Source: an optimization exercise on an open RTL-to-GDS flow (aim: small area, a short achievable clock period and few clock cycles). Production flows keep margins and buffers that such runs may drop. The RTL was checked by simulation tests, not by an equivalence proof against the original design. Some runs may be left out. An edit can pass the tests and still lose a function that they never use. Power and IR drop assume default switching activity.

`config.mk`:
```
export PLATFORM = sky130hd
export DESIGN_NAME = scc
export DESIGN_NICKNAME = scc
export VERILOG_FILES = /design/flow/design.v
export SDC_FILE = /design/flow/constraint.sdc
export NUM_CORES = 4
export LEC_CHECK = 0
export CAP_MARGIN = 20
export CORE_MARGIN = 2
export CORE_UTILIZATION = 40
export SETUP_SLACK_MARGIN = 0.2
export SLEW_MARGIN = 20
```
`constraint.sdc`:
```
create_clock -name core_clock -period 12.0 [get_ports {clk}]
set_input_delay 2.4000 -clock core_clock [delete_from_list [all_inputs] [get_ports {clk}]]
set_output_delay 2.4000 -clock core_clock [all_outputs]
set_load 0.01 [all_outputs]
```
`design.v`:
```
module alu (
    input  [31:0] operand1,          
    input  [31:0] operand2,          
    input  [2:0]  alu_Instruction,   
    output reg [31:0] result,        
    output zero,                     
    output reg overflow,             
    output reg carry,                
    output negative                  
);
    localparam ADD = 1;
    localparam SUB = 2;
    localparam AND = 3;
    localparam OR  = 4;
    localparam XOR = 5;
    localparam NOT = 6;
    reg [32:0] temp_result;
    always @(*) begin
        carry = 1'b0;  
        overflow = 1'b0;
        temp_result = 33'd0;
        case (alu_Instruction)
            ADD: begin
                temp_result = {1'b0, operand1} + {1'b0, operand2};
                result = temp_result[31:0];
                carry = temp_result[32];   
                overflow = (operand1[31] == operand2[31]) && (result[31] != operand1[31]);
            end
            SUB: begin
                temp_result = {1'b0, operand1} - {1'b0, operand2};
                result = temp_result[31:0];
                carry = ~temp_result[32];   
                overflow = (operand1[31] != operand2[31]) && (result[31] != operand1[31]);
            end
            AND: result = operand1 & operand2;
            OR:  result = operand1 | operand2;
            XOR: result = operand1 ^ operand2;
            NOT: result = ~operand1;
            default: result = 32'd0;
        endcase
    end
    assign zero = (result == 32'd0);   
    assign negative = result[31];      
endmodule
module regs(
    input clk,
    input rst,
    input write_to_reg_Flag,
    input [3:0] write_reg,
    input [3:0] read_reg_1,
    input [3:0] read_reg_2,
    input [3:0] read_reg_3,
    input [31:0] write_data,
    output [31:0] read_data_1,
    output [31:0] read_data_2,
    output [31:0] read_data_3
    );
reg [31:0] rf[0:13];
integer k;
assign read_data_1 = (read_reg_1 < 4'd14) ? rf[read_reg_1] : 32'd0;
assign read_data_2 = (read_reg_2 < 4'd14) ? rf[read_reg_2] : 32'd0;
assign read_data_3 = (read_reg_3 < 4'd14) ? rf[read_reg_3] : 32'd0;
always @(posedge clk) begin
    if (rst) begin
        for (k = 0; k < 14; k = k + 1)
            rf[k] <= 32'd0;  
    end
    else if (write_to_reg_Flag && write_reg < 4'd14) begin
        rf[write_reg] <= write_data;
    end
end
endmodule
module mul_unit(
    input clk,
    input rst,
    input start,             
    input [31:0] a,          
    input [31:0] b,          
    output reg busy,         
    output done,             
    output [31:0] product
);
reg [31:0] acc;
reg [31:0] mcand;
reg [31:0] mplier;
assign done = busy && (mplier == 32'd0);
assign product = acc;
always @(posedge clk) begin
    if (rst) begin
        busy <= 1'b0;
        acc <= 32'd0;
        mcand <= 32'd0;
        mplier <= 32'd0;
    end
    else if (!busy) begin
        if (start) begin
            busy <= 1'b1;
            acc <= 32'd0;
            mcand <= a;
            mplier <= b;
        end
    end
    else if (mplier == 32'd0) begin
        busy <= 1'b0;
    end
    else begin
        if (mplier[0]) acc <= acc + mcand;
        mcand <= {mcand[30:0], 1'b0};
        mplier <= {1'b0, mplier[31:1]};
    end
end
endmodule
module scc(
    input clk,
    input rst,
    output halt_f,
    output data_memory_read,
    output data_memory_write,
    input [31:0] instruction_memory_v,
    input [31:0] data_memory_in_v,
    output [31:0] data_memory_out_v,
    output [31:0] data_memory_a,
    output [31:0] programCounter
);
reg [31:0] pc;
reg halted;
reg [3:0] nzcv;  
assign programCounter = pc;
assign halt_f = halted;
wire [31:0] instruction = instruction_memory_v;
wire [1:0] iclass = instruction[31:30];
wire alu_class_bit = instruction[29];
wire s_bit = instruction[28];
wire [2:0] op = instruction[27:25];
wire [3:0] destination_reg = instruction[24:21];
wire [3:0] op1_reg = instruction[20:17];
wire [3:0] op2_reg = instruction[16:13];
wire [15:0] immediate = instruction[15:0];
wire [31:0] immediate_extended = {{16{immediate[15]}}, immediate};
wire is_alu_imm  = (iclass == 2'd0) && alu_class_bit;
wire is_special  = (iclass == 2'd0) && !alu_class_bit;
wire is_alu_reg  = (iclass == 2'd1);
wire is_alu      = is_alu_imm || is_alu_reg;
wire is_mul      = is_alu && (op == 3'd0);
wire is_load     = (iclass == 2'd2) && !instruction[25];
wire is_store    = (iclass == 2'd2) && instruction[25];
wire is_sys      = (iclass == 2'd3);
wire is_halt     = is_sys && s_bit;
wire is_branchy  = is_sys && !s_bit && !instruction[27];
wire is_b        = is_branchy && (instruction[26:25] == 2'd0);
wire is_bcond    = is_branchy && (instruction[26:25] == 2'd1);
wire is_br       = is_branchy && (instruction[26:25] == 2'd2);
wire is_savf     = is_special && (op == 3'd6) && s_bit;
wire is_movf     = is_special && (op == 3'd6) && !s_bit;
wire [31:0] read_data_1, read_data_2, read_data_3;
wire [31:0] write_data;
wire write_to_reg_Flag;
wire write_reg_en;
regs registers(
    .clk(clk),
    .rst(rst),
    .write_to_reg_Flag(write_reg_en),
    .write_reg(destination_reg),
    .read_reg_1(op1_reg),
    .read_reg_2(op2_reg),
    .read_reg_3(destination_reg),
    .write_data(write_data),
    .read_data_1(read_data_1),
    .read_data_2(read_data_2),
    .read_data_3(read_data_3)
);
wire [31:0] operand1 = is_br ? read_data_3 : read_data_1;
wire [31:0] operand2 = is_alu_reg ? read_data_2 : immediate_extended;
wire [2:0] alu_op = (is_load || is_store) ? 3'd1 : (is_br ? 3'd2 : op);
wire [31:0] alu_Result;
wire zero, overflow, carry, negative;
alu alu_epic(
    .operand1(operand1),
    .operand2(operand2),
    .alu_Instruction(alu_op),
    .result(alu_Result),
    .zero(zero),
    .overflow(overflow),
    .carry(carry),
    .negative(negative)
);
wire [31:0] shift_Result = (op == 3'd4) ? (read_data_1 << operand2) : (read_data_1 >> operand2);
wire mul_busy, mul_done;
wire [31:0] mul_product;
wire run = !halted;
wire mul_stall = is_mul && !mul_done;
mul_unit multiplier(
    .clk(clk),
    .rst(rst),
    .start(run && is_mul),
    .a(read_data_1),
    .b(operand2),
    .busy(mul_busy),
    .done(mul_done),
    .product(mul_product)
);
reg branchTaken;
always @(*) begin
    case (destination_reg)  
        4'd0:  branchTaken = nzcv[2];                       
        4'd1:  branchTaken = ~nzcv[2];                      
        4'd2:  branchTaken = nzcv[1];                       
        4'd3:  branchTaken = ~nzcv[1];                      
        4'd4:  branchTaken = nzcv[3];                       
        4'd5:  branchTaken = ~nzcv[3];                      
        4'd6:  branchTaken = nzcv[0];                       
        4'd7:  branchTaken = ~nzcv[0];                      
        4'd8:  branchTaken = nzcv[1] & ~nzcv[2];            
        4'd9:  branchTaken = ~nzcv[1] | nzcv[2];            
        4'd10: branchTaken = (nzcv[3] == nzcv[0]);          
        4'd11: branchTaken = (nzcv[3] != nzcv[0]);          
        4'd12: branchTaken = ~nzcv[2] & (nzcv[3] == nzcv[0]);  
        4'd13: branchTaken = nzcv[2] | (nzcv[3] != nzcv[0]);   
        4'd14: branchTaken = 1'b1;                          
        default: branchTaken = 1'b0;                        
    endcase
end
reg [31:0] wb_data;
always @(*) begin
    wb_data = alu_Result;
    if (is_load) wb_data = data_memory_in_v;
    else if (is_mul) wb_data = mul_product;
    else if (is_special) begin
        case (op)
            3'd0: wb_data = {16'd0, immediate};                   
            3'd1: wb_data = {immediate, read_data_3[15:0]};       
            3'd2: wb_data = 32'd0;                                
            3'd3: wb_data = 32'hFFFFFFFF;                         
            3'd4: wb_data = shift_Result;                         
            3'd5: wb_data = shift_Result;                         
            3'd6: wb_data = {28'd0, nzcv};                        
            default: wb_data = 32'd0;
        endcase
    end
end
assign write_data = wb_data;
assign write_to_reg_Flag = is_load || (is_alu && !mul_stall) || (is_special && !is_savf);
assign write_reg_en = run && write_to_reg_Flag;
assign data_memory_a = alu_Result;
assign data_memory_out_v = read_data_3;
assign data_memory_read = !rst && run && is_load;
assign data_memory_write = !rst && run && is_store;
reg [31:0] next_pc;
always @(*) begin
    next_pc = pc + 32'd4;
    if (mul_stall || is_halt)
        next_pc = pc;
    else if (write_to_reg_Flag && destination_reg == 4'd15)
        next_pc = write_data;
    else if (is_br)
        next_pc = alu_Result;
    else if (is_b || (is_bcond && branchTaken))
        next_pc = pc + immediate_extended;
end
always @(posedge clk) begin
    if (rst) begin
        pc <= 32'd0;
        halted <= 1'b0;
        nzcv <= 4'd0;
    end
    else if (run) begin
        pc <= next_pc;
        if (is_halt) halted <= 1'b1;
        if (is_savf)
            nzcv <= read_data_3[3:0];
        else if (is_mul && mul_done && s_bit)
            nzcv <= {mul_product[31], (mul_product == 32'd0), 2'b00};
        else if (is_alu && !is_mul && s_bit)
            nzcv <= {negative, zero, carry, overflow};
    end
end
endmodule
```
`run.sh`:
```
#!/bin/bash
# synth_recipe.tcl (not shown) runs the flow's synth.tcl, then flattens the netlist and writes it again
# the make line also repeats each setting of config.mk as NAME=value (left out here)
make -C /OpenROAD-flow-scripts/flow DESIGN_CONFIG=/design/flow/config.mk WORK_HOME=/design/flow/orfs CLKGATE_MAP_FILE= SYNTH_SCRIPT=/design/flow/synth_recipe.tcl finish
```
### Close-up of the layout, run 1

Bar = 20 microns. Region (239, 239) to (289, 289) microns. Cells in gray, sequential cells in the stronger gray; small squares are vias.
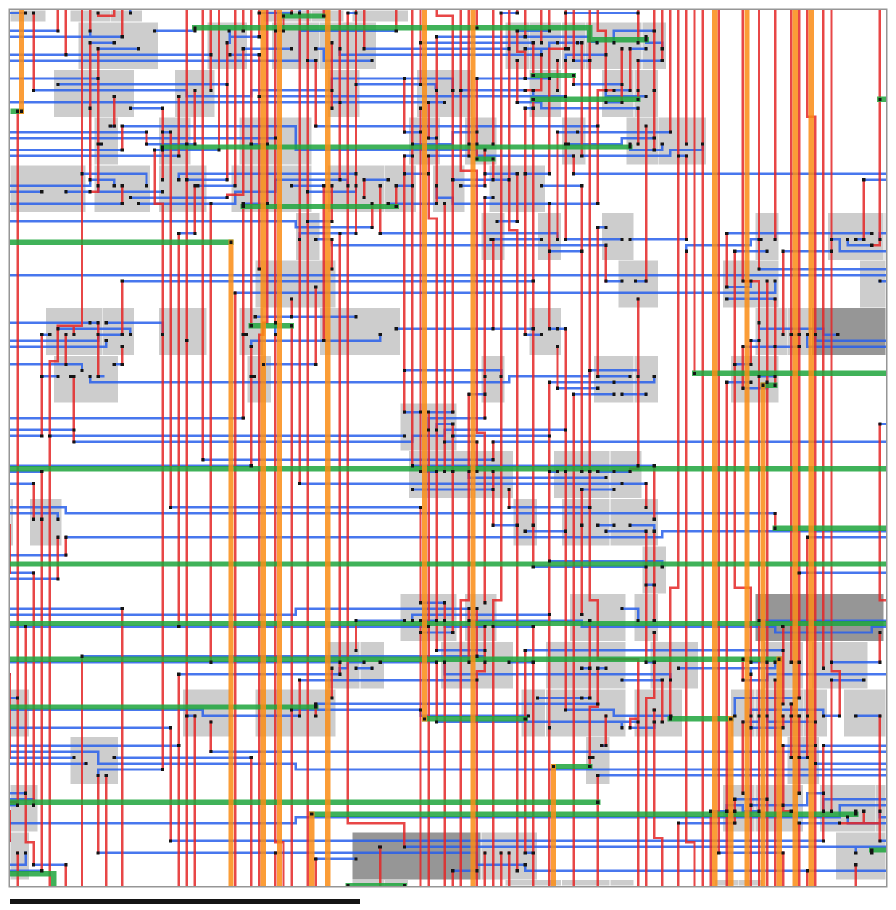
- met2: red
- met4: orange
- met3: green
- met1: blue
- most frequent: ha_1 (9)
- cells with their middle in the window: 98
- netlist names of flops here include: pc (2), multiplier.mplier (1)
- sequential cells in the window: 3

### Pin placement, run 1

Pins as bars across the die edge, other pins in gray.
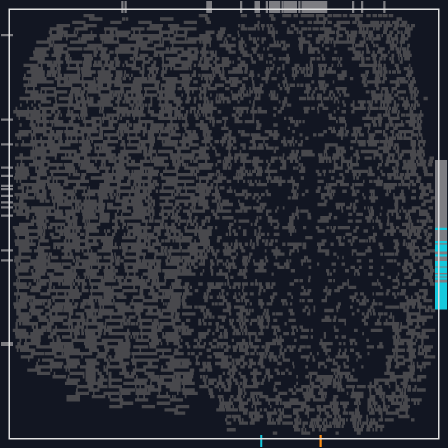
- rst: orange (pins 1; direction input; edge bottom)
- data_memory_in_v: cyan (pins 32; direction input; edge 31 right, 1 bottom)
- all pins by edge: 90 right, 58 top, 15 left, 2 bottom

==> impl_table.tex, run 1 <==
\begin{tabular}{lr}
\hline
Metric & Value \\
\hline
\multicolumn{2}{l}{\textbf{Layout}} \\
Number of fill cells in the layout & 11620 \\
Post-layout instance area & 0.05472 sq mm \\
Net count of the finished layout & 5470 \\
\multicolumn{2}{l}{\textbf{Floorplan}} \\
Die Y-Extent & 351.5 microns \\
Starting utilization of the core area & 0.4031 \\
Die Outline Area & 0.1235 sq mm \\
Boundary Pins & 165 \\
Standard-cell row count & 127 \\
Die X-Extent & 351.5 microns \\
\multicolumn{2}{l}{\textbf{Yosys}} \\
Proportion of netlist area held by the largest area contributor & 0.2785 \\
Ranking of synthesized cells by area & sky130\_fd\_sc\_hd\_\_edfxtp\_1, sky130\_fd\_sc\_hd\_\_mux4\_2, sky130\_fd\_sc\_hd\_\_mux2i\_1 \\
Async set or reset register ratio after synthesis & 0 \\
Cell types with the highest counts after synthesis & sky130\_fd\_sc\_hd\_\_nor2\_1, sky130\_fd\_sc\_hd\_\_edfxtp\_1, sky130\_fd\_sc\_hd\_\_mux2i\_1, sky130\_fd\_sc\_hd\_\_nand2\_1, sky130\_fd\_sc\_hd\_\_a21oi\_1 \\
Distinct cell type count after synthesis & 108 \\
Proportion of synthesized chip area in sequential cells & 0.3341 \\
Most used flip-flop cell after synthesis & sky130\_fd\_sc\_hd\_\_edfxtp\_1 \\
Synth warnings & 4 \\
Count of mapped cells out of synthesis & 5183 \\
Count of flip-flops with a built-in enable after synthesis & 448 \\
\multicolumn{2}{l}{\textbf{GRT}} \\
Met1 Resource Use GR & 0.5276 \\
Number of antenna violations at the first check in global routing & 14 \\
Global routing's busiest layer & met2 \\
Number of global-route vias before repair & 44510 \\
Largest net degree at the start of global routing & 66 \\
\multicolumn{2}{l}{\textbf{CTS}} \\
Number of setup buffers added after CTS & 0 \\
TritonCTS buffer count & 72 \\
Insertion delay of the later-clocked pin in the worst-skew pair & 730 ps \\
Count of clock tree sinks & 582 \\
Maximum clock path buffer count & 3 \\
Level count of the clock H-tree & 3 \\
CTS tree & done \\
\multicolumn{2}{l}{\textbf{Placement}} \\
HPWL reported at the end of detailed placement & 185.8 mm \\
Buffers on Ports & 164 \\
\multicolumn{2}{l}{\textbf{STA}} \\
Pin slew with the least headroom to its limit & 1248 ps \\
Highest clock rate & 0.08783 GHz \\
Fraction of the cycle the final worst path needs & 0.9488 \\
Shortest clock period the worst path allows after layout & 11390 ps \\
RSZ-0062 raised after global routing & no \\
Worst relative slew slack & 0.1678 \\
Setup violators final & 0 \\
Setup Total Neg Slack & 0 ps \\
\multicolumn{2}{l}{\textbf{Routing}} \\
Total met3 wirelength after detailed routing & 32.09 mm \\
DRT Wirelength & 257.0 mm \\
Met2 wirelength from detailed routing & 106.6 mm \\
Detail-routed net length per standard cell & 37.17 microns \\
Detailed-routing iteration count for the pre-antenna-repair pass & 9 \\
Violation count after the first detailed-routing iteration & 7268 \\
Met1 Routed Length & 99.42 mm \\
\multicolumn{2}{l}{\textbf{Setup path}} \\
Critical Setup Path Class & input port to primary output \\
R2R Path Start & registers.rf[7][0]\$\_SDFFCE\_PN0P\_ \\
Sequence of cells on the critical path & clkdlybuf4s50\_1 > buf\_4 > nor2b\_1 > a222oi\_1 > buf\_4 > nand2\_1 > o21ai\_0 > inv\_1 > ha\_1 > inv\_1 > fa\_1 > nand2b\_1 > a21oi\_1 > o31ai\_1 > a21oi\_1 > o21ai\_0 > a2111oi\_0 > buf\_4 > or4\_1 > a21oi\_1 > nor3\_1 > inv\_1 > clkdlybuf4s50\_1 \\
Crit path largest cell delay & 740 ps \\
R2r worst-path depth & 22 \\
Data arrival time of the critical path & 8990 ps \\
Setup slack of the worst register-to-register path & 4590 ps \\
Count of buffer and inverter cells on the critical path & 8 \\
Worst setup path end & data\_memory\_a[26] \\
Data required time of the worst path & 9600 ps \\
Critical Path Sink Type & primary output \\
Delay-heaviest family, CP & buffers and inverters \\
Critical path origin & instruction\_memory\_v[20] \\
Top fanout value on the critical path & 8 \\
\multicolumn{2}{l}{\textbf{Run}} \\
Max-cap violation count & 0 \\
\multicolumn{2}{l}{\textbf{Status}} \\
Result of the run & complete, no violations \\
\multicolumn{2}{l}{\textbf{Min path}} \\
Critical hold path startpoint & multiplier.mplier[27]\$\_SDFFE\_PP0P\_ \\
Worst hold path endpoint & multiplier.mplier[27]\$\_SDFFE\_PP0P\_ \\
Class of the tightest hold or removal check & flip-flop to flip-flop \\
\multicolumn{2}{l}{\textbf{Pwr}} \\
Fraction of power consumed by combinational cells & 0.351 \\
Clock group share of total power & 0.331 \\
Net load switching power & 2.884 mW \\
Net switching fraction of the power & 0.3885 \\
\hline
\end{tabular}
Testbench counts for the RTL of run 1, summed over its fixed seeds: cycles 82,680.
### Register map, names as in the netlist, run 1

Bar = 100 microns. Other sequential cells in the stronger gray, the rest of the logic in the fainter gray.
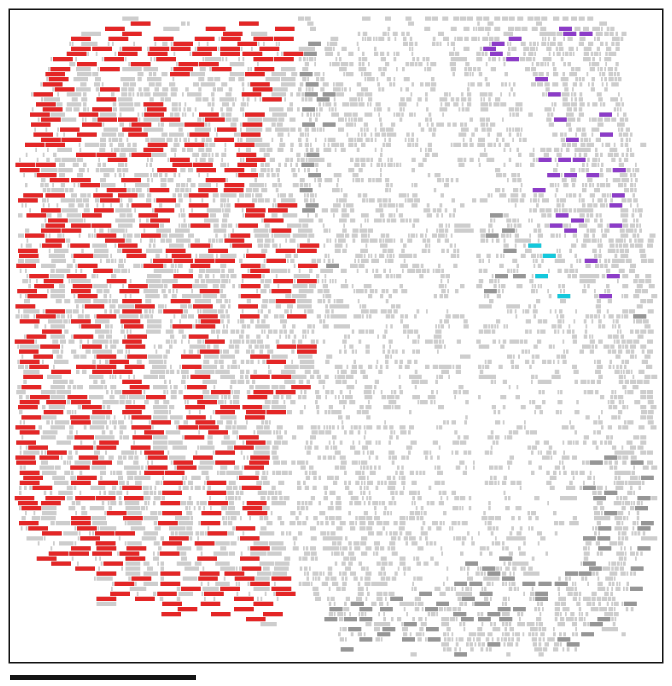
- nzcv: cyan (sequential cells 4; where middle right)
- pc: purple (sequential cells 32; where upper right)
- registers.rf: red (sequential cells 448)
flip-flop and latch power: 2.36 mW
proportion of cell area occupied by registers: 0.2949
Util after Layout: 0.4567

run 1: power groups by stage:
stage,Sequential [mW],Combinational [mW],Clock [mW]
6_report,2.36,2.61,2.46
5_1_grt,2.36,2.67,2.55
4_1_cts,2.35,2.48,2.48
3_5_place_dp,2.39,2.47,0
3_3_place_gp,2.39,2.48,0
2_1_floorplan,2.36,1.38,0
run 1: final cells by class:
class                   instances  area share
clock buffers                  90     0.03510
multi-input cells            4010      0.5422
repair buffers                423     0.06731
inverters                     150     0.01036
diodes                          3   0.0001372
clock inverters                44     0.01315
flip-flops and latches        582      0.2949
well taps                    1612     0.03686
run 1: registers in the layout (all words and copies together), names as in the netlist:
register / flops
multiplier.mplier: 32
multiplier.acc: 32
halted: 1
nzcv: 4
registers.rf: 448
multiplier.mcand: 32
pc: 32
multiplier.busy: 1
run 1: kinds of logic (layout without fill, tap and decap cells):
kind of cell    after synthesis  in the layout  share of synthesized area
compound gates             1413           1413                     0.1986
xor+xnor                     89             89                    0.01614
fa+ha+maj                   165            165                    0.04337
buf+inv                     591            707                    0.05637
flops                       582            582                     0.3341
mux                         666            666                     0.1959
other cells                   0              3                          0
simple gates               1677           1677                     0.1555
run 1: layout by cell type (no fill, tap or decap), types with 95 or more instances in the layout:
cell type	instances
sky130_fd_sc_hd__a211oi_1	95
sky130_fd_sc_hd__a21oi_1	309
sky130_fd_sc_hd__buf_4	249
sky130_fd_sc_hd__clkdlybuf4s50_1	151
sky130_fd_sc_hd__dfxtp_1	133
sky130_fd_sc_hd__edfxtp_1	448
sky130_fd_sc_hd__ha_1	161
sky130_fd_sc_hd__inv_1	138
sky130_fd_sc_hd__mux2i_1	400
sky130_fd_sc_hd__mux4_2	218
sky130_fd_sc_hd__nand2_1	359
sky130_fd_sc_hd__nand3_1	115
sky130_fd_sc_hd__nor2_1	733
sky130_fd_sc_hd__nor3_1	100
sky130_fd_sc_hd__o211ai_1	98
sky130_fd_sc_hd__o21ai_0	267
run 1: per-stage QoR:
step	power [mW]	utilization	hold WS, ps	cells	worst slack, ps
floorplan	3.740	-	444.7	5183	1811
global placement	4.871	0.4335	459.5	6769	379.1
detailed placement	4.865	0.4343	463.5	6774	864.8
CTS	7.308	0.4563	471.0	6908	827.9
global route	7.579	0.4567	493.1	6911	407.5
finish	7.423	0.4567	471.7	6914	613.9
## Run 2: files that changed since run 1, shown whole
==> design.v <==
module alu(
    input  [31:0] a,
    input  [31:0] b,
    input         sub,
    output [31:0] sum,
    output        n,
    output        z,
    output        c,
    output        v
);
    wire [31:0] bx = sub ? ~b : b;
    wire [32:0] s = {1'b0, a} + {1'b0, bx} + {32'd0, sub};
    assign sum = s[31:0];
    assign c = s[32];
    assign n = s[31];
    assign v = (a[31] == bx[31]) && (s[31] != a[31]);
    wire [31:0] cin_if_zero = {a[30:0] | bx[30:0], sub};
    assign z = &(~(a ^ bx ^ cin_if_zero));
endmodule
module shifter(
    input  [31:0] a,
    input  [15:0] amt,
    input         left,
    output [31:0] y
);
    function [31:0] rev(input [31:0] x);
        integer i;
        for (i = 0; i < 32; i = i + 1) rev[i] = x[31 - i];
    endfunction
    wire [31:0] x = left ? rev(a) : a;
    wire [31:0] r = x >> amt[4:0];
    wire big = |amt[15:5];
    wire [31:0] o = left ? rev(r) : r;
    assign y = big ? 32'd0 : o;
endmodule
module regs(
    input clk,
    input rst,
    input we,
    input [3:0] wa,
    input [31:0] wd,
    input [3:0] ra1,
    input [3:0] ra2,
    output [31:0] rd1,
    output [31:0] rd2
);
reg [31:0] rf[0:13];
wire [31:0] wd_r = rst ? 32'd0 : wd;
integer k;
always @(posedge clk) begin
    for (k = 0; k < 14; k = k + 1)
        if (rst || (we && wa == k[3:0]))
            rf[k] <= wd_r;
end
assign rd1 = (ra1 < 4'd14) ? rf[ra1] : 32'd0;
assign rd2 = (ra2 < 4'd14) ? rf[ra2] : 32'd0;
endmodule
module mul_unit(
    input  [31:0] acc,
    input  [31:0] mcand,
    input  [31:0] mplier,
    input         prev,
    output [31:0] sum,
    output        last
);
    wire b1 = mplier[1], b0 = mplier[0];
    wire one = b0 ^ prev;
    wire two = (b1 & ~b0 & ~prev) | (~b1 & b0 & prev);
    wire neg = b1;
    wire [31:0] pp = one ? mcand : (two ? {mcand[30:0], 1'b0} : 32'd0);
    assign sum = acc + (pp ^ {32{neg}}) + {31'd0, neg};
    assign last = (mplier[31:1] == 31'd0) || (mplier[31:1] == {31{1'b1}});
endmodule
module scc(
    input clk,
    input rst,
    output halt_f,
    output data_memory_read,
    output data_memory_write,
    input [31:0] instruction_memory_v,
    input [31:0] data_memory_in_v,
    output [31:0] data_memory_out_v,
    output [31:0] data_memory_a,
    output [31:0] programCounter
);
reg [31:0] pc;
reg        halted;
reg [3:0]  nzcv;             
reg        ex_v;
reg        ex_add, ex_sub, ex_and, ex_or, ex_xor, ex_not, ex_mul;
reg        ex_lsl, ex_lsr, ex_pass, ex_movt, ex_movf, ex_savf;
reg        ex_ld, ex_st, ex_br, ex_halt, ex_aluS, ex_mulS;
reg        ex_wr;            
reg        ex_wpc;           
reg [3:0]  ex_rd;
reg [31:0] opA, opB;
reg [15:0] imm_ex;
reg [31:0] acc;
reg        bprev;
reg        mem_ld, mem_st, mem_we, mem_ldpc;
reg [3:0]  mem_rd;
reg [31:0] mem_res, mem_data;
assign programCounter    = pc;
assign halt_f            = halted;
assign data_memory_read  = mem_ld;
assign data_memory_write = mem_st;
assign data_memory_a     = mem_res;
assign data_memory_out_v = mem_data;
wire [31:0] ins = instruction_memory_v;
wire [1:0]  cls = ins[31:30];
wire        A   = ins[29];
wire        S   = ins[28];
wire [2:0]  op  = ins[27:25];
wire [3:0]  rd  = ins[24:21];
wire [3:0]  rn  = ins[20:17];
wire [3:0]  rm  = ins[16:13];
wire [15:0] imm = ins[15:0];
wire [31:0] simm = {{16{imm[15]}}, imm};
wire c_aluimm = (cls == 2'd0) & A;
wire c_spec   = (cls == 2'd0) & ~A;
wire c_alureg = (cls == 2'd1);
wire c_alu    = c_aluimm | c_alureg;
wire c_mem    = (cls == 2'd2);
wire c_sys    = (cls == 2'd3);
wire d_mul   = c_alu & (op == 3'd0);
wire d_add   = c_alu & (op == 3'd1);
wire d_sub   = c_alu & (op == 3'd2);
wire d_and   = c_alu & (op == 3'd3);
wire d_or    = c_alu & (op == 3'd4);
wire d_xor   = c_alu & (op == 3'd5);
wire d_not   = c_alu & (op == 3'd6);
wire d_mov   = c_spec & (op == 3'd0);
wire d_movt  = c_spec & (op == 3'd1);
wire d_set   = c_spec & (op == 3'd3);
wire d_lsl   = c_spec & (op == 3'd4);
wire d_lsr   = c_spec & (op == 3'd5);
wire d_savf  = c_spec & (op == 3'd6) & S;
wire d_movf  = c_spec & (op == 3'd6) & ~S;
wire d_pass  = c_spec & ((op == 3'd0) | (op == 3'd2) | (op == 3'd3) | (op == 3'd7));
wire d_ld    = c_mem & ~ins[25];
wire d_st    = c_mem & ins[25];
wire d_halt  = c_sys & S;
wire d_br    = c_sys & ~S & ~ins[27] & (ins[26:25] == 2'd2);
wire d_b     = c_sys & ~S & ~ins[27] & (ins[26:25] == 2'd0);
wire d_bcond = c_sys & ~S & ~ins[27] & (ins[26:25] == 2'd1);
wire d_issue = c_alu | c_spec | c_mem | d_halt | d_br;
wire d_wrd   = c_alu | (c_spec & ~d_savf) | d_ld;
wire [3:0] rb = c_alureg ? rm : rd;
wire useA = c_alu | d_lsl | d_lsr | c_mem;
wire useB = c_alureg | d_st | d_movt | d_savf | d_br;
wire [31:0] rfA, rfB;
wire [31:0] wb_data = mem_ld ? data_memory_in_v : mem_res;
regs registers(
    .clk(clk), .rst(rst),
    .we(mem_we), .wa(mem_rd), .wd(wb_data),
    .ra1(rn), .ra2(rb),
    .rd1(rfA), .rd2(rfB)
);
wire [31:0] sum;
wire an, az, ac, av;
alu alu0(.a(opA), .b(opB), .sub(ex_sub), .sum(sum), .n(an), .z(az), .c(ac), .v(av));
wire [31:0] shres;
shifter sh0(.a(opA), .amt(imm_ex), .left(ex_lsl), .y(shres));
wire [31:0] mul_sum;
wire mul_last;
mul_unit mu0(.acc(acc), .mcand(opA), .mplier(opB), .prev(bprev), .sum(mul_sum), .last(mul_last));
wire [31:0] lres = ({32{ex_and}} & (opA & opB)) |
                   ({32{ex_or}}  & (opA | opB)) |
                   ({32{ex_xor}} & (opA ^ opB)) |
                   ({32{ex_not}} & ~opA);
wire ex_arith = ex_add | ex_sub;
wire [31:0] ex_result =
    ({32{ex_arith}} & sum) |
    lres |
    ({32{ex_lsl | ex_lsr}} & shres) |
    ({32{ex_pass}} & opB) |
    ({32{ex_movt}} & {imm_ex, opB[15:0]}) |
    ({32{ex_movf}} & {28'd0, nzcv}) |
    ({32{ex_mul}}  & mul_sum);
wire        lz = ~|lres;
wire [3:0]  alu_flags = ex_arith ? {an, az, ac, av} : {lres[31], lz, 2'b00};
wire [31:0] agu_base = ex_br ? opB : opA;
wire [31:0] agu_off  = {{16{imm_ex[15]}}, imm_ex} ^ {32{ex_br}};
wire [31:0] agu      = agu_base + agu_off + {31'd0, ex_br};
wire mem_redirect = mem_ldpc;
wire mul_busy     = ex_v & ex_mul & ~mul_last;
wire ex_commit    = ex_v & ~mul_busy & ~mem_redirect;
wire ex_redirect  = ex_commit & (ex_br | ex_wpc);
wire ex_halting   = ex_commit & ex_halt;
wire [31:0] ex_target = ex_br ? agu : ex_result;
wire fa_ex  = ex_wr & (ex_rd == rn);
wire fa_mem = mem_we & (mem_rd == rn);
wire fb_ex  = ex_wr & (ex_rd == rb);
wire fb_mem = mem_we & (mem_rd == rb);
wire [31:0] fwdA = fa_ex ? ex_result : (fa_mem ? wb_data : rfA);
wire [31:0] immB = c_aluimm ? simm : (d_mov ? {16'd0, imm} : (d_set ? 32'hFFFFFFFF : 32'd0));
wire [31:0] selB = useB ? rfB : immB;
wire [31:0] fwdB = (useB & fb_ex) ? ex_result : ((useB & fb_mem) ? wb_data : selB);
wire [3:0] fl = (ex_v & ex_savf) ? opB[3:0] : ((ex_v & ex_aluS) ? alu_flags : nzcv);
reg cond;
always @(*) begin
    case (rd)
        4'd0:  cond = fl[2];
        4'd1:  cond = ~fl[2];
        4'd2:  cond = fl[1];
        4'd3:  cond = ~fl[1];
        4'd4:  cond = fl[3];
        4'd5:  cond = ~fl[3];
        4'd6:  cond = fl[0];
        4'd7:  cond = ~fl[0];
        4'd8:  cond = fl[1] & ~fl[2];
        4'd9:  cond = ~fl[1] | fl[2];
        4'd10: cond = (fl[3] == fl[0]);
        4'd11: cond = (fl[3] != fl[0]);
        4'd12: cond = ~fl[2] & (fl[3] == fl[0]);
        4'd13: cond = fl[2] | (fl[3] != fl[0]);
        4'd14: cond = 1'b1;
        default: cond = 1'b0;
    endcase
end
wire fd_taken = d_b | (d_bcond & cond);
wire load_use = ex_v & ex_ld & ex_wr &
                ((useA & (rn == ex_rd)) | (useB & (rb == ex_rd)));
wire branch_wait = d_bcond & ex_v & ex_mulS;
wire stall = mul_busy | load_use | branch_wait;
wire run = ~halted;
wire fd_go = run & ~stall & ~ex_redirect & ~mem_redirect & ~ex_halting;
wire issue = fd_go & d_issue;
wire [31:0] pc_plus4  = pc + 32'd4;
wire [31:0] pc_target = pc + simm;
reg  [31:0] pc_next;
always @(*) begin
    if (!run)                    pc_next = pc;
    else if (mem_redirect)       pc_next = data_memory_in_v;
    else if (ex_redirect)        pc_next = ex_target;
    else if (!fd_go)             pc_next = pc;
    else if (fd_taken)           pc_next = pc_target;
    else                         pc_next = pc_plus4;
end
always @(posedge clk) begin
    if (rst) begin
        pc     <= 32'd0;
        halted <= 1'b0;
        nzcv   <= 4'd0;
        ex_v   <= 1'b0;
        ex_wr  <= 1'b0;
        mem_ld <= 1'b0;
        mem_st <= 1'b0;
        mem_we <= 1'b0;
        mem_ldpc <= 1'b0;
    end else begin
        pc <= pc_next;
        if (ex_halting) halted <= 1'b1;
        if (ex_commit) begin
            if (ex_savf)
                nzcv <= opB[3:0];
            else if (ex_aluS)
                nzcv <= alu_flags;
            else if (ex_mulS)
                nzcv <= {mul_sum[31], ~|mul_sum, 2'b00};
        end
        if (!mul_busy || mem_redirect) begin
            ex_v  <= issue;
            ex_wr <= issue & d_wrd & (rd < 4'd14);
        end
        mem_ld   <= ex_commit & ex_ld;
        mem_st   <= ex_commit & ex_st;
        mem_we   <= ex_commit & ex_wr;
        mem_ldpc <= ex_commit & ex_ld & (ex_rd == 4'd15);
    end
end
always @(posedge clk) begin
    if (!mul_busy) begin
        ex_add  <= d_add;
        ex_sub  <= d_sub;
        ex_and  <= d_and;
        ex_or   <= d_or;
        ex_xor  <= d_xor;
        ex_not  <= d_not;
        ex_mul  <= d_mul;
        ex_lsl  <= d_lsl;
        ex_lsr  <= d_lsr;
        ex_pass <= d_pass;
        ex_movt <= d_movt;
        ex_movf <= d_movf;
        ex_savf <= d_savf;
        ex_ld   <= d_ld;
        ex_st   <= d_st;
        ex_br   <= d_br;
        ex_halt <= d_halt;
        ex_aluS <= c_alu & S & ~d_mul;
        ex_mulS <= d_mul & S;
        ex_wpc  <= d_wrd & (rd == 4'd15) & ~d_ld;
        ex_rd   <= rd;
        imm_ex  <= imm;
        opA     <= fwdA;
        opB     <= fwdB;
        acc     <= 32'd0;
        bprev   <= 1'b0;
    end else begin
        opA   <= {opA[29:0], 2'b00};
        opB   <= {{2{opB[31]}}, opB[31:2]};
        acc   <= mul_sum;
        bprev <= opB[1];
    end
end
always @(posedge clk) begin
    mem_rd   <= ex_rd;
    mem_res  <= (ex_ld | ex_st) ? agu : ex_result;
    mem_data <= opB;
end
endmodule
==> impl_table.tex, run 2 <==
\begin{tabular}{lr}
\hline
Metric & Value \\
\hline
\multicolumn{2}{l}{\textbf{Pwr}} \\
Leakage dissipation & 18.74 nW (was 20.87 nW) \\
PD cells & 176.0 mW/mm\^{}2 (was 135.7 mW/mm\^{}2) \\
\multicolumn{2}{l}{\textbf{CTS}} \\
Clock transition at path regs & 60 ps (about the same) \\
Post-CTS Hold Fix Bufs & 0 (unchanged) \\
CTS tree & done (unchanged) \\
Clock Root Buffer & sky130\_fd\_sc\_hd\_\_clkbuf\_16 (unchanged) \\
Number of setup buffers added after CTS & 0 (unchanged) \\
TritonCTS buffer count & 78 (was 72) \\
Maximum clock path buffer count & 3 (unchanged) \\
Level count of the clock H-tree & 3 (unchanged) \\
Resized cells post-CTS & 0 (unchanged) \\
Count of clock tree sinks & 696 (was 582) \\
Insertion delay of the later-clocked pin in the worst-skew pair & 680 ps (was 730 ps) \\
\multicolumn{2}{l}{\textbf{Routing}} \\
Number of nets still failing antenna checks after routing & 0 (unchanged) \\
DRT Wirelength & 204.6 mm (was 257.0 mm) \\
Violation count after the first detailed-routing iteration & 7020 (was 7268) \\
Post-detailed-route via-to-cell ratio & 6.829 (was 6.858) \\
Detailed-routing iteration count for the pre-antenna-repair pass & 6 (was 9) \\
Overall via count from detail\_route & 42170 (was 47420) \\
Detail-routed net length per standard cell & 33.14 microns (was 37.17 microns) \\
\multicolumn{2}{l}{\textbf{Yosys}} \\
Number of flip-flops and latches in the synthesized netlist & 696 (was 582) \\
Share of synthesized cell area in and, or, nand and nor gates & 0.1290 (was 0.1555) \\
Largest family of logic cells by synthesized area & compound AO/OA/AOI/OAI gates (unchanged) \\
Ranking of synthesized cells by area & sky130\_fd\_sc\_hd\_\_edfxtp\_1, sky130\_fd\_sc\_hd\_\_dfxtp\_1, sky130\_fd\_sc\_hd\_\_ha\_1 (was sky130\_fd\_sc\_hd\_\_edfxtp\_1, sky130\_fd\_sc\_hd\_\_mux4\_2, sky130\_fd\_sc\_hd\_\_mux2i\_1) \\
Cell types with the highest counts after synthesis & sky130\_fd\_sc\_hd\_\_edfxtp\_1, sky130\_fd\_sc\_hd\_\_nor2\_1, sky130\_fd\_sc\_hd\_\_nand2\_1, sky130\_fd\_sc\_hd\_\_clkbuf\_1, sky130\_fd\_sc\_hd\_\_a22oi\_1 (was sky130\_fd\_sc\_hd\_\_nor2\_1, sky130\_fd\_sc\_hd\_\_edfxtp\_1, sky130\_fd\_sc\_hd\_\_mux2i\_1, sky130\_fd\_sc\_hd\_\_nand2\_1, sky130\_fd\_sc\_hd\_\_a21oi\_1) \\
Parity-gate share of the synthesized area counting xor and xnor cells & 0.04576 (was 0.01614) \\
Proportion of netlist area held by the largest area contributor & 0.3293 (was 0.2785) \\
Synth warnings & 4 (unchanged) \\
Cell type with the largest total area after synthesis & sky130\_fd\_sc\_hd\_\_edfxtp\_1 (unchanged) \\
Async set or reset register ratio after synthesis & 0 (unchanged) \\
Syn Std Cell Area & 0.04459 sq mm (was 0.04830 sq mm) \\
Share of cell area taken by muxes after synthesis & 0.04989 (was 0.1959) \\
Count of flip-flops with a built-in enable after synthesis & 489 (was 448) \\
Proportion of synthesized chip area in sequential cells & 0.4222 (was 0.3341) \\
Average cell area after synthesis & 9.654 sq um (was 9.318 sq um) \\
Distinct cell type count after synthesis & 96 (was 108) \\
Count of mapped cells out of synthesis & 4619 (was 5183) \\
Area share of fa/ha/maj cells after synthesis & 0.06296 (was 0.04337) \\
Most repeated cell in the gate-level netlist after synthesis & sky130\_fd\_sc\_hd\_\_edfxtp\_1 (was sky130\_fd\_sc\_hd\_\_nor2\_1) \\
Share of the synthesized area in compound gates (AO/OA/AOI/OAI) & 0.2452 (was 0.1986) \\
Most used flip-flop cell after synthesis & sky130\_fd\_sc\_hd\_\_edfxtp\_1 (unchanged) \\
\multicolumn{2}{l}{\textbf{Setup path}} \\
Critical path startpoint category & input port (unchanged) \\
Data required time of the worst path & 12580 ps (was 9600 ps) \\
R2r worst-path depth & 18 (was 22) \\
Top fanout value on the critical path & 16 (was 8) \\
Sequence of cells on the critical path & clkdlybuf4s50\_1 > nor2b\_1 > mux2i\_1 > xnor2\_1 > nor4\_2 > a32oi\_1 > o21ai\_1 > nand2\_1 > nand2b\_1 > nor2\_1 > and3\_1 > a221o\_1 > a211oi\_1 (was clkdlybuf4s50\_1 > buf\_4 > nor2b\_1 > a222oi\_1 > buf\_4 > nand2\_1 > o21ai\_0 > inv\_1 > ha\_1 > inv\_1 > fa\_1 > nand2b\_1 > a21oi\_1 > o31ai\_1 > a21oi\_1 > o21ai\_0 > a2111oi\_0 > buf\_4 > or4\_1 > a21oi\_1 > nor3\_1 > inv\_1 > clkdlybuf4s50\_1) \\
Critical Path Sink Type & flip-flop (was primary output) \\
Crit path largest cell delay & 910 ps (was 740 ps) \\
Setup slack of the worst register-to-register path & 4910 ps (was 4590 ps) \\
Data arrival time of the critical path & 7770 ps (was 8990 ps) \\
Critical Setup Path Class & input port to flip-flop (was input port to primary output) \\
\multicolumn{2}{l}{\textbf{STA}} \\
Highest clock rate & 0.1392 GHz (was 0.08783 GHz) \\
Fraction of the cycle the final worst path needs & 0.5987 (was 0.9488) \\
Pin slew with the least headroom to its limit & 1277 ps (was 1248 ps) \\
Setup violators final & 0 (unchanged) \\
Shortest clock period the worst path allows after layout & 7184 ps (was 11390 ps) \\
Worst clock skew & 46.42 ps (was 45.84 ps) \\
Worst relative slew slack & 0.1447 (was 0.1678) \\
Setup Total Neg Slack & 0 ps (unchanged) \\
RSZ-0062 raised after global routing & no (unchanged) \\
\multicolumn{2}{l}{\textbf{Layout}} \\
\# diodes & 0 (was 3) \\
Fraction of final layout cells with drive strength greater than 1 & 0.09217 (was 0.1500) \\
Number of fill cells in the layout & 10460 (was 11620) \\
Area growth from synthesis to final layout & 13.56\% (was 13.30\%) \\
Most common cell after layout, fill and taps aside & sky130\_fd\_sc\_hd\_\_edfxtp\_1 (was sky130\_fd\_sc\_hd\_\_nor2\_1) \\
Number of non-filler instances in the completed layout & 6175 (was 6914) \\
Commonest non-fill, non-tap cells in the layout & sky130\_fd\_sc\_hd\_\_edfxtp\_1, sky130\_fd\_sc\_hd\_\_nand2\_1, sky130\_fd\_sc\_hd\_\_nor2\_1 (was sky130\_fd\_sc\_hd\_\_nor2\_1, sky130\_fd\_sc\_hd\_\_edfxtp\_1, sky130\_fd\_sc\_hd\_\_mux2i\_1) \\
Flip-flop count of the largest register, all copies and words added & 448 (unchanged) \\
Reg with most FFs & registers.rf (unchanged) \\
Net count of the finished layout & 4914 (was 5470) \\
\multicolumn{2}{l}{\textbf{Min path}} \\
Class of the tightest hold or removal check & flip-flop to flip-flop (unchanged) \\
Hold Crit Depth & 2 (unchanged) \\
\multicolumn{2}{l}{\textbf{Placement}} \\
Dpl cells & 6034 (was 6774) \\
RePlAce Congestion & 1.036 (was 1.049) \\
Buffers on Ports & 164 (unchanged) \\
HPWL reported at the end of detailed placement & 138.5 mm (was 185.8 mm) \\
\multicolumn{2}{l}{\textbf{Floorplan}} \\
Die Y-Extent & 337.9 microns (was 351.5 microns) \\
Boundary Pins & 165 (unchanged) \\
Starting utilization of the core area & 0.4030 (was 0.4031) \\
Die Outline Area & 0.1142 sq mm (was 0.1235 sq mm) \\
Die X-Extent & 337.9 microns (was 351.5 microns) \\
Standard-cell row count & 122 (was 127) \\
\multicolumn{2}{l}{\textbf{Status}} \\
Result of the run & complete, no violations (unchanged) \\
\multicolumn{2}{l}{\textbf{Run}} \\
Max-cap violation count & 0 (unchanged) \\
\multicolumn{2}{l}{\textbf{GRT}} \\
Largest net degree at the start of global routing & 78 (was 66) \\
Number of antenna violations at the first check in global routing & 5 (was 14) \\
Number of global-route vias before repair & 38830 (was 44510) \\
\hline
\end{tabular}
Testbench counts for the RTL of run 2, summed over its fixed seeds: cycles 68,332.
## run 2: cell types whose count changed in the layout (fill, tap and decap cells not counted), sizes merged, moves of 57 or more
cell / change
mux4: -177
a221oi: +108
ha: +57
a21oi: -73
nor2: -383
dfxtp: +73
mux2i: -309
buf: -142
a22oi: +274
xor2: +101
## run 2: logic make-up after synthesis
group           Yosys count
fa+ha+maj               222
buf+inv                 525
compound gates         1547
simple gates           1230
mux                     166
xor+xnor                233
flops                   696
## run 2: report_power, final
group / leakage (nW) / total (mW) / switching (mW) / internal, mW
sequential: 6.78 / 3.44 / 0.435 / 3.01
combinational: 10.7 / 3.00 / 1.95 / 1.05
clock: 1.27 / 2.47 / 1.08 / 1.39
## run 2: critical path, delay by kind of cell
kind / cells / cell delay (ps)
simple gates: 6 / 2870
compound gates: 4 / 950
buf+inv: 1 / 640
mux: 1 / 740
xor+xnor: 1 / 160
## run 2: layout make-up
cell class / count / area (sq um) / share of cell area
clock inverter: 45 / 490.5 / 0.009685
inverter: 161 / 609.3 / 0.01203
sequential: 696 / 18830 / 0.3719
timing repair buffer: 291 / 2592 / 0.05119
multi-input combinational: 3398 / 24150 / 0.4769
clock buffer: 96 / 2101 / 0.04148
tap: 1488 / 1862 / 0.03677
## run 2: routing by layer
layer,wire length [microns],up-vias,global-route usage
met5,13,-,0
met4,15010,2,0.2177
met3,24850,778,0.08718
met2,86310,3208,0.5070
met1,78450,20410,0.4572
li1,-,17780,-
## run 2: path summary, 6_finish.rpt
kind | start | end
setup / recovery | instruction_memory_v[30] | pc[31]$_SDFFE_PP0P_
hold / removal | pc[0]$_SDFFE_PP0P_ | pc[0]$_SDFFE_PP0P_
setup reg to reg | bprev$_SDFF_PN0_ | nzcv[2]$_SDFFE_PP0P_
hold reg to reg | pc[0]$_SDFFE_PP0P_ | pc[0]$_SDFFE_PP0P_
## run 2: metrics by stage
| step | power (mW) | instance area (sq um) | hold slack [ps] | setup WS (ps) |
|---|---|---|---|---|
| after floorplan | 4.973 | 44590 | 354.0 | 6358 |
| after global placement | 6.309 | 48030 | 470.9 | 4335 |
| after detailed placement | 6.313 | 48030 | 470.7 | 4146 |
| after CTS | 8.769 | 50620 | 481.1 | 4815 |
| after global routing | 9.160 | 50640 | 505.2 | 4551 |
| final | 8.914 | 50640 | 483.0 | 4816 |
### Register map, names as in the netlist, run 2

Bar = 100 microns. Other sequential cells in the stronger gray, the rest of the logic in the fainter gray.
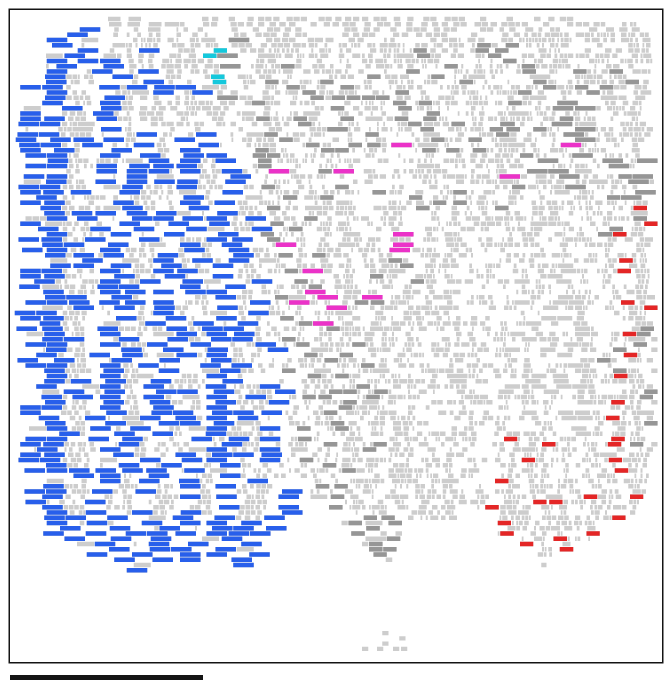
area taken by flip-flops and latches: 0.01883 sq mm
Util after Layout: 0.4576
proportion of cell area occupied by registers: 0.3719

### Close-up of the layout, run 2

Bar = 20 microns. Region (228, 228) to (278, 278) microns. Cells in gray, sequential cells in the stronger gray; small squares are vias.
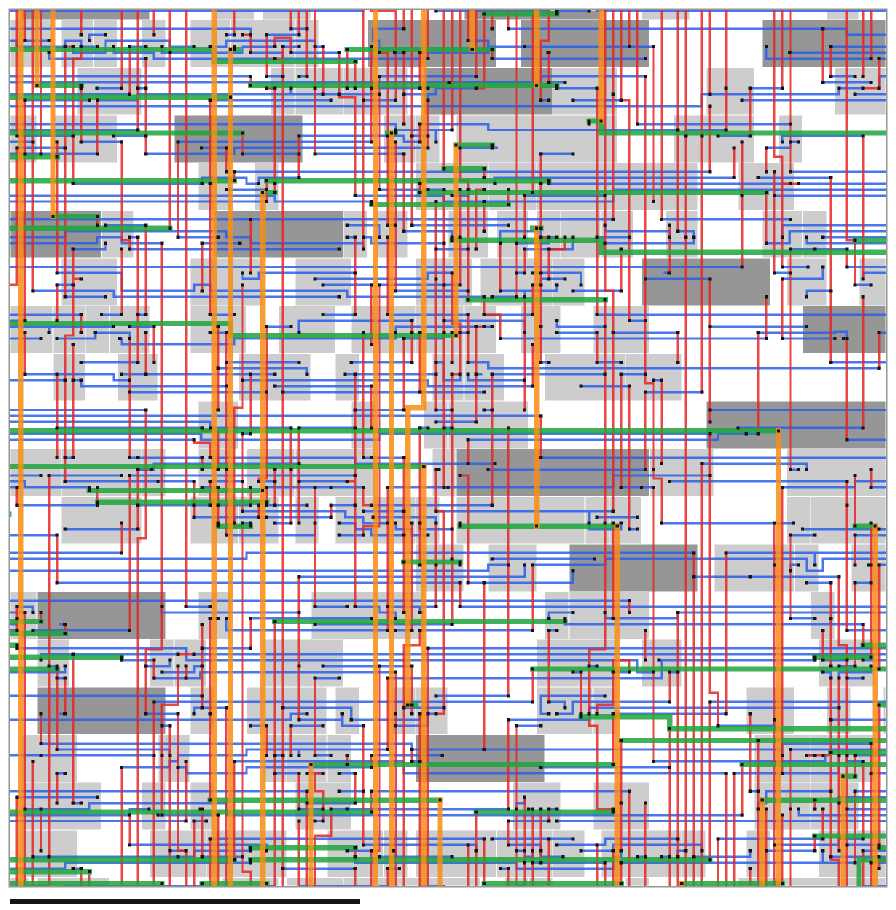
- met3: green
- met1: blue
- met4: orange
- met2: red
- netlist names of flops here include: mem_res (5), opA (4), mem_data (2)
- most frequent: nand2_1 (19), ha_1 (17), o21ai_0 (14)
- cells with their middle in the window: 161
- sequential cells in the window: 14

### Congestion heat map, run 2

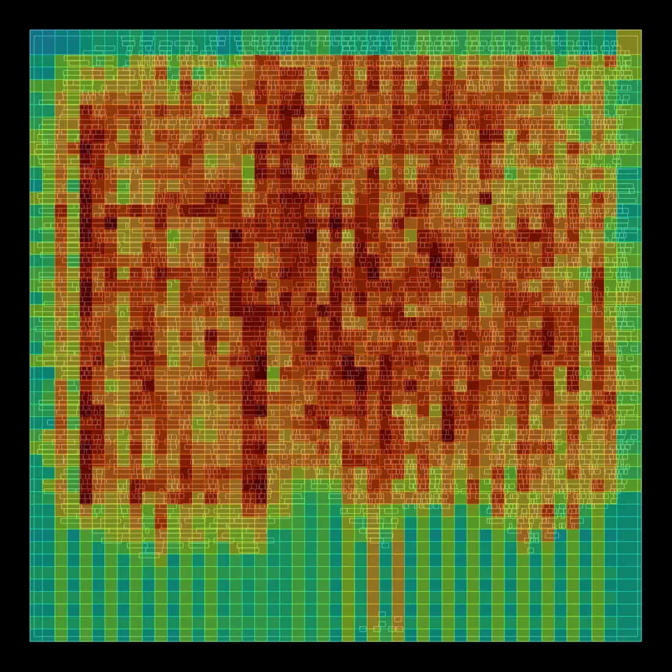
GR Util met2: 0.5070
GR Util All Layers: 0.3466
met1 Resource Use GR: 0.4572
global routing's busiest layer: met2

### Pin placement, run 2

Pins as bars across the die edge, other pins in gray.
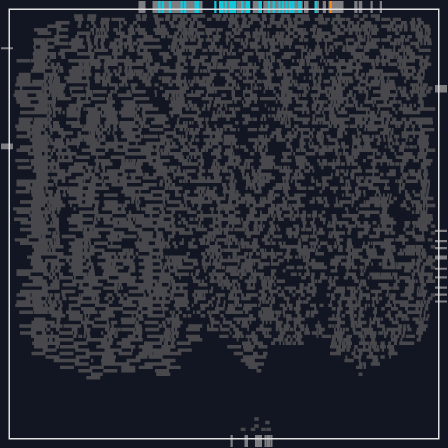
- rst: orange (pins 1; direction input; edge top)
- data_memory_in_v: cyan (pins 32; direction input; edge top)

--- run 3 (changed files replaced; the others as in run 2) ---
removed: run.sh
==> design.v <==
module rstgate #(parameter W = 1) (
    input rst,
    input [W-1:0] d,
    output [W-1:0] q
);
    assign q = rst ? {W{1'b0}} : d;
endmodule
module pcsel(
    input  [31:0] pc,
    input  [15:0] pc_hi_inc,
    input  [15:0] pc_hi_dec,
    input  [31:0] pc_plus4,
    input  [31:0] pc_other,
    input  [15:0] imm,
    input         take_target,
    input         take_seq,
    output [31:0] pc_next,
    output [31:0] target
);
    wire [16:0] lo = {1'b0, pc[15:0]} + {1'b0, imm};
    wire same = lo[16] == imm[15];
    wire inc  = lo[16] & ~imm[15];
    wire dec  = ~lo[16] & imm[15];
    wire [15:0] hi = ({16{same}} & pc[31:16]) | ({16{inc}} & pc_hi_inc) | ({16{dec}} & pc_hi_dec);
    assign target  = {hi, lo[15:0]};
    assign pc_next = take_target ? target : (take_seq ? pc_plus4 : pc_other);
endmodule
module add32(
    input  [31:0] a,
    input  [31:0] b,
    input         cin,
    output [31:0] s,
    output        c31,
    output        c32
);
    wire [33:0] t = {1'b0, a, cin} + {1'b0, b, cin};
    assign s   = t[32:1];
    assign c32 = t[33];
    assign c31 = s[31] ^ a[31] ^ b[31];
endmodule
module rdport(
    input  [447:0] regs,
    input  [3:0]   ra,
    output [31:0]  q
);
    assign q = (ra < 4'd14) ? regs[ra*32 +: 32] : 32'd0;
endmodule
module fdctl(
    input  [31:0] ins,
    input         fl_cond,       
    input         pend,          
    input         ex_ldw,        
    input  [3:0]  ex_rd,
    input         rdr_now,       
    input         ex_muls,
    input         mem_muls,
    input         override,
    output        fd_go,
    output        issue,
    output        take_target,
    output        take_seq
);
    wire [1:0] cls = ins[31:30];
    wire [2:0] op  = ins[27:25];
    wire [3:0] rn  = ins[20:17];
    wire [3:0] rm  = ins[16:13];
    wire c_alu    = (cls == 2'd1) | ((cls == 2'd0) & ins[29]);
    wire c_alureg = (cls == 2'd1);
    wire c_spec   = (cls == 2'd0) & ~ins[29];
    wire c_mem    = (cls == 2'd2);
    wire c_sys    = (cls == 2'd3);
    wire useA     = c_alu | (c_spec & ((op == 3'd4) | (op == 3'd5))) | c_mem;
    wire d_movf   = c_spec & (op == 3'd6) & ~ins[28];
    wire d_halt   = c_sys & ins[28];
    wire d_br     = c_sys & ~ins[28] & ~ins[27] & (ins[26:25] == 2'd2);
    wire d_b      = c_sys & ~ins[28] & ~ins[27] & (ins[26:25] == 2'd0);
    wire d_bcond  = c_sys & ~ins[28] & ~ins[27] & (ins[26:25] == 2'd1);
    wire d_issue  = c_alu | c_spec | c_mem | d_halt | d_br;
    wire load_use    = ex_ldw & ((useA & (rn == ex_rd)) | (c_alureg & (rm == ex_rd)));
    wire port_b_busy = rdr_now & c_alureg;
    wire branch_wait = (d_bcond & (ex_muls | mem_muls)) | (d_movf & ex_muls);
    wire taken = d_b | (d_bcond & (pend ? ins[15] : fl_cond));
    assign fd_go = ~override & ~load_use & ~port_b_busy & ~branch_wait;
    assign issue = fd_go & d_issue;
    assign take_target = fd_go & taken;
    assign take_seq    = fd_go & ~taken;
endmodule
module scc(
    input clk,
    input rst,
    output halt_f,
    output data_memory_read,
    output data_memory_write,
    input [31:0] instruction_memory_v,
    input [31:0] data_memory_in_v,
    output [31:0] data_memory_out_v,
    output [31:0] data_memory_a,
    output [31:0] programCounter
);
reg [31:0] pc;
reg        halted;
reg [3:0]  nzcv;             
reg        ex_v;
reg        ex_add, ex_sub, ex_and, ex_or, ex_xor, ex_not, ex_mul;
reg        ex_lsl, ex_lsr, ex_pass, ex_movt, ex_movf, ex_savf;
reg        ex_ld, ex_st, ex_br, ex_halt, ex_aluS, ex_mulS;
reg        ex_rdr;           
reg        ex_rd2;           
reg        ex_ph;            
reg        ex_wr;            
reg        ex_wpc;           
reg [3:0]  ex_rd;
reg [31:0] opA, opB;         
reg        fA_q, fB_q;       
reg        mul_started;      
reg        mul_last;         
reg        bprev;
reg  [1:0] bq_n;             
reg        mem_ld, mem_st, mem_we, mem_jmp;
reg        mem_muls;         
reg [3:0]  mem_rd;
reg [31:0] mem_res, mem_data;
assign programCounter    = pc;
assign halt_f            = halted;
assign data_memory_read  = mem_ld;
assign data_memory_write = mem_st;
assign data_memory_a     = mem_res;
assign data_memory_out_v = mem_data;
wire [31:0] ins = instruction_memory_v;
wire [1:0]  cls = ins[31:30];
wire        A   = ins[29];
wire        S   = ins[28];
wire [2:0]  op  = ins[27:25];
wire [3:0]  rd  = ins[24:21];
wire [3:0]  rn  = ins[20:17];
wire [3:0]  rm  = ins[16:13];
wire [15:0] imm = ins[15:0];
wire [31:0] simm = {{16{imm[15]}}, imm};
wire c_aluimm = (cls == 2'd0) & A;
wire c_spec   = (cls == 2'd0) & ~A;
wire c_alureg = (cls == 2'd1);
wire c_alu    = c_aluimm | c_alureg;
wire c_mem    = (cls == 2'd2);
wire c_sys    = (cls == 2'd3);
wire d_mul   = c_alu & (op == 3'd0);
wire d_add   = c_alu & (op == 3'd1);
wire d_sub   = c_alu & (op == 3'd2);
wire d_and   = c_alu & (op == 3'd3);
wire d_or    = c_alu & (op == 3'd4);
wire d_xor   = c_alu & (op == 3'd5);
wire d_not   = c_alu & (op == 3'd6);
wire d_mov   = c_spec & (op == 3'd0);
wire d_movt  = c_spec & (op == 3'd1);
wire d_set   = c_spec & (op == 3'd3);
wire d_lsl   = c_spec & (op == 3'd4);
wire d_lsr   = c_spec & (op == 3'd5);
wire d_savf  = c_spec & (op == 3'd6) & S;
wire d_movf  = c_spec & (op == 3'd6) & ~S;
wire d_pass  = c_spec & ((op == 3'd0) | (op == 3'd2) | (op == 3'd3) | (op == 3'd7));
wire d_ld    = c_mem & ~ins[25];
wire d_st    = c_mem & ins[25];
wire d_halt  = c_sys & S;
wire d_br    = c_sys & ~S & ~ins[27] & (ins[26:25] == 2'd2);
wire d_b     = c_sys & ~S & ~ins[27] & (ins[26:25] == 2'd0);
wire d_bcond = c_sys & ~S & ~ins[27] & (ins[26:25] == 2'd1);
wire d_issue = c_alu | c_spec | c_mem | d_halt | d_br;
wire d_wrd   = c_alu | (c_spec & ~d_savf) | d_ld;
wire useA = c_alu | d_lsl | d_lsr | c_mem;
wire d_rdr = d_st | d_movt | d_savf | d_br;
wire [31:0] rfA, rfB;
wire [31:0] wb_data = mem_ld ? data_memory_in_v : mem_res;
wire        rdr_now = ex_v & ex_rdr & ~ex_ph;
wire [3:0]  rb = rdr_now ? ex_rd : rm;
reg  [31:0] rf[0:13];
wire [31:0] wd_r;
rstgate #(32) wd_gate(.rst(rst), .d(wb_data), .q(wd_r));
integer k;
always @(posedge clk) begin
    for (k = 0; k < 14; k = k + 1)
        if (rst || (mem_we && mem_rd == k[3:0]))
            rf[k] <= wd_r;
end
wire [447:0] rf_flat;
genvar gi;
generate
    for (gi = 0; gi < 14; gi = gi + 1) begin : rf_pack
        assign rf_flat[gi*32 +: 32] = rf[gi];
    end
endgenerate
rdport rdA(.regs(rf_flat), .ra(rn), .q(rfA));
rdport rdB(.regs(rf_flat), .ra(rb), .q(rfB));
wire [31:0] xA = fA_q ? mem_res : opA;
wire [31:0] xB = fB_q ? mem_res : opB;
wire [31:0] xC = (mem_we & (mem_rd == ex_rd)) ? wb_data : rfB;
wire [31:0] bx = ex_sub ? ~xB : xB;
wire [31:0] sum;
wire        c31, ac;
add32 alu_add(.a(xA), .b(bx), .cin(ex_sub), .s(sum), .c31(c31), .c32(ac));
wire an = sum[31];
wire av = c31 ^ ac;
wire az = &(~(xA ^ bx ^ {xA[30:0] | bx[30:0], ex_sub}));
function [31:0] rev32(input [31:0] x);
    integer i;
    for (i = 0; i < 32; i = i + 1) rev32[i] = x[31 - i];
endfunction
wire [31:0] sh_in  = ex_lsl ? rev32(xA) : xA;
wire [31:0] sh_r   = sh_in >> xB[4:0];
wire [31:0] sh_out = ex_lsl ? rev32(sh_r) : sh_r;
wire [31:0] shres  = (|xB[31:5]) ? 32'd0 : sh_out;
wire [31:0] acc   = mul_started ? mem_res : 32'd0;
wire [1:0]  bq    = ~bq_n;
wire        b_one = bq[0] ^ bprev;
wire        b_two = (bq[1] & ~bq[0] & ~bprev) | (~bq[1] & bq[0] & bprev);
wire        b_neg = bq[1];
wire [31:0] b_pp  = b_one ? xA : (b_two ? {xA[30:0], 1'b0} : 32'd0);
wire [31:0] mul_sum;
wire        mul_c31, mul_c32;
add32 mul_add(.a(acc), .b(b_pp ^ {32{b_neg}}), .cin(b_neg), .s(mul_sum), .c31(mul_c31), .c32(mul_c32));
wire        last_after_p0   = (xB[31:1] == 31'd0) || (xB[31:1] == {31{1'b1}});
wire        last_after_step = (xB[31:3] == 29'd0) || (xB[31:3] == {29{1'b1}});
wire [31:0] lres = ({32{ex_and}} & (xA & xB)) |
                   ({32{ex_or}}  & (xA | xB)) |
                   ({32{ex_xor}} & (xA ^ xB)) |
                   ({32{ex_not}} & ~xA);
wire ex_arith = ex_add | ex_sub;
wire [31:0] ex_result =
    ({32{ex_arith}} & sum) |
    lres |
    ({32{ex_lsl | ex_lsr}} & shres) |
    ({32{ex_pass}} & xB) |
    ({32{ex_movt}} & {xB[15:0], xA[15:0]}) |
    ({32{ex_movf}} & {28'd0, nzcv}) |
    ({32{ex_mul}}  & mul_sum);
wire        lz = ~|lres;
wire [3:0]  alu_flags = ex_arith ? {an, az, ac, av} : {lres[31], lz, 2'b00};
wire mem_redirect = mem_jmp;
wire mul_busy     = ex_v & ex_mul & ~mul_last;
wire rd2_busy     = ex_v & ex_rd2 & ~ex_ph;
wire mul_p0       = ex_v & ex_mul & fB_q;
wire ex_hold      = mul_busy | rd2_busy | mul_p0;
wire ex_commit    = ex_v & ~ex_hold & ~mem_redirect;
wire ex_halting   = ex_commit & ex_halt;
wire fa_mem = mem_we & (mem_rd == rn);
wire fb_mem = mem_we & (mem_rd == rm);
wire fa_ex  = ex_wr & (ex_rd == rn);
wire fb_ex  = c_alureg & ex_wr & (ex_rd == rm);
wire [31:0] fwdA = fa_mem ? wb_data : rfA;
wire [31:0] immB = (c_aluimm | c_mem | d_br | d_movt | d_lsl | d_lsr) ? simm :
                   (d_mov ? {16'd0, imm} : (d_set ? 32'hFFFFFFFF : 32'd0));
wire [31:0] fwdB = c_alureg ? (fb_mem ? wb_data : rfB) : immB;
function condf(input [3:0] c, input [3:0] f);    
    case (c)
        4'd0:  condf = f[2];
        4'd1:  condf = ~f[2];
        4'd2:  condf = f[1];
        4'd3:  condf = ~f[1];
        4'd4:  condf = f[3];
        4'd5:  condf = ~f[3];
        4'd6:  condf = f[0];
        4'd7:  condf = ~f[0];
        4'd8:  condf = f[1] & ~f[2];
        4'd9:  condf = ~f[1] | f[2];
        4'd10: condf = (f[3] == f[0]);
        4'd11: condf = (f[3] != f[0]);
        4'd12: condf = ~f[2] & (f[3] == f[0]);
        4'd13: condf = f[2] | (f[3] != f[0]);
        4'd14: condf = 1'b1;
        default: condf = 1'b0;
    endcase
endfunction
wire [3:0] fl   = (ex_v & ex_savf) ? xA[3:0] : nzcv;
wire       pend = d_bcond & ex_v & ex_aluS & (rd[3:1] != 3'b111);
wire       pred = imm[15];
wire fl_cond = condf(rd, fl);
reg        bp_v, bp_pred;
reg  [3:0] bp_cond;
reg [31:0] bp_alt;           
wire       bp_miss = bp_v & (condf(bp_cond, nzcv) != bp_pred);
wire run = ~halted;
wire override = ~run | mem_redirect | bp_miss | ex_hold | ex_halting;
wire fd_go, issue, take_target, take_seq;
fdctl fdctl0(
    .ins(ins), .fl_cond(fl_cond), .pend(pend),
    .ex_ldw(ex_v & ex_ld & ex_wr), .ex_rd(ex_rd), .rdr_now(rdr_now),
    .ex_muls(ex_v & ex_mulS), .mem_muls(mem_muls), .override(override),
    .fd_go(fd_go), .issue(issue), .take_target(take_target), .take_seq(take_seq)
);
wire [31:0] pc_plus4  = pc + 32'd4;
wire [15:0] pc_hi_inc = pc[31:16] + 16'd1;
wire [15:0] pc_hi_dec = pc[31:16] - 16'd1;
wire [31:0] pc_other  = ~run ? pc : (mem_redirect ? wb_data : (bp_miss ? bp_alt : pc));
wire [31:0] pc_target;
wire [31:0] pc_next;
pcsel pcsel0(
    .pc(pc), .pc_hi_inc(pc_hi_inc), .pc_hi_dec(pc_hi_dec), .pc_plus4(pc_plus4),
    .pc_other(pc_other), .imm(imm),
    .take_target(take_target), .take_seq(take_seq),
    .pc_next(pc_next), .target(pc_target)
);
reg  [3:0] nzcv_n;
always @(*) begin
    nzcv_n = nzcv;
    if (ex_commit & ex_savf)
        nzcv_n = xA[3:0];
    else if (ex_commit & ex_aluS)
        nzcv_n = alu_flags;
    else if (mem_muls)
        nzcv_n = {mem_res[31], ~|mem_res, 2'b00};
end
wire ex_load  = ~ex_hold | mem_redirect;
wire ex_v_n   = ex_load ? issue : ex_v;
wire ex_wr_n  = ex_load ? (issue & d_wrd & (rd < 4'd14)) : ex_wr;
wire [44:0] st_n = {ex_commit & ex_mulS, fd_go & pend, pc_next, halted | ex_halting, nzcv_n, ex_v_n, ex_wr_n,
                    ex_commit & ex_ld, ex_commit & ex_st, ex_commit & ex_wr,
                    ex_commit & ex_wpc};
wire [44:0] st_d;
rstgate #(45) st_gate(.rst(rst), .d(st_n), .q(st_d));
always @(posedge clk) begin
    {mem_muls, bp_v, pc, halted, nzcv, ex_v, ex_wr, mem_ld, mem_st, mem_we, mem_jmp} <= st_d;
end
always @(posedge clk) begin
    bp_pred <= pred;
    bp_cond <= rd;
    bp_alt  <= pred ? pc_plus4 : pc_target;
end
always @(posedge clk) begin
    if (!ex_hold) begin
        ex_add  <= d_add | c_mem;        
        ex_sub  <= d_sub | d_br;         
        ex_and  <= d_and;
        ex_or   <= d_or;
        ex_xor  <= d_xor;
        ex_not  <= d_not;
        ex_mul  <= d_mul;
        ex_lsl  <= d_lsl;
        ex_lsr  <= d_lsr;
        ex_pass <= d_pass;
        ex_movt <= d_movt;
        ex_movf <= d_movf;
        ex_savf <= d_savf;
        ex_ld   <= d_ld;
        ex_st   <= d_st;
        ex_br   <= d_br;
        ex_halt <= d_halt;
        ex_rdr  <= d_rdr;
        ex_rd2  <= d_movt | d_savf | d_br;
        ex_ph   <= 1'b0;
        ex_aluS <= c_alu & S & ~d_mul;
        ex_mulS <= d_mul & S;
        ex_wpc  <= (d_wrd & (rd == 4'd15)) | d_br;
        ex_rd   <= rd;
        opA     <= fwdA;
        opB     <= fwdB;
        fA_q    <= fa_ex;
        fB_q    <= fb_ex;
        bq_n    <= ~fwdB[1:0];
        mul_started <= 1'b0;
        mul_last <= 1'b0;
        bprev   <= 1'b0;
    end else if (rd2_busy) begin
        opA   <= xC;
        fA_q  <= 1'b0;
        ex_ph <= 1'b1;
    end else if (mul_p0) begin
        opA   <= xA;
        opB   <= xB;
        fA_q  <= 1'b0;
        fB_q  <= 1'b0;
        bq_n  <= ~xB[1:0];
        mul_last <= last_after_p0;
    end else begin
        opA   <= {xA[29:0], 2'b00};
        opB   <= {{2{xB[31]}}, xB[31:2]};
        fA_q  <= 1'b0;
        fB_q  <= 1'b0;
        bq_n  <= ~xB[3:2];
        mul_started <= 1'b1;
        mul_last <= last_after_step;
        bprev <= xB[1];
    end
end
always @(posedge clk) begin
    mem_rd   <= ex_rd;
    mem_res  <= ex_result;
    mem_data <= xC;
end
endmodule
==> flow/run.sh <==
#!/bin/bash
set -euo pipefail
bash standard.sh SETUP_SLACK_MARGIN=7.4 finish > flow_make.log 2>&1
==> standard.sh <==
#!/bin/bash
# synth_recipe.tcl (not shown) runs the flow's synth.tcl, then flattens the netlist and writes it again
# the make line also repeats each setting of config.mk as NAME=value (left out here)
make -C /OpenROAD-flow-scripts/flow DESIGN_CONFIG=/design/flow/config.mk WORK_HOME=/design/flow/orfs CLKGATE_MAP_FILE= SYNTH_SCRIPT=/design/flow/synth_recipe.tcl "${@:-finish}"
==> config.mk <==
export PLATFORM = sky130hd
export DESIGN_NAME = scc
export DESIGN_NICKNAME = scc
export VERILOG_FILES = /design/flow/design.v
export SDC_FILE = /design/flow/constraint.sdc
export NUM_CORES = 4
export LEC_CHECK = 0
export CAP_MARGIN = 20
export CORE_MARGIN = 2
export CORE_UTILIZATION = 40
export SETUP_SLACK_MARGIN = 0.2
export SLEW_MARGIN = 20
export SYNTH_HIERARCHICAL = 1
export SYNTH_MINIMUM_KEEP_SIZE = 0
==> impl_table.tex, run 3 <==
\begin{tabular}{lr}
\hline
Metric & Value \\
\hline
\multicolumn{2}{l}{\textbf{CTS}} \\
Post-CTS Hold Fix Bufs & 0 (unchanged) \\
Maximum clock path buffer count & 3 (unchanged) \\
Clock transition at path regs & 60 ps (about the same) \\
Level count of the clock H-tree & 3 (unchanged) \\
Insertion delay of the later-clocked pin in the worst-skew pair & 650 ps (was 680 ps) \\
Clock Root Buffer & sky130\_fd\_sc\_hd\_\_clkbuf\_16 (unchanged) \\
TritonCTS buffer count & 79 (was 78) \\
\multicolumn{2}{l}{\textbf{Setup path}} \\
Worst setup path end & opA[1]\$\_DFF\_P\_ (was pc[31]\$\_SDFFE\_PP0P\_) \\
Critical path startpoint category & input port (unchanged) \\
Setup slack of the worst register-to-register path & 7370 ps (was 4910 ps) \\
Top fanout value on the critical path & 7 (was 16) \\
R2r worst-path depth & 15 (was 18) \\
Data arrival time of the critical path & 5280 ps (was 7770 ps) \\
Critical Setup Path Class & input port to flip-flop (unchanged) \\
Data required time of the worst path & 12590 ps (was 12580 ps) \\
Terminus of the critical flop-to-flop path & mem\_res[31]\$\_DFF\_P\_ (was nzcv[2]\$\_SDFFE\_PP0P\_) \\
Critical Path Sink Type & flip-flop (unchanged) \\
Critical path origin & instruction\_memory\_v[13] (was instruction\_memory\_v[30]) \\
\multicolumn{2}{l}{\textbf{Routing}} \\
Detailed-routing iteration count for the pre-antenna-repair pass & 12 (was 6) \\
Number of nets still failing antenna checks after routing & 0 (unchanged) \\
Met2 wirelength from detailed routing & 91.76 mm (was 86.31 mm) \\
Met1 Routed Length & 84.34 mm (was 78.45 mm) \\
Post-detailed-route via-to-cell ratio & 6.629 (was 6.829) \\
Overall via count from detail\_route & 45280 (was 42170) \\
Total met3 wirelength after detailed routing & 29.77 mm (was 24.85 mm) \\
\multicolumn{2}{l}{\textbf{Pwr}} \\
Net switching fraction of the power & 0.4430 (was 0.3892) \\
Largest power group & combinational cells (was sequential cells) \\
Internal portion of total power & 6.819 mW (was 5.445 mW) \\
Fraction of power consumed by combinational cells & 0.488 (was 0.336) \\
Power dissipated in combinational cells & 5.98 mW (was 3.00 mW) \\
Leakage dissipation & 23.23 nW (was 18.74 nW) \\
Share of power burned in registers & 0.310 (was 0.386) \\
PD cells & 211.0 mW/mm\^{}2 (was 176.0 mW/mm\^{}2) \\
Net load switching power & 5.423 mW (was 3.470 mW) \\
Clock group share of total power & 0.202 (was 0.277) \\
\multicolumn{2}{l}{\textbf{Layout}} \\
Reg with most FFs & rf (was registers.rf) \\
Number of fill cells in the layout & 11120 (was 10460) \\
Fraction of final layout cells with drive strength greater than 1 & 0.1679 (was 0.09217) \\
Net count of the finished layout & 5402 (was 4914) \\
Flip-flop count of the largest register, all copies and words added & 448 (unchanged) \\
Most common cell after layout, fill and taps aside & sky130\_fd\_sc\_hd\_\_mux2i\_1 (was sky130\_fd\_sc\_hd\_\_edfxtp\_1) \\
\multicolumn{2}{l}{\textbf{STA}} \\
Worst relative slew slack & 0.2193 (was 0.1447) \\
Pin slew with the least headroom to its limit & 1171 ps (was 1277 ps) \\
Setup violators final & 0 (unchanged) \\
Setup Total Neg Slack & 0 ps (unchanged) \\
Shortest clock period the worst path allows after layout & 4684 ps (was 7184 ps) \\
RSZ-0062 raised after global routing & yes (was no) \\
Hold Slack & 502.9 ps (was 483.0 ps) \\
\multicolumn{2}{l}{\textbf{Placement}} \\
RePlAce Congestion & 1.020 (was 1.036) \\
HPWL reported at the end of detailed placement & 143.6 mm (was 138.5 mm) \\
Buffers on Ports & 164 (unchanged) \\
\multicolumn{2}{l}{\textbf{Floorplan}} \\
Standard-cell row count & 127 (was 122) \\
Die X-Extent & 352.5 microns (was 337.9 microns) \\
Die Y-Extent & 352.5 microns (was 337.9 microns) \\
Starting utilization of the core area & 0.4039 (was 0.4030) \\
\multicolumn{2}{l}{\textbf{Yosys}} \\
Count of mapped cells out of synthesis & 4973 (was 4619) \\
Syn Std Cell Area & 0.04859 sq mm (was 0.04459 sq mm) \\
Average cell area after synthesis & 9.771 sq um (was 9.654 sq um) \\
Synth warnings & 8 (was 4) \\
\multicolumn{2}{l}{\textbf{Status}} \\
Result of the run & complete, no violations (unchanged) \\
\multicolumn{2}{l}{\textbf{GRT}} \\
Global routing's busiest layer & met2 (unchanged) \\
\hline
\end{tabular}
Testbench counts for the RTL of run 3, summed over its fixed seeds: cycles 70,539.
-- run 3: cell types whose count changed in the layout (fill, tap and decap cells not counted), sizes merged, moves of 56 or more --
cell	previous run	this run
mux2i	91	613
o22ai	42	298
a22oi	304	68
buf	128	326
a221oi	154	31
nor2b	18	113
nor2	359	292
or4	2	67
a22o	60	2
xor2	135	77
nand2b	62	6
o211ai	65	9
-- run 3: per-stage QoR --
step | cells | util | power, mW | cell area, sq um | setup WS [ps]
5_1_grt | 6830 | 0.4824 | 12.60 | 58030 | 7277
3_5_place_dp | 6503 | 0.4293 | 8.934 | 51650 | 5346
4_1_cts | 6732 | 0.4673 | 11.65 | 56210 | 7380
3_3_place_gp | 6503 | 0.4293 | 8.903 | 51640 | 5395
6_report | 6830 | 0.4824 | 12.24 | 58030 | 7316
2_1_floorplan | 4973 | - | 6.786 | 48770 | 7076
-- run 3: worst max-delay path, stage by stage --
cell                        delay, ps
sky130_fd_sc_hd__buf_6             90
sky130_fd_sc_hd__buf_12           140
sky130_fd_sc_hd__mux2_4           290
sky130_fd_sc_hd__buf_12           140
sky130_fd_sc_hd__buf_2            150
sky130_fd_sc_hd__or3b_4           500
sky130_fd_sc_hd__clkbuf_16        230
sky130_fd_sc_hd__o22ai_1          150
sky130_fd_sc_hd__or4_1            190
sky130_fd_sc_hd__nor2_1            60
sky130_fd_sc_hd__a21oi_1          670
sky130_fd_sc_hd__nor2_1           130
sky130_fd_sc_hd__nor2_1           120
-- run 3: cell type report --
type,count,area share
antenna,1,0.00004312
clock inverter,47,0.008409
inverter,188,0.01320
multi-input combinational,3700,0.4895
tap,1612,0.03476
sequential,695,0.3280
timing repair buffer,489,0.09000
clock buffer,98,0.03618
-- run 3: worst min path at each step --
stage / depth (start not counted) / end / slack, ps
3_5_place_dp: 2 / ex_ph$_SDFFE_PP0P_ / 490
3_3_place_gp: 2 / ex_ph$_SDFFE_PP0P_ / 470
5_1_grt: 2 / mul_last$_SDFFE_PP0N_ / 550
2_1_floorplan: 2 / ex_ph$_SDFFE_PP0P_ / 450
4_1_cts: 2 / ex_ph$_SDFFE_PP0P_ / 500
6_report: 2 / ex_ph$_SDFFE_PP0P_ / 500
-- run 3: repair_timing --
| item | in CTS | in global routing |
|---|---|---|
| setup buffers | 66 | 86 |
| resized for setup | 269 | 252 |
| pin swaps | 54 | 66 |
| cloned | 18 | 11 |
| endpoints found under the setup margin | 182 | 114 |
### Congestion heat map, run 3

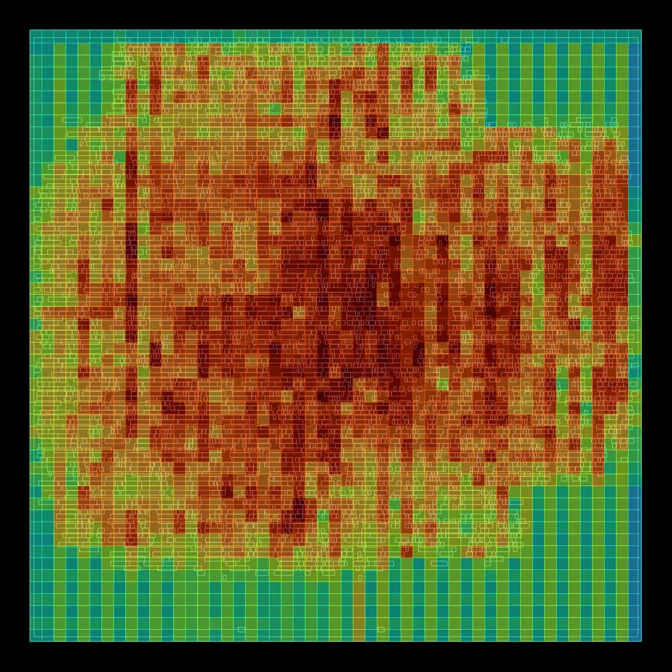
Util after Layout: 0.4824
detail-routed net length per standard cell: 32.61 microns
met3 Track Usage GR: 0.1031
GR Util All Layers: 0.3373
GR Util met2: 0.4847

### Pin placement, run 3

Pins as bars across the die edge, other pins in gray.
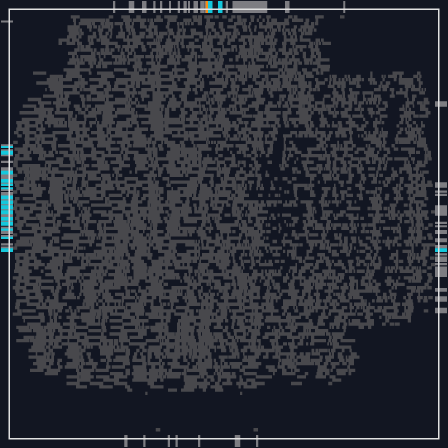
- rst: orange (pins 1; direction input; edge top)
- data_memory_in_v: cyan (pins 32; direction input; edge 25 left, 5 top, 2 right)

### Wiring by layer, run 3

Bar = 100 microns. Only two layers are drawn.
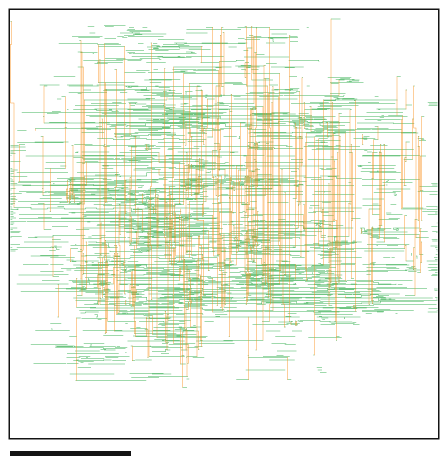
- met3: green (wire length 29.8 mm)
- met4: orange (wire length 16400 microns)

### Register map, names as in the netlist, run 3

Bar = 100 microns. Other sequential cells in the stronger gray, the rest of the logic in the fainter gray.
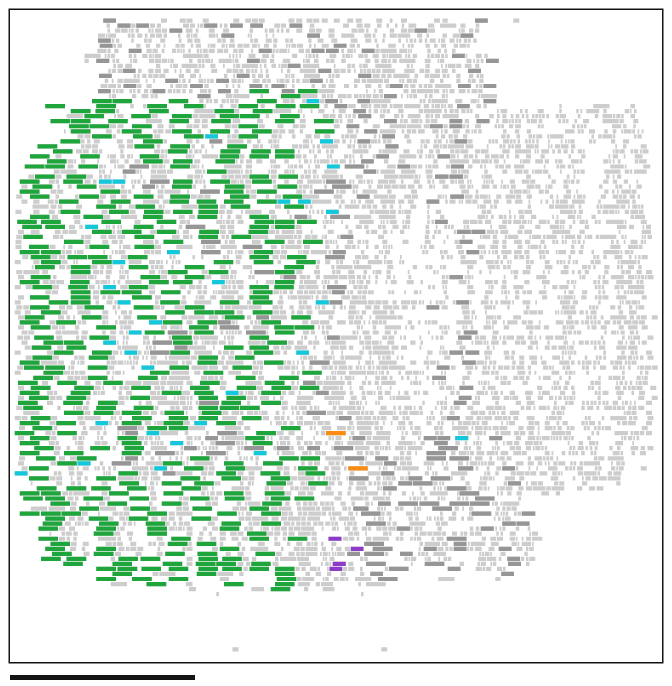
flip-flop and latch power: 3.79 mW
area taken by flip-flops and latches: 0.01903 sq mm
proportion of cell area occupied by registers: 0.3280

==> run 4: changes to the inputs <==
--- a/design.v
+++ b/design.v
@@ -87,2 +87,12 @@
 endmodule
+module late2(
+    input         sa,
+    input  [31:0] a,
+    input         sb,
+    input  [31:0] b,
+    input  [31:0] rest,
+    output [31:0] y
+);
+    assign y = ({32{sa}} & a) | ({32{sb}} & b) | rest;
+endmodule
 module scc(
@@ -225,4 +235,3 @@
 wire ex_arith = ex_add | ex_sub;
-wire [31:0] ex_result =
-    ({32{ex_arith}} & sum) |
+wire [31:0] ex_other =
     lres |
@@ -231,4 +240,5 @@
     ({32{ex_movt}} & {xB[15:0], xA[15:0]}) |
-    ({32{ex_movf}} & {28'd0, nzcv}) |
-    ({32{ex_mul}}  & mul_sum);
+    ({32{ex_movf}} & {28'd0, nzcv});
+wire [31:0] ex_result;
+late2 res_mux(.sa(ex_arith), .a(sum), .sb(ex_mul), .b(mul_sum), .rest(ex_other), .y(ex_result));
 wire        lz = ~|lres;
@@ -325,2 +335,18 @@
 end
+wire mul_step = ex_hold & ~rd2_busy & ~mul_p0;
+wire [31:0] opA_rest = ({32{~ex_hold & fa_mem}} & wb_data) |
+                       ({32{ex_hold & ~rd2_busy & mul_p0}} & xA) |
+                       ({32{mul_step}} & {xA[29:0], 2'b00});
+wire [31:0] opB_rest = ({32{~ex_hold & c_alureg & fb_mem}} & wb_data) |
+                       ({32{~ex_hold & ~c_alureg}} & immB) |
+                       ({32{rd2_busy}} & opB) |
+                       ({32{ex_hold & ~rd2_busy & mul_p0}} & xB) |
+                       ({32{mul_step}} & {{2{xB[31]}}, xB[31:2]});
+wire [31:0] opA_n, opB_n;
+late2 opA_mux(.sa(~ex_hold & ~fa_mem), .a(rfA), .sb(rd2_busy), .b(xC), .rest(opA_rest), .y(opA_n));
+late2 opB_mux(.sa(~ex_hold & c_alureg & ~fb_mem), .a(rfB), .sb(1'b0), .b(32'd0), .rest(opB_rest), .y(opB_n));
+always @(posedge clk) begin
+    opA <= opA_n;
+    opB <= opB_n;
+end
 always @(posedge clk) begin
@@ -351,4 +377,2 @@
         ex_rd   <= rd;
-        opA     <= fwdA;
-        opB     <= fwdB;
         fA_q    <= fa_ex;
@@ -360,3 +384,2 @@
     end else if (rd2_busy) begin
-        opA   <= xC;
         fA_q  <= 1'b0;
@@ -364,4 +387,2 @@
     end else if (mul_p0) begin
-        opA   <= xA;
-        opB   <= xB;
         fA_q  <= 1'b0;
@@ -371,4 +392,2 @@
     end else begin
-        opA   <= {xA[29:0], 2'b00};
-        opB   <= {{2{xB[31]}}, xB[31:2]};
         fA_q  <= 1'b0;
==> flow/run.sh (replaced) <==
#!/bin/bash
# Own flow: the standard ORFS layout (standard.sh: standard synthesis,
# floorplan, placement, CTS, routing), changed in two settings only:
#  - the port buffers that placement inserts on every input and output are
#    plain buf_4 cells instead of the delay cells ORFS picks by default.
# The SDC (clock period, I/O delays, loads) is the standard flow's, unchanged. make's
# output goes to flow_make.log; every ORFS step writes its own log under
# orfs/logs/.
set -euo pipefail
bash standard.sh SETUP_SLACK_MARGIN=7.6 "BUFFER_PORTS_ARGS=-buffer_cell sky130_fd_sc_hd__buf_4" finish > flow_make.log 2>&1
==> impl_table.tex, run 4 <==
\begin{tabular}{lr}
\hline
Metric & Value \\
\hline
\multicolumn{2}{l}{\textbf{Floorplan}} \\
Die Outline Area & 0.1223 sq mm (was 0.1243 sq mm) \\
Starting utilization of the core area & 0.4039 (about the same) \\
Die X-Extent & 349.8 microns (was 352.5 microns) \\
Boundary Pins & 165 (unchanged) \\
Die Y-Extent & 349.8 microns (was 352.5 microns) \\
\multicolumn{2}{l}{\textbf{CTS}} \\
Level count of the clock H-tree & 3 (unchanged) \\
Insertion delay of the later-clocked pin in the worst-skew pair & 690 ps (was 650 ps) \\
Clock Root Buffer & sky130\_fd\_sc\_hd\_\_clkbuf\_16 (unchanged) \\
Post-CTS Hold Fix Bufs & 0 (unchanged) \\
Clock transition at path regs & 60 ps (about the same) \\
CTS tree & done (unchanged) \\
TritonCTS buffer count & 80 (was 79) \\
\multicolumn{2}{l}{\textbf{Setup path}} \\
Slowest CP cell & sky130\_fd\_sc\_hd\_\_edfxtp\_1 (was sky130\_fd\_sc\_hd\_\_a21oi\_1) \\
Critical Path Sink Type & flip-flop (unchanged) \\
R2R Path Start & fB\_q\$\_SDFFCE\_PP0P\_ (was mem\_res[27]\$\_DFF\_P\_) \\
Critical path startpoint category & flip-flop (was input port) \\
Setup slack of the worst register-to-register path & 7460 ps (was 7370 ps) \\
Data arrival time of the critical path & 5130 ps (was 5280 ps) \\
Top fanout value on the critical path & 22 (was 7) \\
Delay-heaviest family, CP & compound AO/OA/AOI/OAI gates (was simple AND/OR/NAND/NOR gates) \\
Critical Setup Path Class & flip-flop to flip-flop (was input port to flip-flop) \\
Crit path largest cell delay & 380 ps (was 670 ps) \\
\multicolumn{2}{l}{\textbf{Placement}} \\
Worst setup timing slack at the placement stage & 6030 ps (was 5346 ps) \\
RePlAce Congestion & 1.082 (was 1.020) \\
Buffers on Ports & 164 (unchanged) \\
\multicolumn{2}{l}{\textbf{STA}} \\
Worst Setup Slack, final & 7462 ps (was 7316 ps) \\
RSZ-0062 raised after global routing & yes (unchanged) \\
Setup violators final & 0 (unchanged) \\
Worst clock skew & 35.75 ps (was 37.13 ps) \\
Worst relative slew slack & 0.1173 (was 0.2193) \\
\multicolumn{2}{l}{\textbf{Pwr}} \\
Leakage dissipation & 22.06 nW (was 23.23 nW) \\
PD cells & 208.5 mW/mm\^{}2 (was 211.0 mW/mm\^{}2) \\
\multicolumn{2}{l}{\textbf{Status}} \\
Result of the run & complete, no violations (unchanged) \\
\multicolumn{2}{l}{\textbf{Routing}} \\
Detail-routed net length per standard cell & 32.49 microns (was 32.61 microns) \\
Post-detailed-route via-to-cell ratio & 6.611 (was 6.629) \\
Detailed-routing iteration count for the pre-antenna-repair pass & 6 (was 12) \\
Number of nets still failing antenna checks after routing & 0 (unchanged) \\
Violation count after the first detailed-routing iteration & 6273 (was 6723) \\
\multicolumn{2}{l}{\textbf{Min path}} \\
Worst hold path endpoint & ex\_ph\$\_SDFFE\_PN0N\_ (was ex\_ph\$\_SDFFE\_PP0P\_) \\
Hold Crit Depth & 2 (unchanged) \\
\multicolumn{2}{l}{\textbf{Yosys}} \\
Synth warnings & 8 (unchanged) \\
Average cell area after synthesis & 10.10 sq um (was 9.771 sq um) \\
Count of mapped cells out of synthesis & 4733 (was 4973) \\
\multicolumn{2}{l}{\textbf{GRT}} \\
Number of antenna violations at the first check in global routing & 10 (was 15) \\
Number of global-route vias before repair & 39600 (was 41340) \\
\multicolumn{2}{l}{\textbf{Layout}} \\
Net count of the finished layout & 5097 (was 5402) \\
Most common cell after layout, fill and taps aside & sky130\_fd\_sc\_hd\_\_mux2i\_1 (unchanged) \\
Footprint of the multi-input gates & 0.02744 sq mm (was 0.02840 sq mm) \\
Number of fill cells in the layout & 11030 (was 11120) \\
\multicolumn{2}{l}{\textbf{Run}} \\
Max-cap violation count & 0 (unchanged) \\
\hline
\end{tabular}
Testbench counts for the RTL of run 4, summed over its fixed seeds: cycles 70,539.
run 4: per-stage QoR:
stage | area [sq um] | utilization | total power, mW | hold WS, ps | instances
finish | 55030 | 0.4648 | 11.48 | 477.4 | 6520
detailed placement | 50470 | 0.4263 | 8.392 | 467.9 | 6291
global route | 55020 | 0.4647 | 11.80 | 495.1 | 6515
floorplan | 48260 | - | 6.425 | 447.0 | 4769
global placement | 50470 | 0.4263 | 8.368 | 451.3 | 6291
CTS | 54090 | 0.4569 | 11.11 | 476.1 | 6476
run 4: area by class of cell:
type	instances	share of cell area
repair buffers	354	0.06018
flip-flops and latches	695	0.3397
well taps	1600	0.03638
diodes	5	0.0002274
multi-input cells	3521	0.4986
inverters	196	0.01437
clock buffers	103	0.04015
clock inverters	46	0.01032
run 4: how the worst max path moves through the flow:
stage	slack [ps]	from	end	depth (start not counted)
detailed placement	6030	instruction_memory_v[19]	opA[21]$_DFF_P_	7
global placement	6100	instruction_memory_v[19]	opA[28]$_DFF_P_	7
floorplan	7160	instruction_memory_v[0]	bp_alt[24]$_DFF_P_	12
CTS	7600	fB_q$_SDFFCE_PP0P_	nzcv[3]$_DFF_P_	20
global route	7410	fB_q$_SDFFCE_PP0P_	nzcv[3]$_DFF_P_	20
finish	7460	fB_q$_SDFFCE_PP0P_	nzcv[3]$_DFF_P_	20
run 4: repair_timing:
| item | 4_1_cts | 5_1_grt |
|---|---|---|
| setup endpoints to repair | 173 | 97 |
| resized for setup | 109 | 112 |
| setup buffers | 28 | 27 |
| pin swaps | 8 | 20 |
| gates cloned | 8 | 12 |
run 4: metal layers:
metal | vias to the layer above | share of wire | track usage
met5 | - | 0.000099 | 0
li1 | 18380 | - | -
met3 | 563 | 0.11 | 0.07394
met4 | 4 | 0.068 | 0.1951
met2 | 2863 | 0.42 | 0.4889
met1 | 21290 | 0.39 | 0.4348
run 4: power by group through the flow:
| stage | Sequential, mW | Combinational, mW | Clock, mW |
|---|---|---|---|
| final | 3.79 | 5.08 | 2.61 |
| after global routing | 3.80 | 5.29 | 2.71 |
| after CTS | 3.72 | 4.76 | 2.62 |
| after detailed placement | 3.75 | 4.64 | 0 |
| after global placement | 3.74 | 4.63 | 0 |
| after floorplan | 3.49 | 2.93 | 0 |
### Register map, names as in the netlist, run 4

Bar = 100 microns. Other sequential cells in the stronger gray, the rest of the logic in the fainter gray.
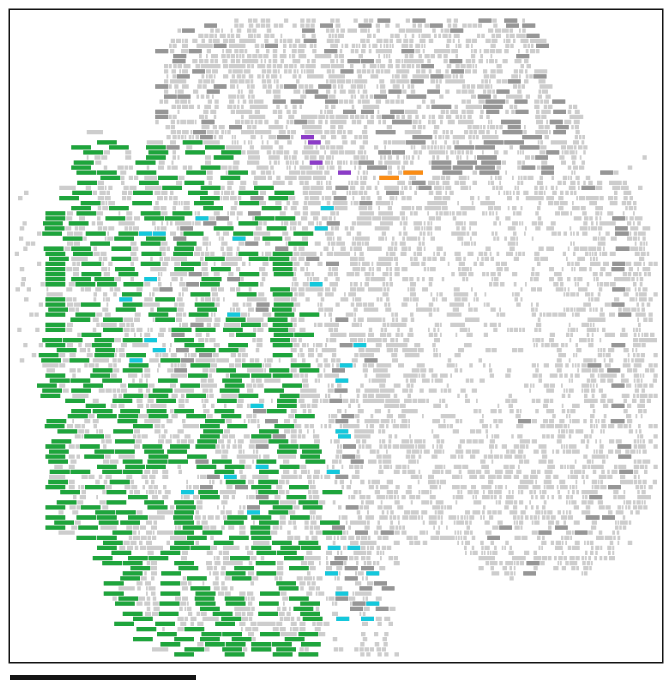
- mem_rd: purple (sequential cells 4; where top center)
- mem_data: cyan (sequential cells 32)
- bq_n: orange (sequential cells 2)
- rf: green (sequential cells 448)
- not colored: 209
Util after Layout: 0.4648
proportion of cell area occupied by registers: 0.3397
area taken by flip-flops and latches: 0.01870 sq mm

### Wiring by layer, run 4

Bar = 100 microns. Only two layers are drawn.
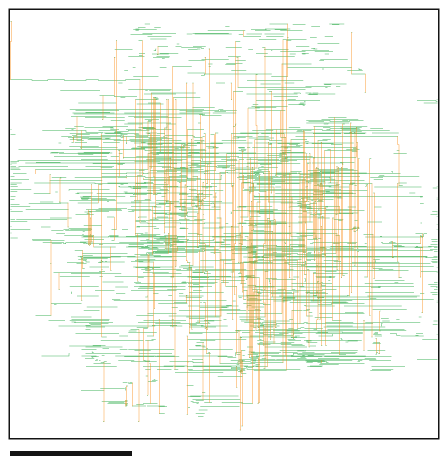
- met3: green (wire length 24.3 mm)
- met4: orange (wire length 14300 microns)
GR Util All Layers: 0.3281
DRT Wirelength: 211.8 mm

### Pin placement, run 4

Pins as bars across the die edge, other pins in gray.
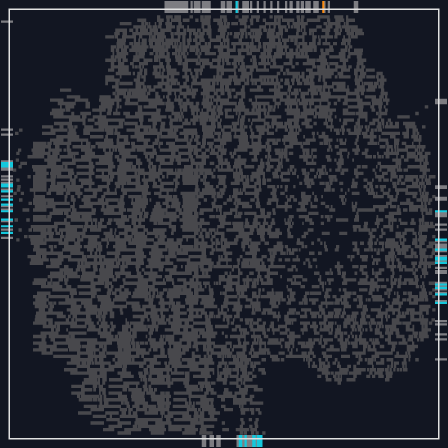
- data_memory_in_v: cyan (pins 32; direction input; edge 12 left, 10 right, 9 bottom, 1 top)
- rst: orange (pins 1; direction input; edge top)
- all pins by edge: 67 top, 42 right, 28 left, 28 bottom

### Close-up of the layout, run 4

Bar = 20 microns. Region (237, 237) to (287, 287) microns. Cells in gray, sequential cells in the stronger gray; small squares are vias.
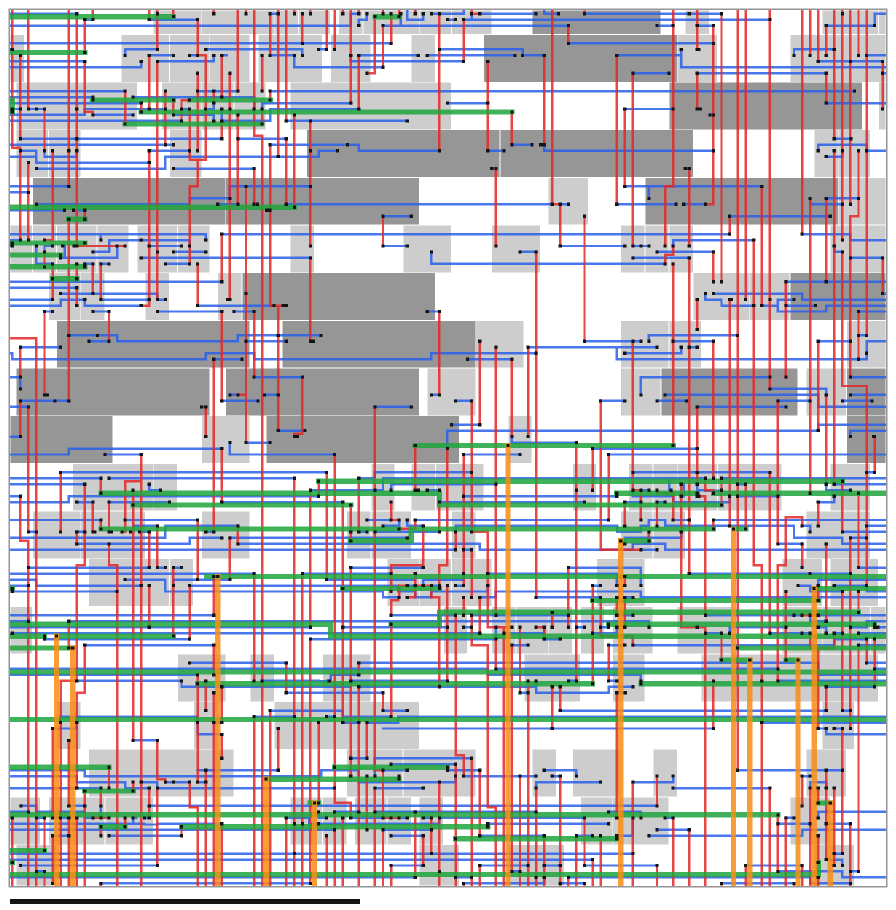
- met1: blue
- met2: red
- met4: orange
- met3: green
- cells with their middle in the window: 146
- netlist names of flops here include: ex_rd (2), nzcv (2)
- most frequent: nand2_1 (20), edfxtp_1 (14), buf_4 (13)
- sequential cells in the window: 17

==> run 5: changes to the inputs <==
--- a/design.v
+++ b/design.v
@@ -35,6 +35,27 @@
 );
-    wire [33:0] t = {1'b0, a, cin} + {1'b0, b, cin};
-    assign s   = t[32:1];
-    assign c32 = t[33];
-    assign c31 = s[31] ^ a[31] ^ b[31];
+    wire [31:0] p = a ^ b;
+    wire [31:0] g0 = (a & b) | {31'd0, p[0] & cin};
+    reg  [31:0] G [0:5];
+    reg  [31:0] P [0:5];
+    integer l, i, j;
+    always @(*) begin
+        G[0] = g0;
+        P[0] = p;
+        for (l = 0; l < 5; l = l + 1) begin
+            for (i = 0; i < 32; i = i + 1) begin
+                j = ((i >> l) << l) - 1;       
+                if (((i >> l) & 1) == 1) begin
+                    G[l+1][i] = G[l][i] | (P[l][i] & G[l][j]);
+                    P[l+1][i] = P[l][i] & P[l][j];
+                end else begin
+                    G[l+1][i] = G[l][i];
+                    P[l+1][i] = P[l][i];
+                end
+            end
+        end
+    end
+    wire [32:0] c = {G[5], cin};
+    assign s   = p ^ c[31:0];
+    assign c31 = c[31];
+    assign c32 = c[32];
 endmodule
==> impl_table.tex, run 5 <==
\begin{tabular}{lr}
\hline
Metric & Value \\
\hline
\multicolumn{2}{l}{\textbf{Layout}} \\
Flip-flop count of the largest register, all copies and words added & 448 (unchanged) \\
Net count of the finished layout & 4922 (was 5097) \\
Fraction of final layout cells with drive strength greater than 1 & 0.1688 (was 0.1577) \\
Commonest non-fill, non-tap cells in the layout & sky130\_fd\_sc\_hd\_\_mux2i\_1, sky130\_fd\_sc\_hd\_\_edfxtp\_1, sky130\_fd\_sc\_hd\_\_buf\_4 (unchanged) \\
Reg with most FFs & rf (unchanged) \\
Most common cell after layout, fill and taps aside & sky130\_fd\_sc\_hd\_\_mux2i\_1 (unchanged) \\
Area growth from synthesis to final layout & 16.67\% (was 15.08\%) \\
\multicolumn{2}{l}{\textbf{Setup path}} \\
Critical Path Sink Type & flip-flop (unchanged) \\
Critical path startpoint category & flip-flop (unchanged) \\
Top fanout value on the critical path & 11 (was 22) \\
Data arrival time of the critical path & 5070 ps (was 5130 ps) \\
Critical Setup Path Class & flip-flop to flip-flop (unchanged) \\
Data required time of the worst path & 12590 ps (about the same) \\
Setup slack of the worst register-to-register path & 7520 ps (was 7460 ps) \\
Critical path origin & fB\_q\$\_SDFFCE\_PP0P\_ (unchanged) \\
R2R Path Start & fB\_q\$\_SDFFCE\_PP0P\_ (unchanged) \\
\multicolumn{2}{l}{\textbf{Run}} \\
Max-cap violation count & 0 (unchanged) \\
\multicolumn{2}{l}{\textbf{Min path}} \\
Critical hold path startpoint & ex\_ph\$\_SDFFE\_PN0N\_ (unchanged) \\
Class of the tightest hold or removal check & flip-flop to flip-flop (unchanged) \\
\multicolumn{2}{l}{\textbf{CTS}} \\
Clock transition at path regs & 60 ps (about the same) \\
Insertion delay of the later-clocked pin in the worst-skew pair & 710 ps (was 690 ps) \\
TritonCTS buffer count & 79 (was 80) \\
CTS tree & done (unchanged) \\
Level count of the clock H-tree & 3 (unchanged) \\
Clock Root Buffer & sky130\_fd\_sc\_hd\_\_clkbuf\_16 (unchanged) \\
Count of clock tree sinks & 695 (unchanged) \\
Maximum clock path buffer count & 3 (unchanged) \\
\multicolumn{2}{l}{\textbf{GRT}} \\
Global-route wire length before repair & 278.8 mm (was 290.8 mm) \\
Largest net degree at the start of global routing & 89 (was 78) \\
GR Util All Layers & 0.3257 (was 0.3281) \\
Number of global-route vias before repair & 37800 (was 39600) \\
Number of antenna violations at the first check in global routing & 13 (was 10) \\
\multicolumn{2}{l}{\textbf{Floorplan}} \\
Die Outline Area & 0.1186 sq mm (was 0.1223 sq mm) \\
Standard-cell row count & 124 (was 126) \\
Starting utilization of the core area & 0.4042 (was 0.4039) \\
Boundary Pins & 165 (unchanged) \\
\multicolumn{2}{l}{\textbf{STA}} \\
RSZ-0062 raised after global routing & yes (unchanged) \\
Worst clock skew & 56.60 ps (was 35.75 ps) \\
Setup Total Neg Slack & 0 ps (unchanged) \\
Pin slew with the least headroom to its limit & 1265 ps (was 1324 ps) \\
Worst Setup Slack, final & 7519 ps (was 7462 ps) \\
Highest clock rate & 0.2232 GHz (was 0.2204 GHz) \\
Fraction of the cycle the final worst path needs & 0.3734 (was 0.3782) \\
Setup violators final & 0 (unchanged) \\
Worst relative slew slack & 0.1323 (was 0.1173) \\
Shortest clock period the worst path allows after layout & 4481 ps (was 4538 ps) \\
Slew Viols, Final & 0 (unchanged) \\
\multicolumn{2}{l}{\textbf{Routing}} \\
Number of nets still failing antenna checks after routing & 0 (unchanged) \\
Post-detailed-route via-to-cell ratio & 6.557 (was 6.611) \\
Detailed-routing iteration count for the pre-antenna-repair pass & 6 (unchanged) \\
Violation count after the first detailed-routing iteration & 5896 (was 6273) \\
\multicolumn{2}{l}{\textbf{Yosys}} \\
Count of mapped cells out of synthesis & 4496 (was 4733) \\
Average cell area after synthesis & 10.31 sq um (was 10.10 sq um) \\
Syn Std Cell Area & 0.04635 sq mm (was 0.04782 sq mm) \\
Synth warnings & 11 (was 8) \\
\multicolumn{2}{l}{\textbf{Pwr}} \\
PD cells & 204.5 mW/mm\^{}2 (was 208.5 mW/mm\^{}2) \\
Leakage dissipation & 21.84 nW (was 22.06 nW) \\
\multicolumn{2}{l}{\textbf{Placement}} \\
Worst setup timing slack at the placement stage & 4612 ps (was 6030 ps) \\
HPWL reported at the end of detailed placement & 133.3 mm (was 140.1 mm) \\
RePlAce Congestion & 1.103 (was 1.082) \\
\multicolumn{2}{l}{\textbf{Status}} \\
Result of the run & complete, no violations (unchanged) \\
\hline
\end{tabular}
Testbench counts for the RTL of run 5, summed over its fixed seeds: cycles 70,539.
==> run 5: cell type report <==
type	instances	area, sq um
clock inverter	34	382.9
clock buffer	114	2230
inverter	219	879.6
timing repair inverter	1	8.758
multi-input combinational	3286	26220
antenna	2	5.005
fill	10510	60580
sequential	695	18690
tap	1512	1892
timing repair buffer	385	3771
==> run 5: through the flow <==
step	std cells	power (mW)	hold slack (ps)	area [sq um]	utilization
2_1_floorplan	4532	6.130	454.7	46750	-
3_3_place_gp	5998	7.954	459.2	48940	0.4268
3_5_place_dp	5998	7.977	493.5	48940	0.4268
4_1_cts	6195	10.61	503.3	52760	0.4601
5_1_grt	6246	11.37	564.7	54070	0.4716
6_report	6248	11.06	500.3	54070	0.4716
==> run 5: routing by layer <==
metal	up-vias	wire length, microns	share of wire	GRT usage
met3	637	24710	0.12	0.09281
li1	17580	-	-	-
met5	-	73	0.00036	0
met2	2693	84160	0.41	0.4713
met1	20050	78760	0.39	0.4266
met4	10	15170	0.075	0.2059
==> run 5: timing repair <==
item                                    CTS  global route
endpoints found under the setup margin  182           100
gates resized for setup                 141           150
gates cloned                             12            13
buffers inserted                         37            38
endpoints found under the hold margin     0             0
hold buffers                              0             0
pin swaps                                21            42
==> run 5: path summary, 6_finish.rpt <==
path | endpoint | cells after the start
worst max-delay path | nzcv[2]$_DFF_P_ | 12
worst min-delay path | ex_ph$_SDFFE_PN0N_ | 2
worst max register to register | nzcv[2]$_DFF_P_ | 12
worst min register to register | ex_ph$_SDFFE_PN0N_ | 2
==> run 5: worst max-delay path: stages (launching register included) <==
cell and delay [ps]:
sky130_fd_sc_hd__edfxtp_1 400, sky130_fd_sc_hd__buf_4 170, sky130_fd_sc_hd__bufbuf_16 310, sky130_fd_sc_hd__mux2i_2 600, sky130_fd_sc_hd__inv_1 260, sky130_fd_sc_hd__ha_1 260, sky130_fd_sc_hd__a221oi_1 670, sky130_fd_sc_hd__nand4_1 380
sky130_fd_sc_hd__nor4_2 550, sky130_fd_sc_hd__nand4_1 220, sky130_fd_sc_hd__o31ai_1 210, sky130_fd_sc_hd__a31o_2 230, sky130_fd_sc_hd__nor2b_1 110
==> run 5: where the power goes <==
part           switching [mW]  internal, mW
combinational            3.04          1.80
sequential              0.592          3.17
clock                    1.07          1.38
total                    4.71          6.35
### Close-up of the layout, run 5

Bar = 20 microns. Region (233, 233) to (283, 283) microns. Cells in gray, sequential cells in the stronger gray; small squares are vias.
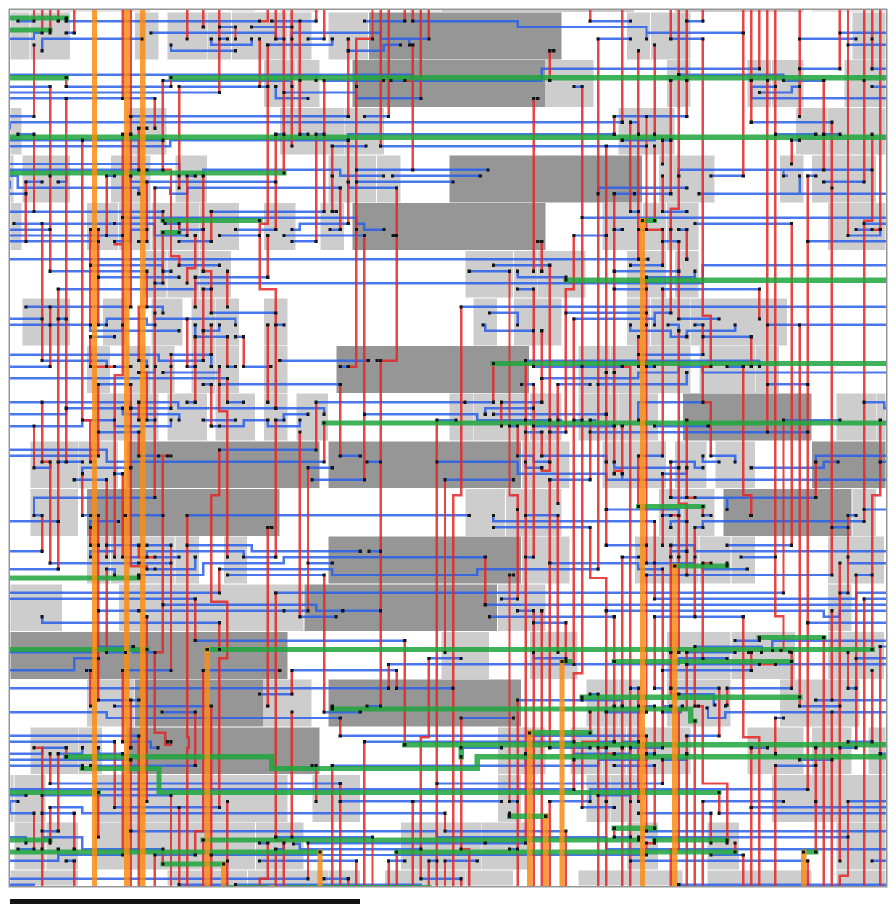
- met2: red
- met4: orange
- met3: green
- met1: blue
- sequential cells in the window: 17
- netlist names of flops here include: nzcv (3)
- most frequent: nor2_1 (17), buf_4 (16), nand2_1 (15)
- cells with their middle in the window: 160

### Register map, names as in the netlist, run 5

Bar = 100 microns. Other sequential cells in the stronger gray, the rest of the logic in the fainter gray.
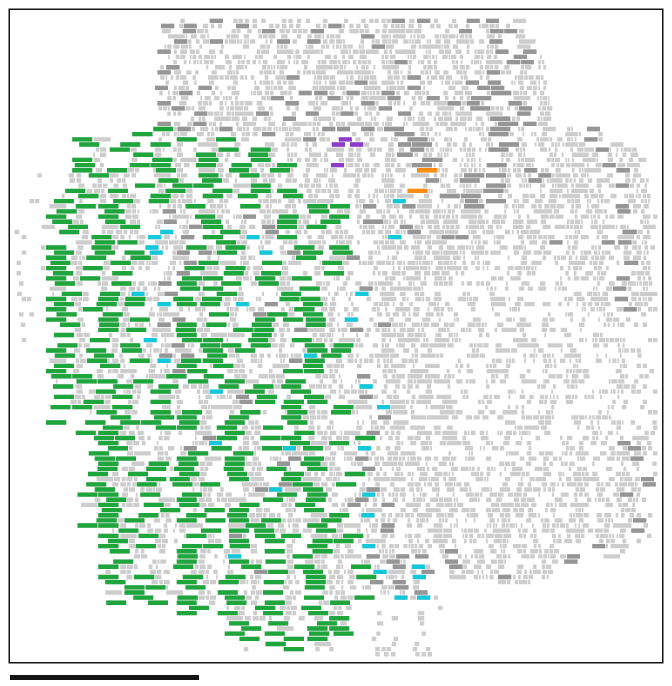
proportion of cell area occupied by registers: 0.3456
flip-flop and latch power: 3.76 mW
Util after Layout: 0.4716

### Pin placement, run 5

Pins as bars across the die edge, other pins in gray.
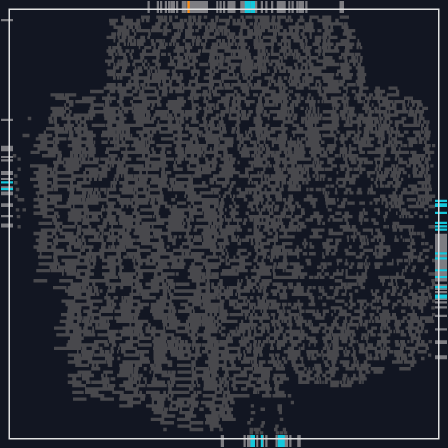
- data_memory_in_v: cyan (pins 32; direction input; edge 14 right, 9 bottom, 7 top, 2 left)
- rst: orange (pins 1; direction input; edge top)
- all pins by edge: 71 top, 50 right, 24 bottom, 20 left
Die X-Extent: 344.4 microns
Buffers on Ports: 164
Die Y-Extent: 344.4 microns

### Wiring by layer, run 5

Bar = 100 microns. Only two layers are drawn.
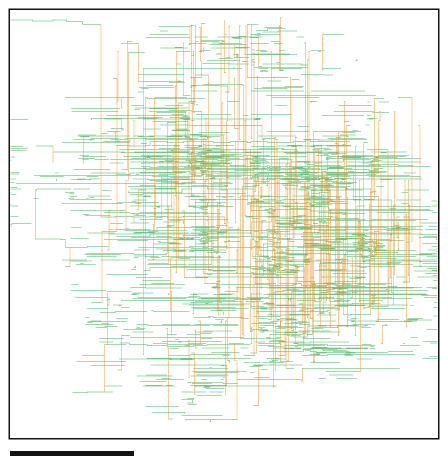
detail-routed net length per standard cell: 32.47 microns
overall via count from detail_route: 40970
DRT Wirelength: 202.9 mm

==> run 6: changes to the inputs <==
--- a/config.mk
+++ b/config.mk
@@ -10,2 +10,4 @@
 export CORE_UTILIZATION = 40
+export CTS_CLUSTER_DIAMETER = 60
+export CTS_CLUSTER_SIZE = 30
 export SETUP_SLACK_MARGIN = 0.2
==> impl_table.tex, run 6 <==
\begin{tabular}{lr}
\hline
Metric & Value \\
\hline
\multicolumn{2}{l}{\textbf{Routing}} \\
Detailed-routing iteration count for the pre-antenna-repair pass & 7 (was 6) \\
Post-detailed-route via-to-cell ratio & 6.567 (was 6.557) \\
Violation count after the first detailed-routing iteration & 5800 (was 5896) \\
\multicolumn{2}{l}{\textbf{GRT}} \\
Number of global-route vias before repair & 37820 (was 37800) \\
Global routing's busiest layer & met2 (unchanged) \\
Global-route wire length before repair & 279.1 mm (was 278.8 mm) \\
Met1 Resource Use GR & 0.4266 (about the same) \\
Largest net degree at the start of global routing & 89 (unchanged) \\
Met3 Track Usage GR & 0.09689 (was 0.09281) \\
\multicolumn{2}{l}{\textbf{Layout}} \\
Most common cell after layout, fill and taps aside & sky130\_fd\_sc\_hd\_\_mux2i\_1 (unchanged) \\
Flip-flop count of the largest register, all copies and words added & 448 (unchanged) \\
Commonest non-fill, non-tap cells in the layout & sky130\_fd\_sc\_hd\_\_mux2i\_1, sky130\_fd\_sc\_hd\_\_edfxtp\_1, sky130\_fd\_sc\_hd\_\_buf\_4 (unchanged) \\
Number of fill cells in the layout & 10550 (was 10510) \\
Area growth from synthesis to final layout & 15.78\% (was 16.67\%) \\
Net count of the finished layout & 4899 (was 4922) \\
Fraction of final layout cells with drive strength greater than 1 & 0.1653 (was 0.1688) \\
Reg with most FFs & rf (unchanged) \\
\multicolumn{2}{l}{\textbf{Floorplan}} \\
Starting utilization of the core area & 0.4042 (unchanged) \\
Boundary Pins & 165 (unchanged) \\
Die X-Extent & 344.4 microns (unchanged) \\
Die Outline Area & 0.1186 sq mm (unchanged) \\
\multicolumn{2}{l}{\textbf{CTS}} \\
TritonCTS buffer count & 70 (was 79) \\
CTS tree & done (unchanged) \\
Count of clock tree sinks & 695 (unchanged) \\
Clock transition at path regs & 70 ps (was 60 ps) \\
Clock Root Buffer & sky130\_fd\_sc\_hd\_\_clkbuf\_16 (unchanged) \\
Maximum clock path buffer count & 3 (unchanged) \\
Level count of the clock H-tree & 3 (unchanged) \\
\multicolumn{2}{l}{\textbf{Min path}} \\
Class of the tightest hold or removal check & flip-flop to flip-flop (unchanged) \\
Worst hold path endpoint & ex\_ph\$\_SDFFE\_PN0N\_ (unchanged) \\
Hold Crit Depth & 2 (unchanged) \\
Critical hold path startpoint & ex\_ph\$\_SDFFE\_PN0N\_ (unchanged) \\
\multicolumn{2}{l}{\textbf{Yosys}} \\
Average cell area after synthesis & 10.31 sq um (unchanged) \\
Count of mapped cells out of synthesis & 4496 (unchanged) \\
Synth warnings & 11 (unchanged) \\
Syn Std Cell Area & 0.04635 sq mm (unchanged) \\
\multicolumn{2}{l}{\textbf{Setup path}} \\
Most used cell, CP & sky130\_fd\_sc\_hd\_\_ha\_4 (was sky130\_fd\_sc\_hd\_\_nand4\_1) \\
Critical Setup Path Class & input port to flip-flop (was flip-flop to flip-flop) \\
Terminus of the critical flop-to-flop path & nzcv[2]\$\_DFF\_P\_ (unchanged) \\
Top fanout value on the critical path & 8 (was 11) \\
Crit path largest cell delay & 400 ps (was 670 ps) \\
Sequence of cells on the critical path & buf\_8 > ha\_4 > fa\_2 > a211oi\_4 > o21ai\_1 > o211ai\_1 > and2\_4 > o21ai\_4 > ha\_4 > buf\_6 > a222oi\_1 > buf\_4 > inv\_1 > mux2\_2 (was buf\_4 > bufbuf\_16 > mux2i\_2 > inv\_1 > ha\_1 > a221oi\_1 > nand4\_1 > nor4\_2 > nand4\_1 > o31ai\_1 > a31o\_2 > nor2b\_1) \\
Critical path startpoint category & input port (was flip-flop) \\
Setup slack of the worst register-to-register path & 7580 ps (was 7520 ps) \\
Slowest CP cell & sky130\_fd\_sc\_hd\_\_fa\_2 (was sky130\_fd\_sc\_hd\_\_a221oi\_1) \\
R2r worst-path depth & 12 (unchanged) \\
Data arrival time of the critical path & 5010 ps (was 5070 ps) \\
R2R Path Start & fB\_q\$\_SDFFCE\_PP0P\_ (unchanged) \\
Critical Path Sink Type & flip-flop (unchanged) \\
\multicolumn{2}{l}{\textbf{Pwr}} \\
Total Power Consumption & 10.95 mW (was 11.06 mW) \\
Leakage dissipation & 21.67 nW (was 21.84 nW) \\
\multicolumn{2}{l}{\textbf{Placement}} \\
RePlAce Congestion & 1.103 (unchanged) \\
Area after detailed placement & 0.04894 sq mm (unchanged) \\
HPWL reported at the end of detailed placement & 133.3 mm (unchanged) \\
\multicolumn{2}{l}{\textbf{Status}} \\
Result of the run & complete, no violations (unchanged) \\
\multicolumn{2}{l}{\textbf{STA}} \\
Setup violators final & 0 (unchanged) \\
Setup Total Neg Slack & 0 ps (unchanged) \\
Shortest clock period the worst path allows after layout & 4463 ps (was 4481 ps) \\
Slew Viols, Final & 0 (unchanged) \\
Worst clock skew & 42.24 ps (was 56.60 ps) \\
Worst relative slew slack & 0.2474 (was 0.1323) \\
Highest clock rate & 0.2241 GHz (was 0.2232 GHz) \\
\hline
\end{tabular}
## run 6: worst max-delay path by stage
stage,to,cells past startpoint,startpoint
4_1_cts,bp_alt[18]$_DFF_P_,12,instruction_memory_v[0]
3_5_place_dp,opA[25]$_DFF_P_,10,instruction_memory_v[15]
6_report,bp_alt[31]$_DFF_P_,14,instruction_memory_v[0]
2_1_floorplan,bp_alt[21]$_DFF_P_,12,instruction_memory_v[0]
5_1_grt,nzcv[0]$_DFF_P_,20,fB_q$_SDFFCE_PP0P_
3_3_place_gp,opA[26]$_DFF_P_,10,instruction_memory_v[15]
## run 6: routing by layer
layer  wire, microns  up-vias
met5              69        -
met4           15280       10
met3           24820      653
met2           83530     2717
met1           77670    19900
li1                -    17550
## run 6: layout make-up
cell class / count / area [sq um] / share of cell area
repair inverters: 1 / 8.758 / 0.0001632
multi-input cells: 3286 / 26090 / 0.4863
well taps: 1512 / 1892 / 0.03526
clock buffers: 73 / 1784 / 0.03325
diodes: 4 / 10.01 / 0.0001865
flip-flops and latches: 695 / 18690 / 0.3482
clock inverters: 56 / 755.7 / 0.01408
repair buffers: 371 / 3562 / 0.06639
inverters: 219 / 867.1 / 0.01616
## run 6: critical path: cells and delay by family
| family | cells | cell delay (ps) |
|---|---|---|
| compound gates | 5 | 860 |
| fa+ha+maj | 3 | 820 |
| buf+inv | 4 | 450 |
| mux | 1 | 240 |
| simple gates | 1 | 230 |
## run 6: metrics by stage
stage	utilization	instances	hold WS (ps)	setup slack (ps)
floorplan	-	4532	454.7	7159
global route	0.4679	6213	568.1	7404
detailed placement	0.4268	5998	493.5	4612
CTS	0.4599	6179	505.0	7580
global placement	0.4268	5998	459.2	4706
finish	0.4680	6217	504.4	7537
## run 6: what timing repair did
action                     4_1_cts  5_1_grt
pin swaps                       19       27
setup endpoints to repair      182      100
gates resized for setup        146      102
setup buffers                   39       27
cloned                          13        7
hold buffers                     0        0
## run 6: report_power, final
group	total [mW]	switching, mW	internal [mW]
clock network	2.41	1.18	1.23
logic	4.79	3.02	1.77
registers	3.75	0.589	3.16
### Close-up of the layout, run 6

Bar = 20 microns. Region (233, 233) to (283, 283) microns. Cells in gray, sequential cells in the stronger gray; small squares are vias.
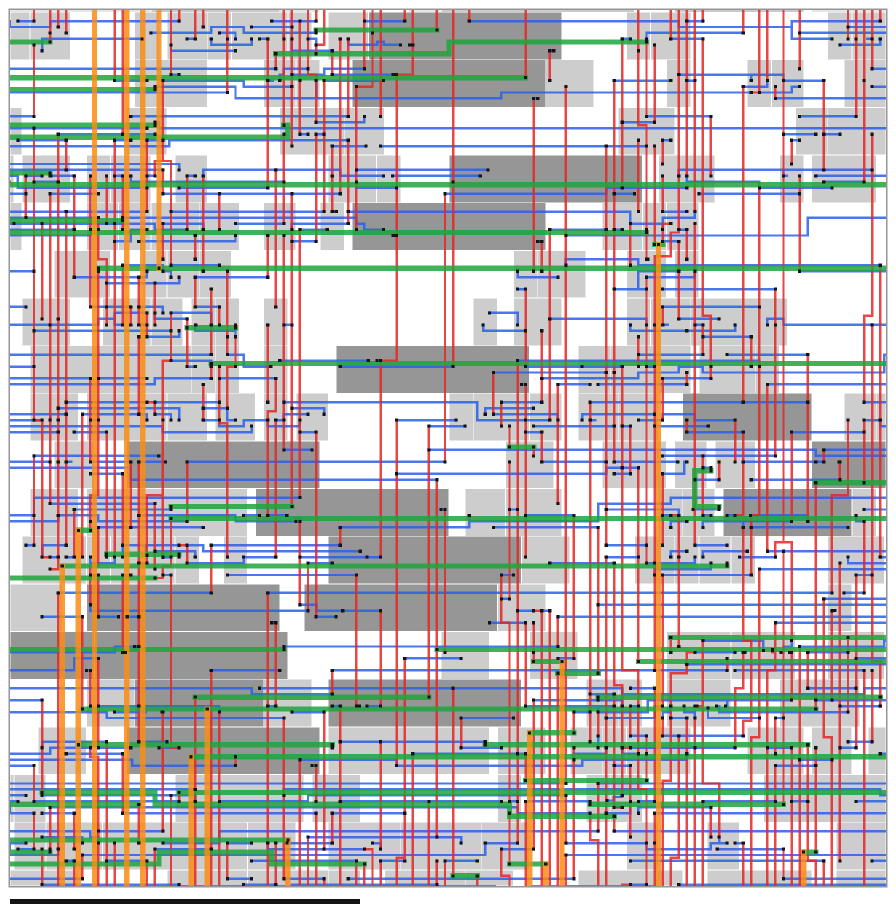
- met2: red
- met3: green
- met4: orange
- met1: blue
- most frequent: nor2_1 (17), nand2_1 (16), buf_4 (15)
- netlist names of flops here include: nzcv (3)
- cells with their middle in the window: 164
- sequential cells in the window: 17

### Pin placement, run 6

Pins as bars across the die edge, other pins in gray.
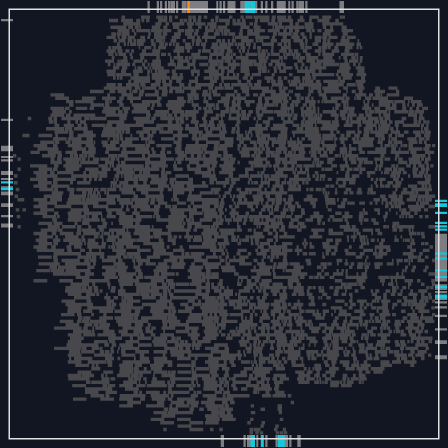
- rst: orange (pins 1; direction input; edge top)
- data_memory_in_v: cyan (pins 32; direction input; edge 14 right, 9 bottom, 7 top, 2 left)
- all pins by edge: 71 top, 50 right, 24 bottom, 20 left

### Register map, names as in the netlist, run 6

Bar = 100 microns. Other sequential cells in the stronger gray, the rest of the logic in the fainter gray.
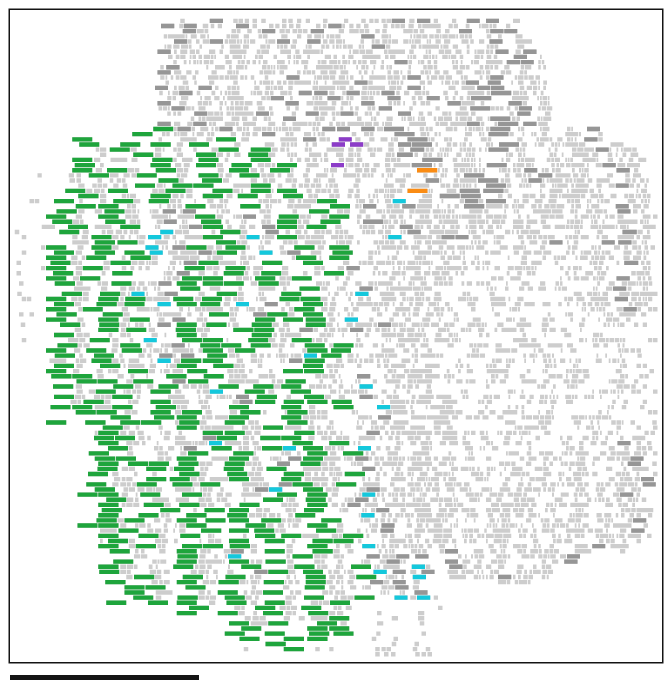
- bq_n: orange (sequential cells 2)
- mem_rd: purple (sequential cells 4; where top center)
- mem_data: cyan (sequential cells 32)
- rf: green (sequential cells 448)
- not colored: 209

### Wiring by layer, run 6

Bar = 100 microns. Only two layers are drawn.
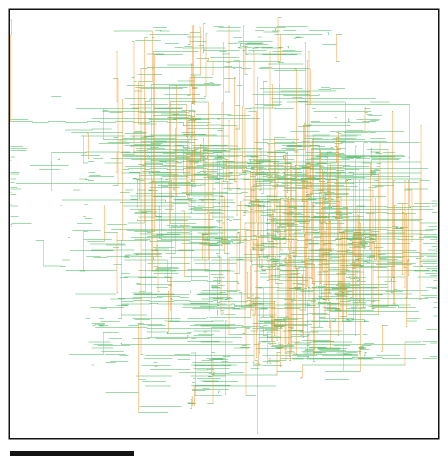
- met3: green (wire length 24.8 mm)
- met4: orange (wire length 15300 microns)
detail-routed net length per standard cell: 32.39 microns
GR Util All Layers: 0.3265
DRT Wirelength: 201.4 mm
overall via count from detail_route: 40830


==> gallery <==
Congestion heat map.
shot_01.png
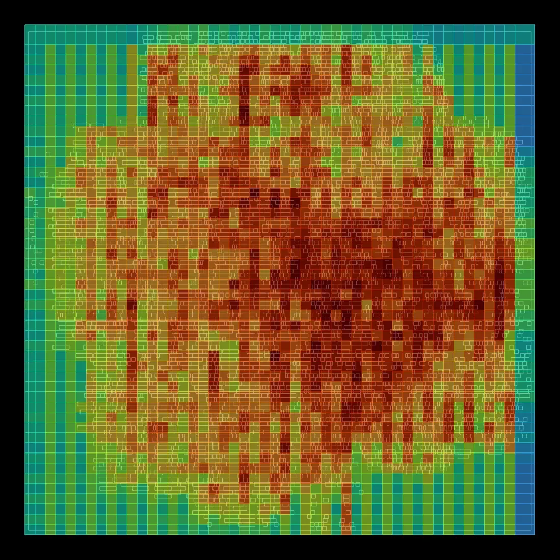
shot_02.png
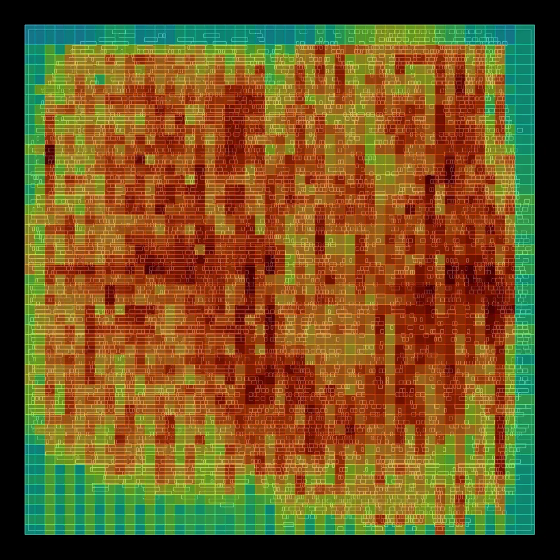
shot_02.png -> run 1
shot_01.png -> run 5
The one with the highest track usage is shot_02.png.

==> re-timing with driven ports <==
No port has a modelled driver above. Below, the same layouts with a new extraction and two added sets of constraints.
Step 1 assumes that a clkbuf_16 drives the clock port and a buf_2 every other input.
Step 2 adds t to the input delays and takes it off the output delays; t is the mean of the earliest and latest rising clock arrival at the registers after step 1. Input paths then give back, and output paths get back, about the clock's delay inside the block.
Slacks: ideal / step 1 / step 2; pairs: ideal / step 1.
| run | t (ns) | slack for setup (ns) | slew at the worst register clock pin (ns) |
|---|---|---|---|
| run 1 | 0.781 | 0.614 / 0.587 / 0.587 | 0.07 / 0.07 |
| run 2 | 0.738 | 4.816 / 4.835 / 4.097 | 0.07 / 0.07 |
| run 3 | 0.708 | 7.316 / 7.322 / 6.644 | 0.07 / 0.07 |
| run 4 | 0.745 | 7.462 / 7.462 / 6.854 | 0.07 / 0.07 |
| run 5 | 0.756 | 7.519 / 7.519 / 6.847 | 0.07 / 0.07 |
| run 6 | 0.744 | 7.537 / 7.574 / 6.829 | 0.10 / 0.10 |
After both steps every run listed still meets setup and hold. The setup slack of run 2, which loses most, moves by +0.019 ns with the drivers and by -0.719 ns with both steps.
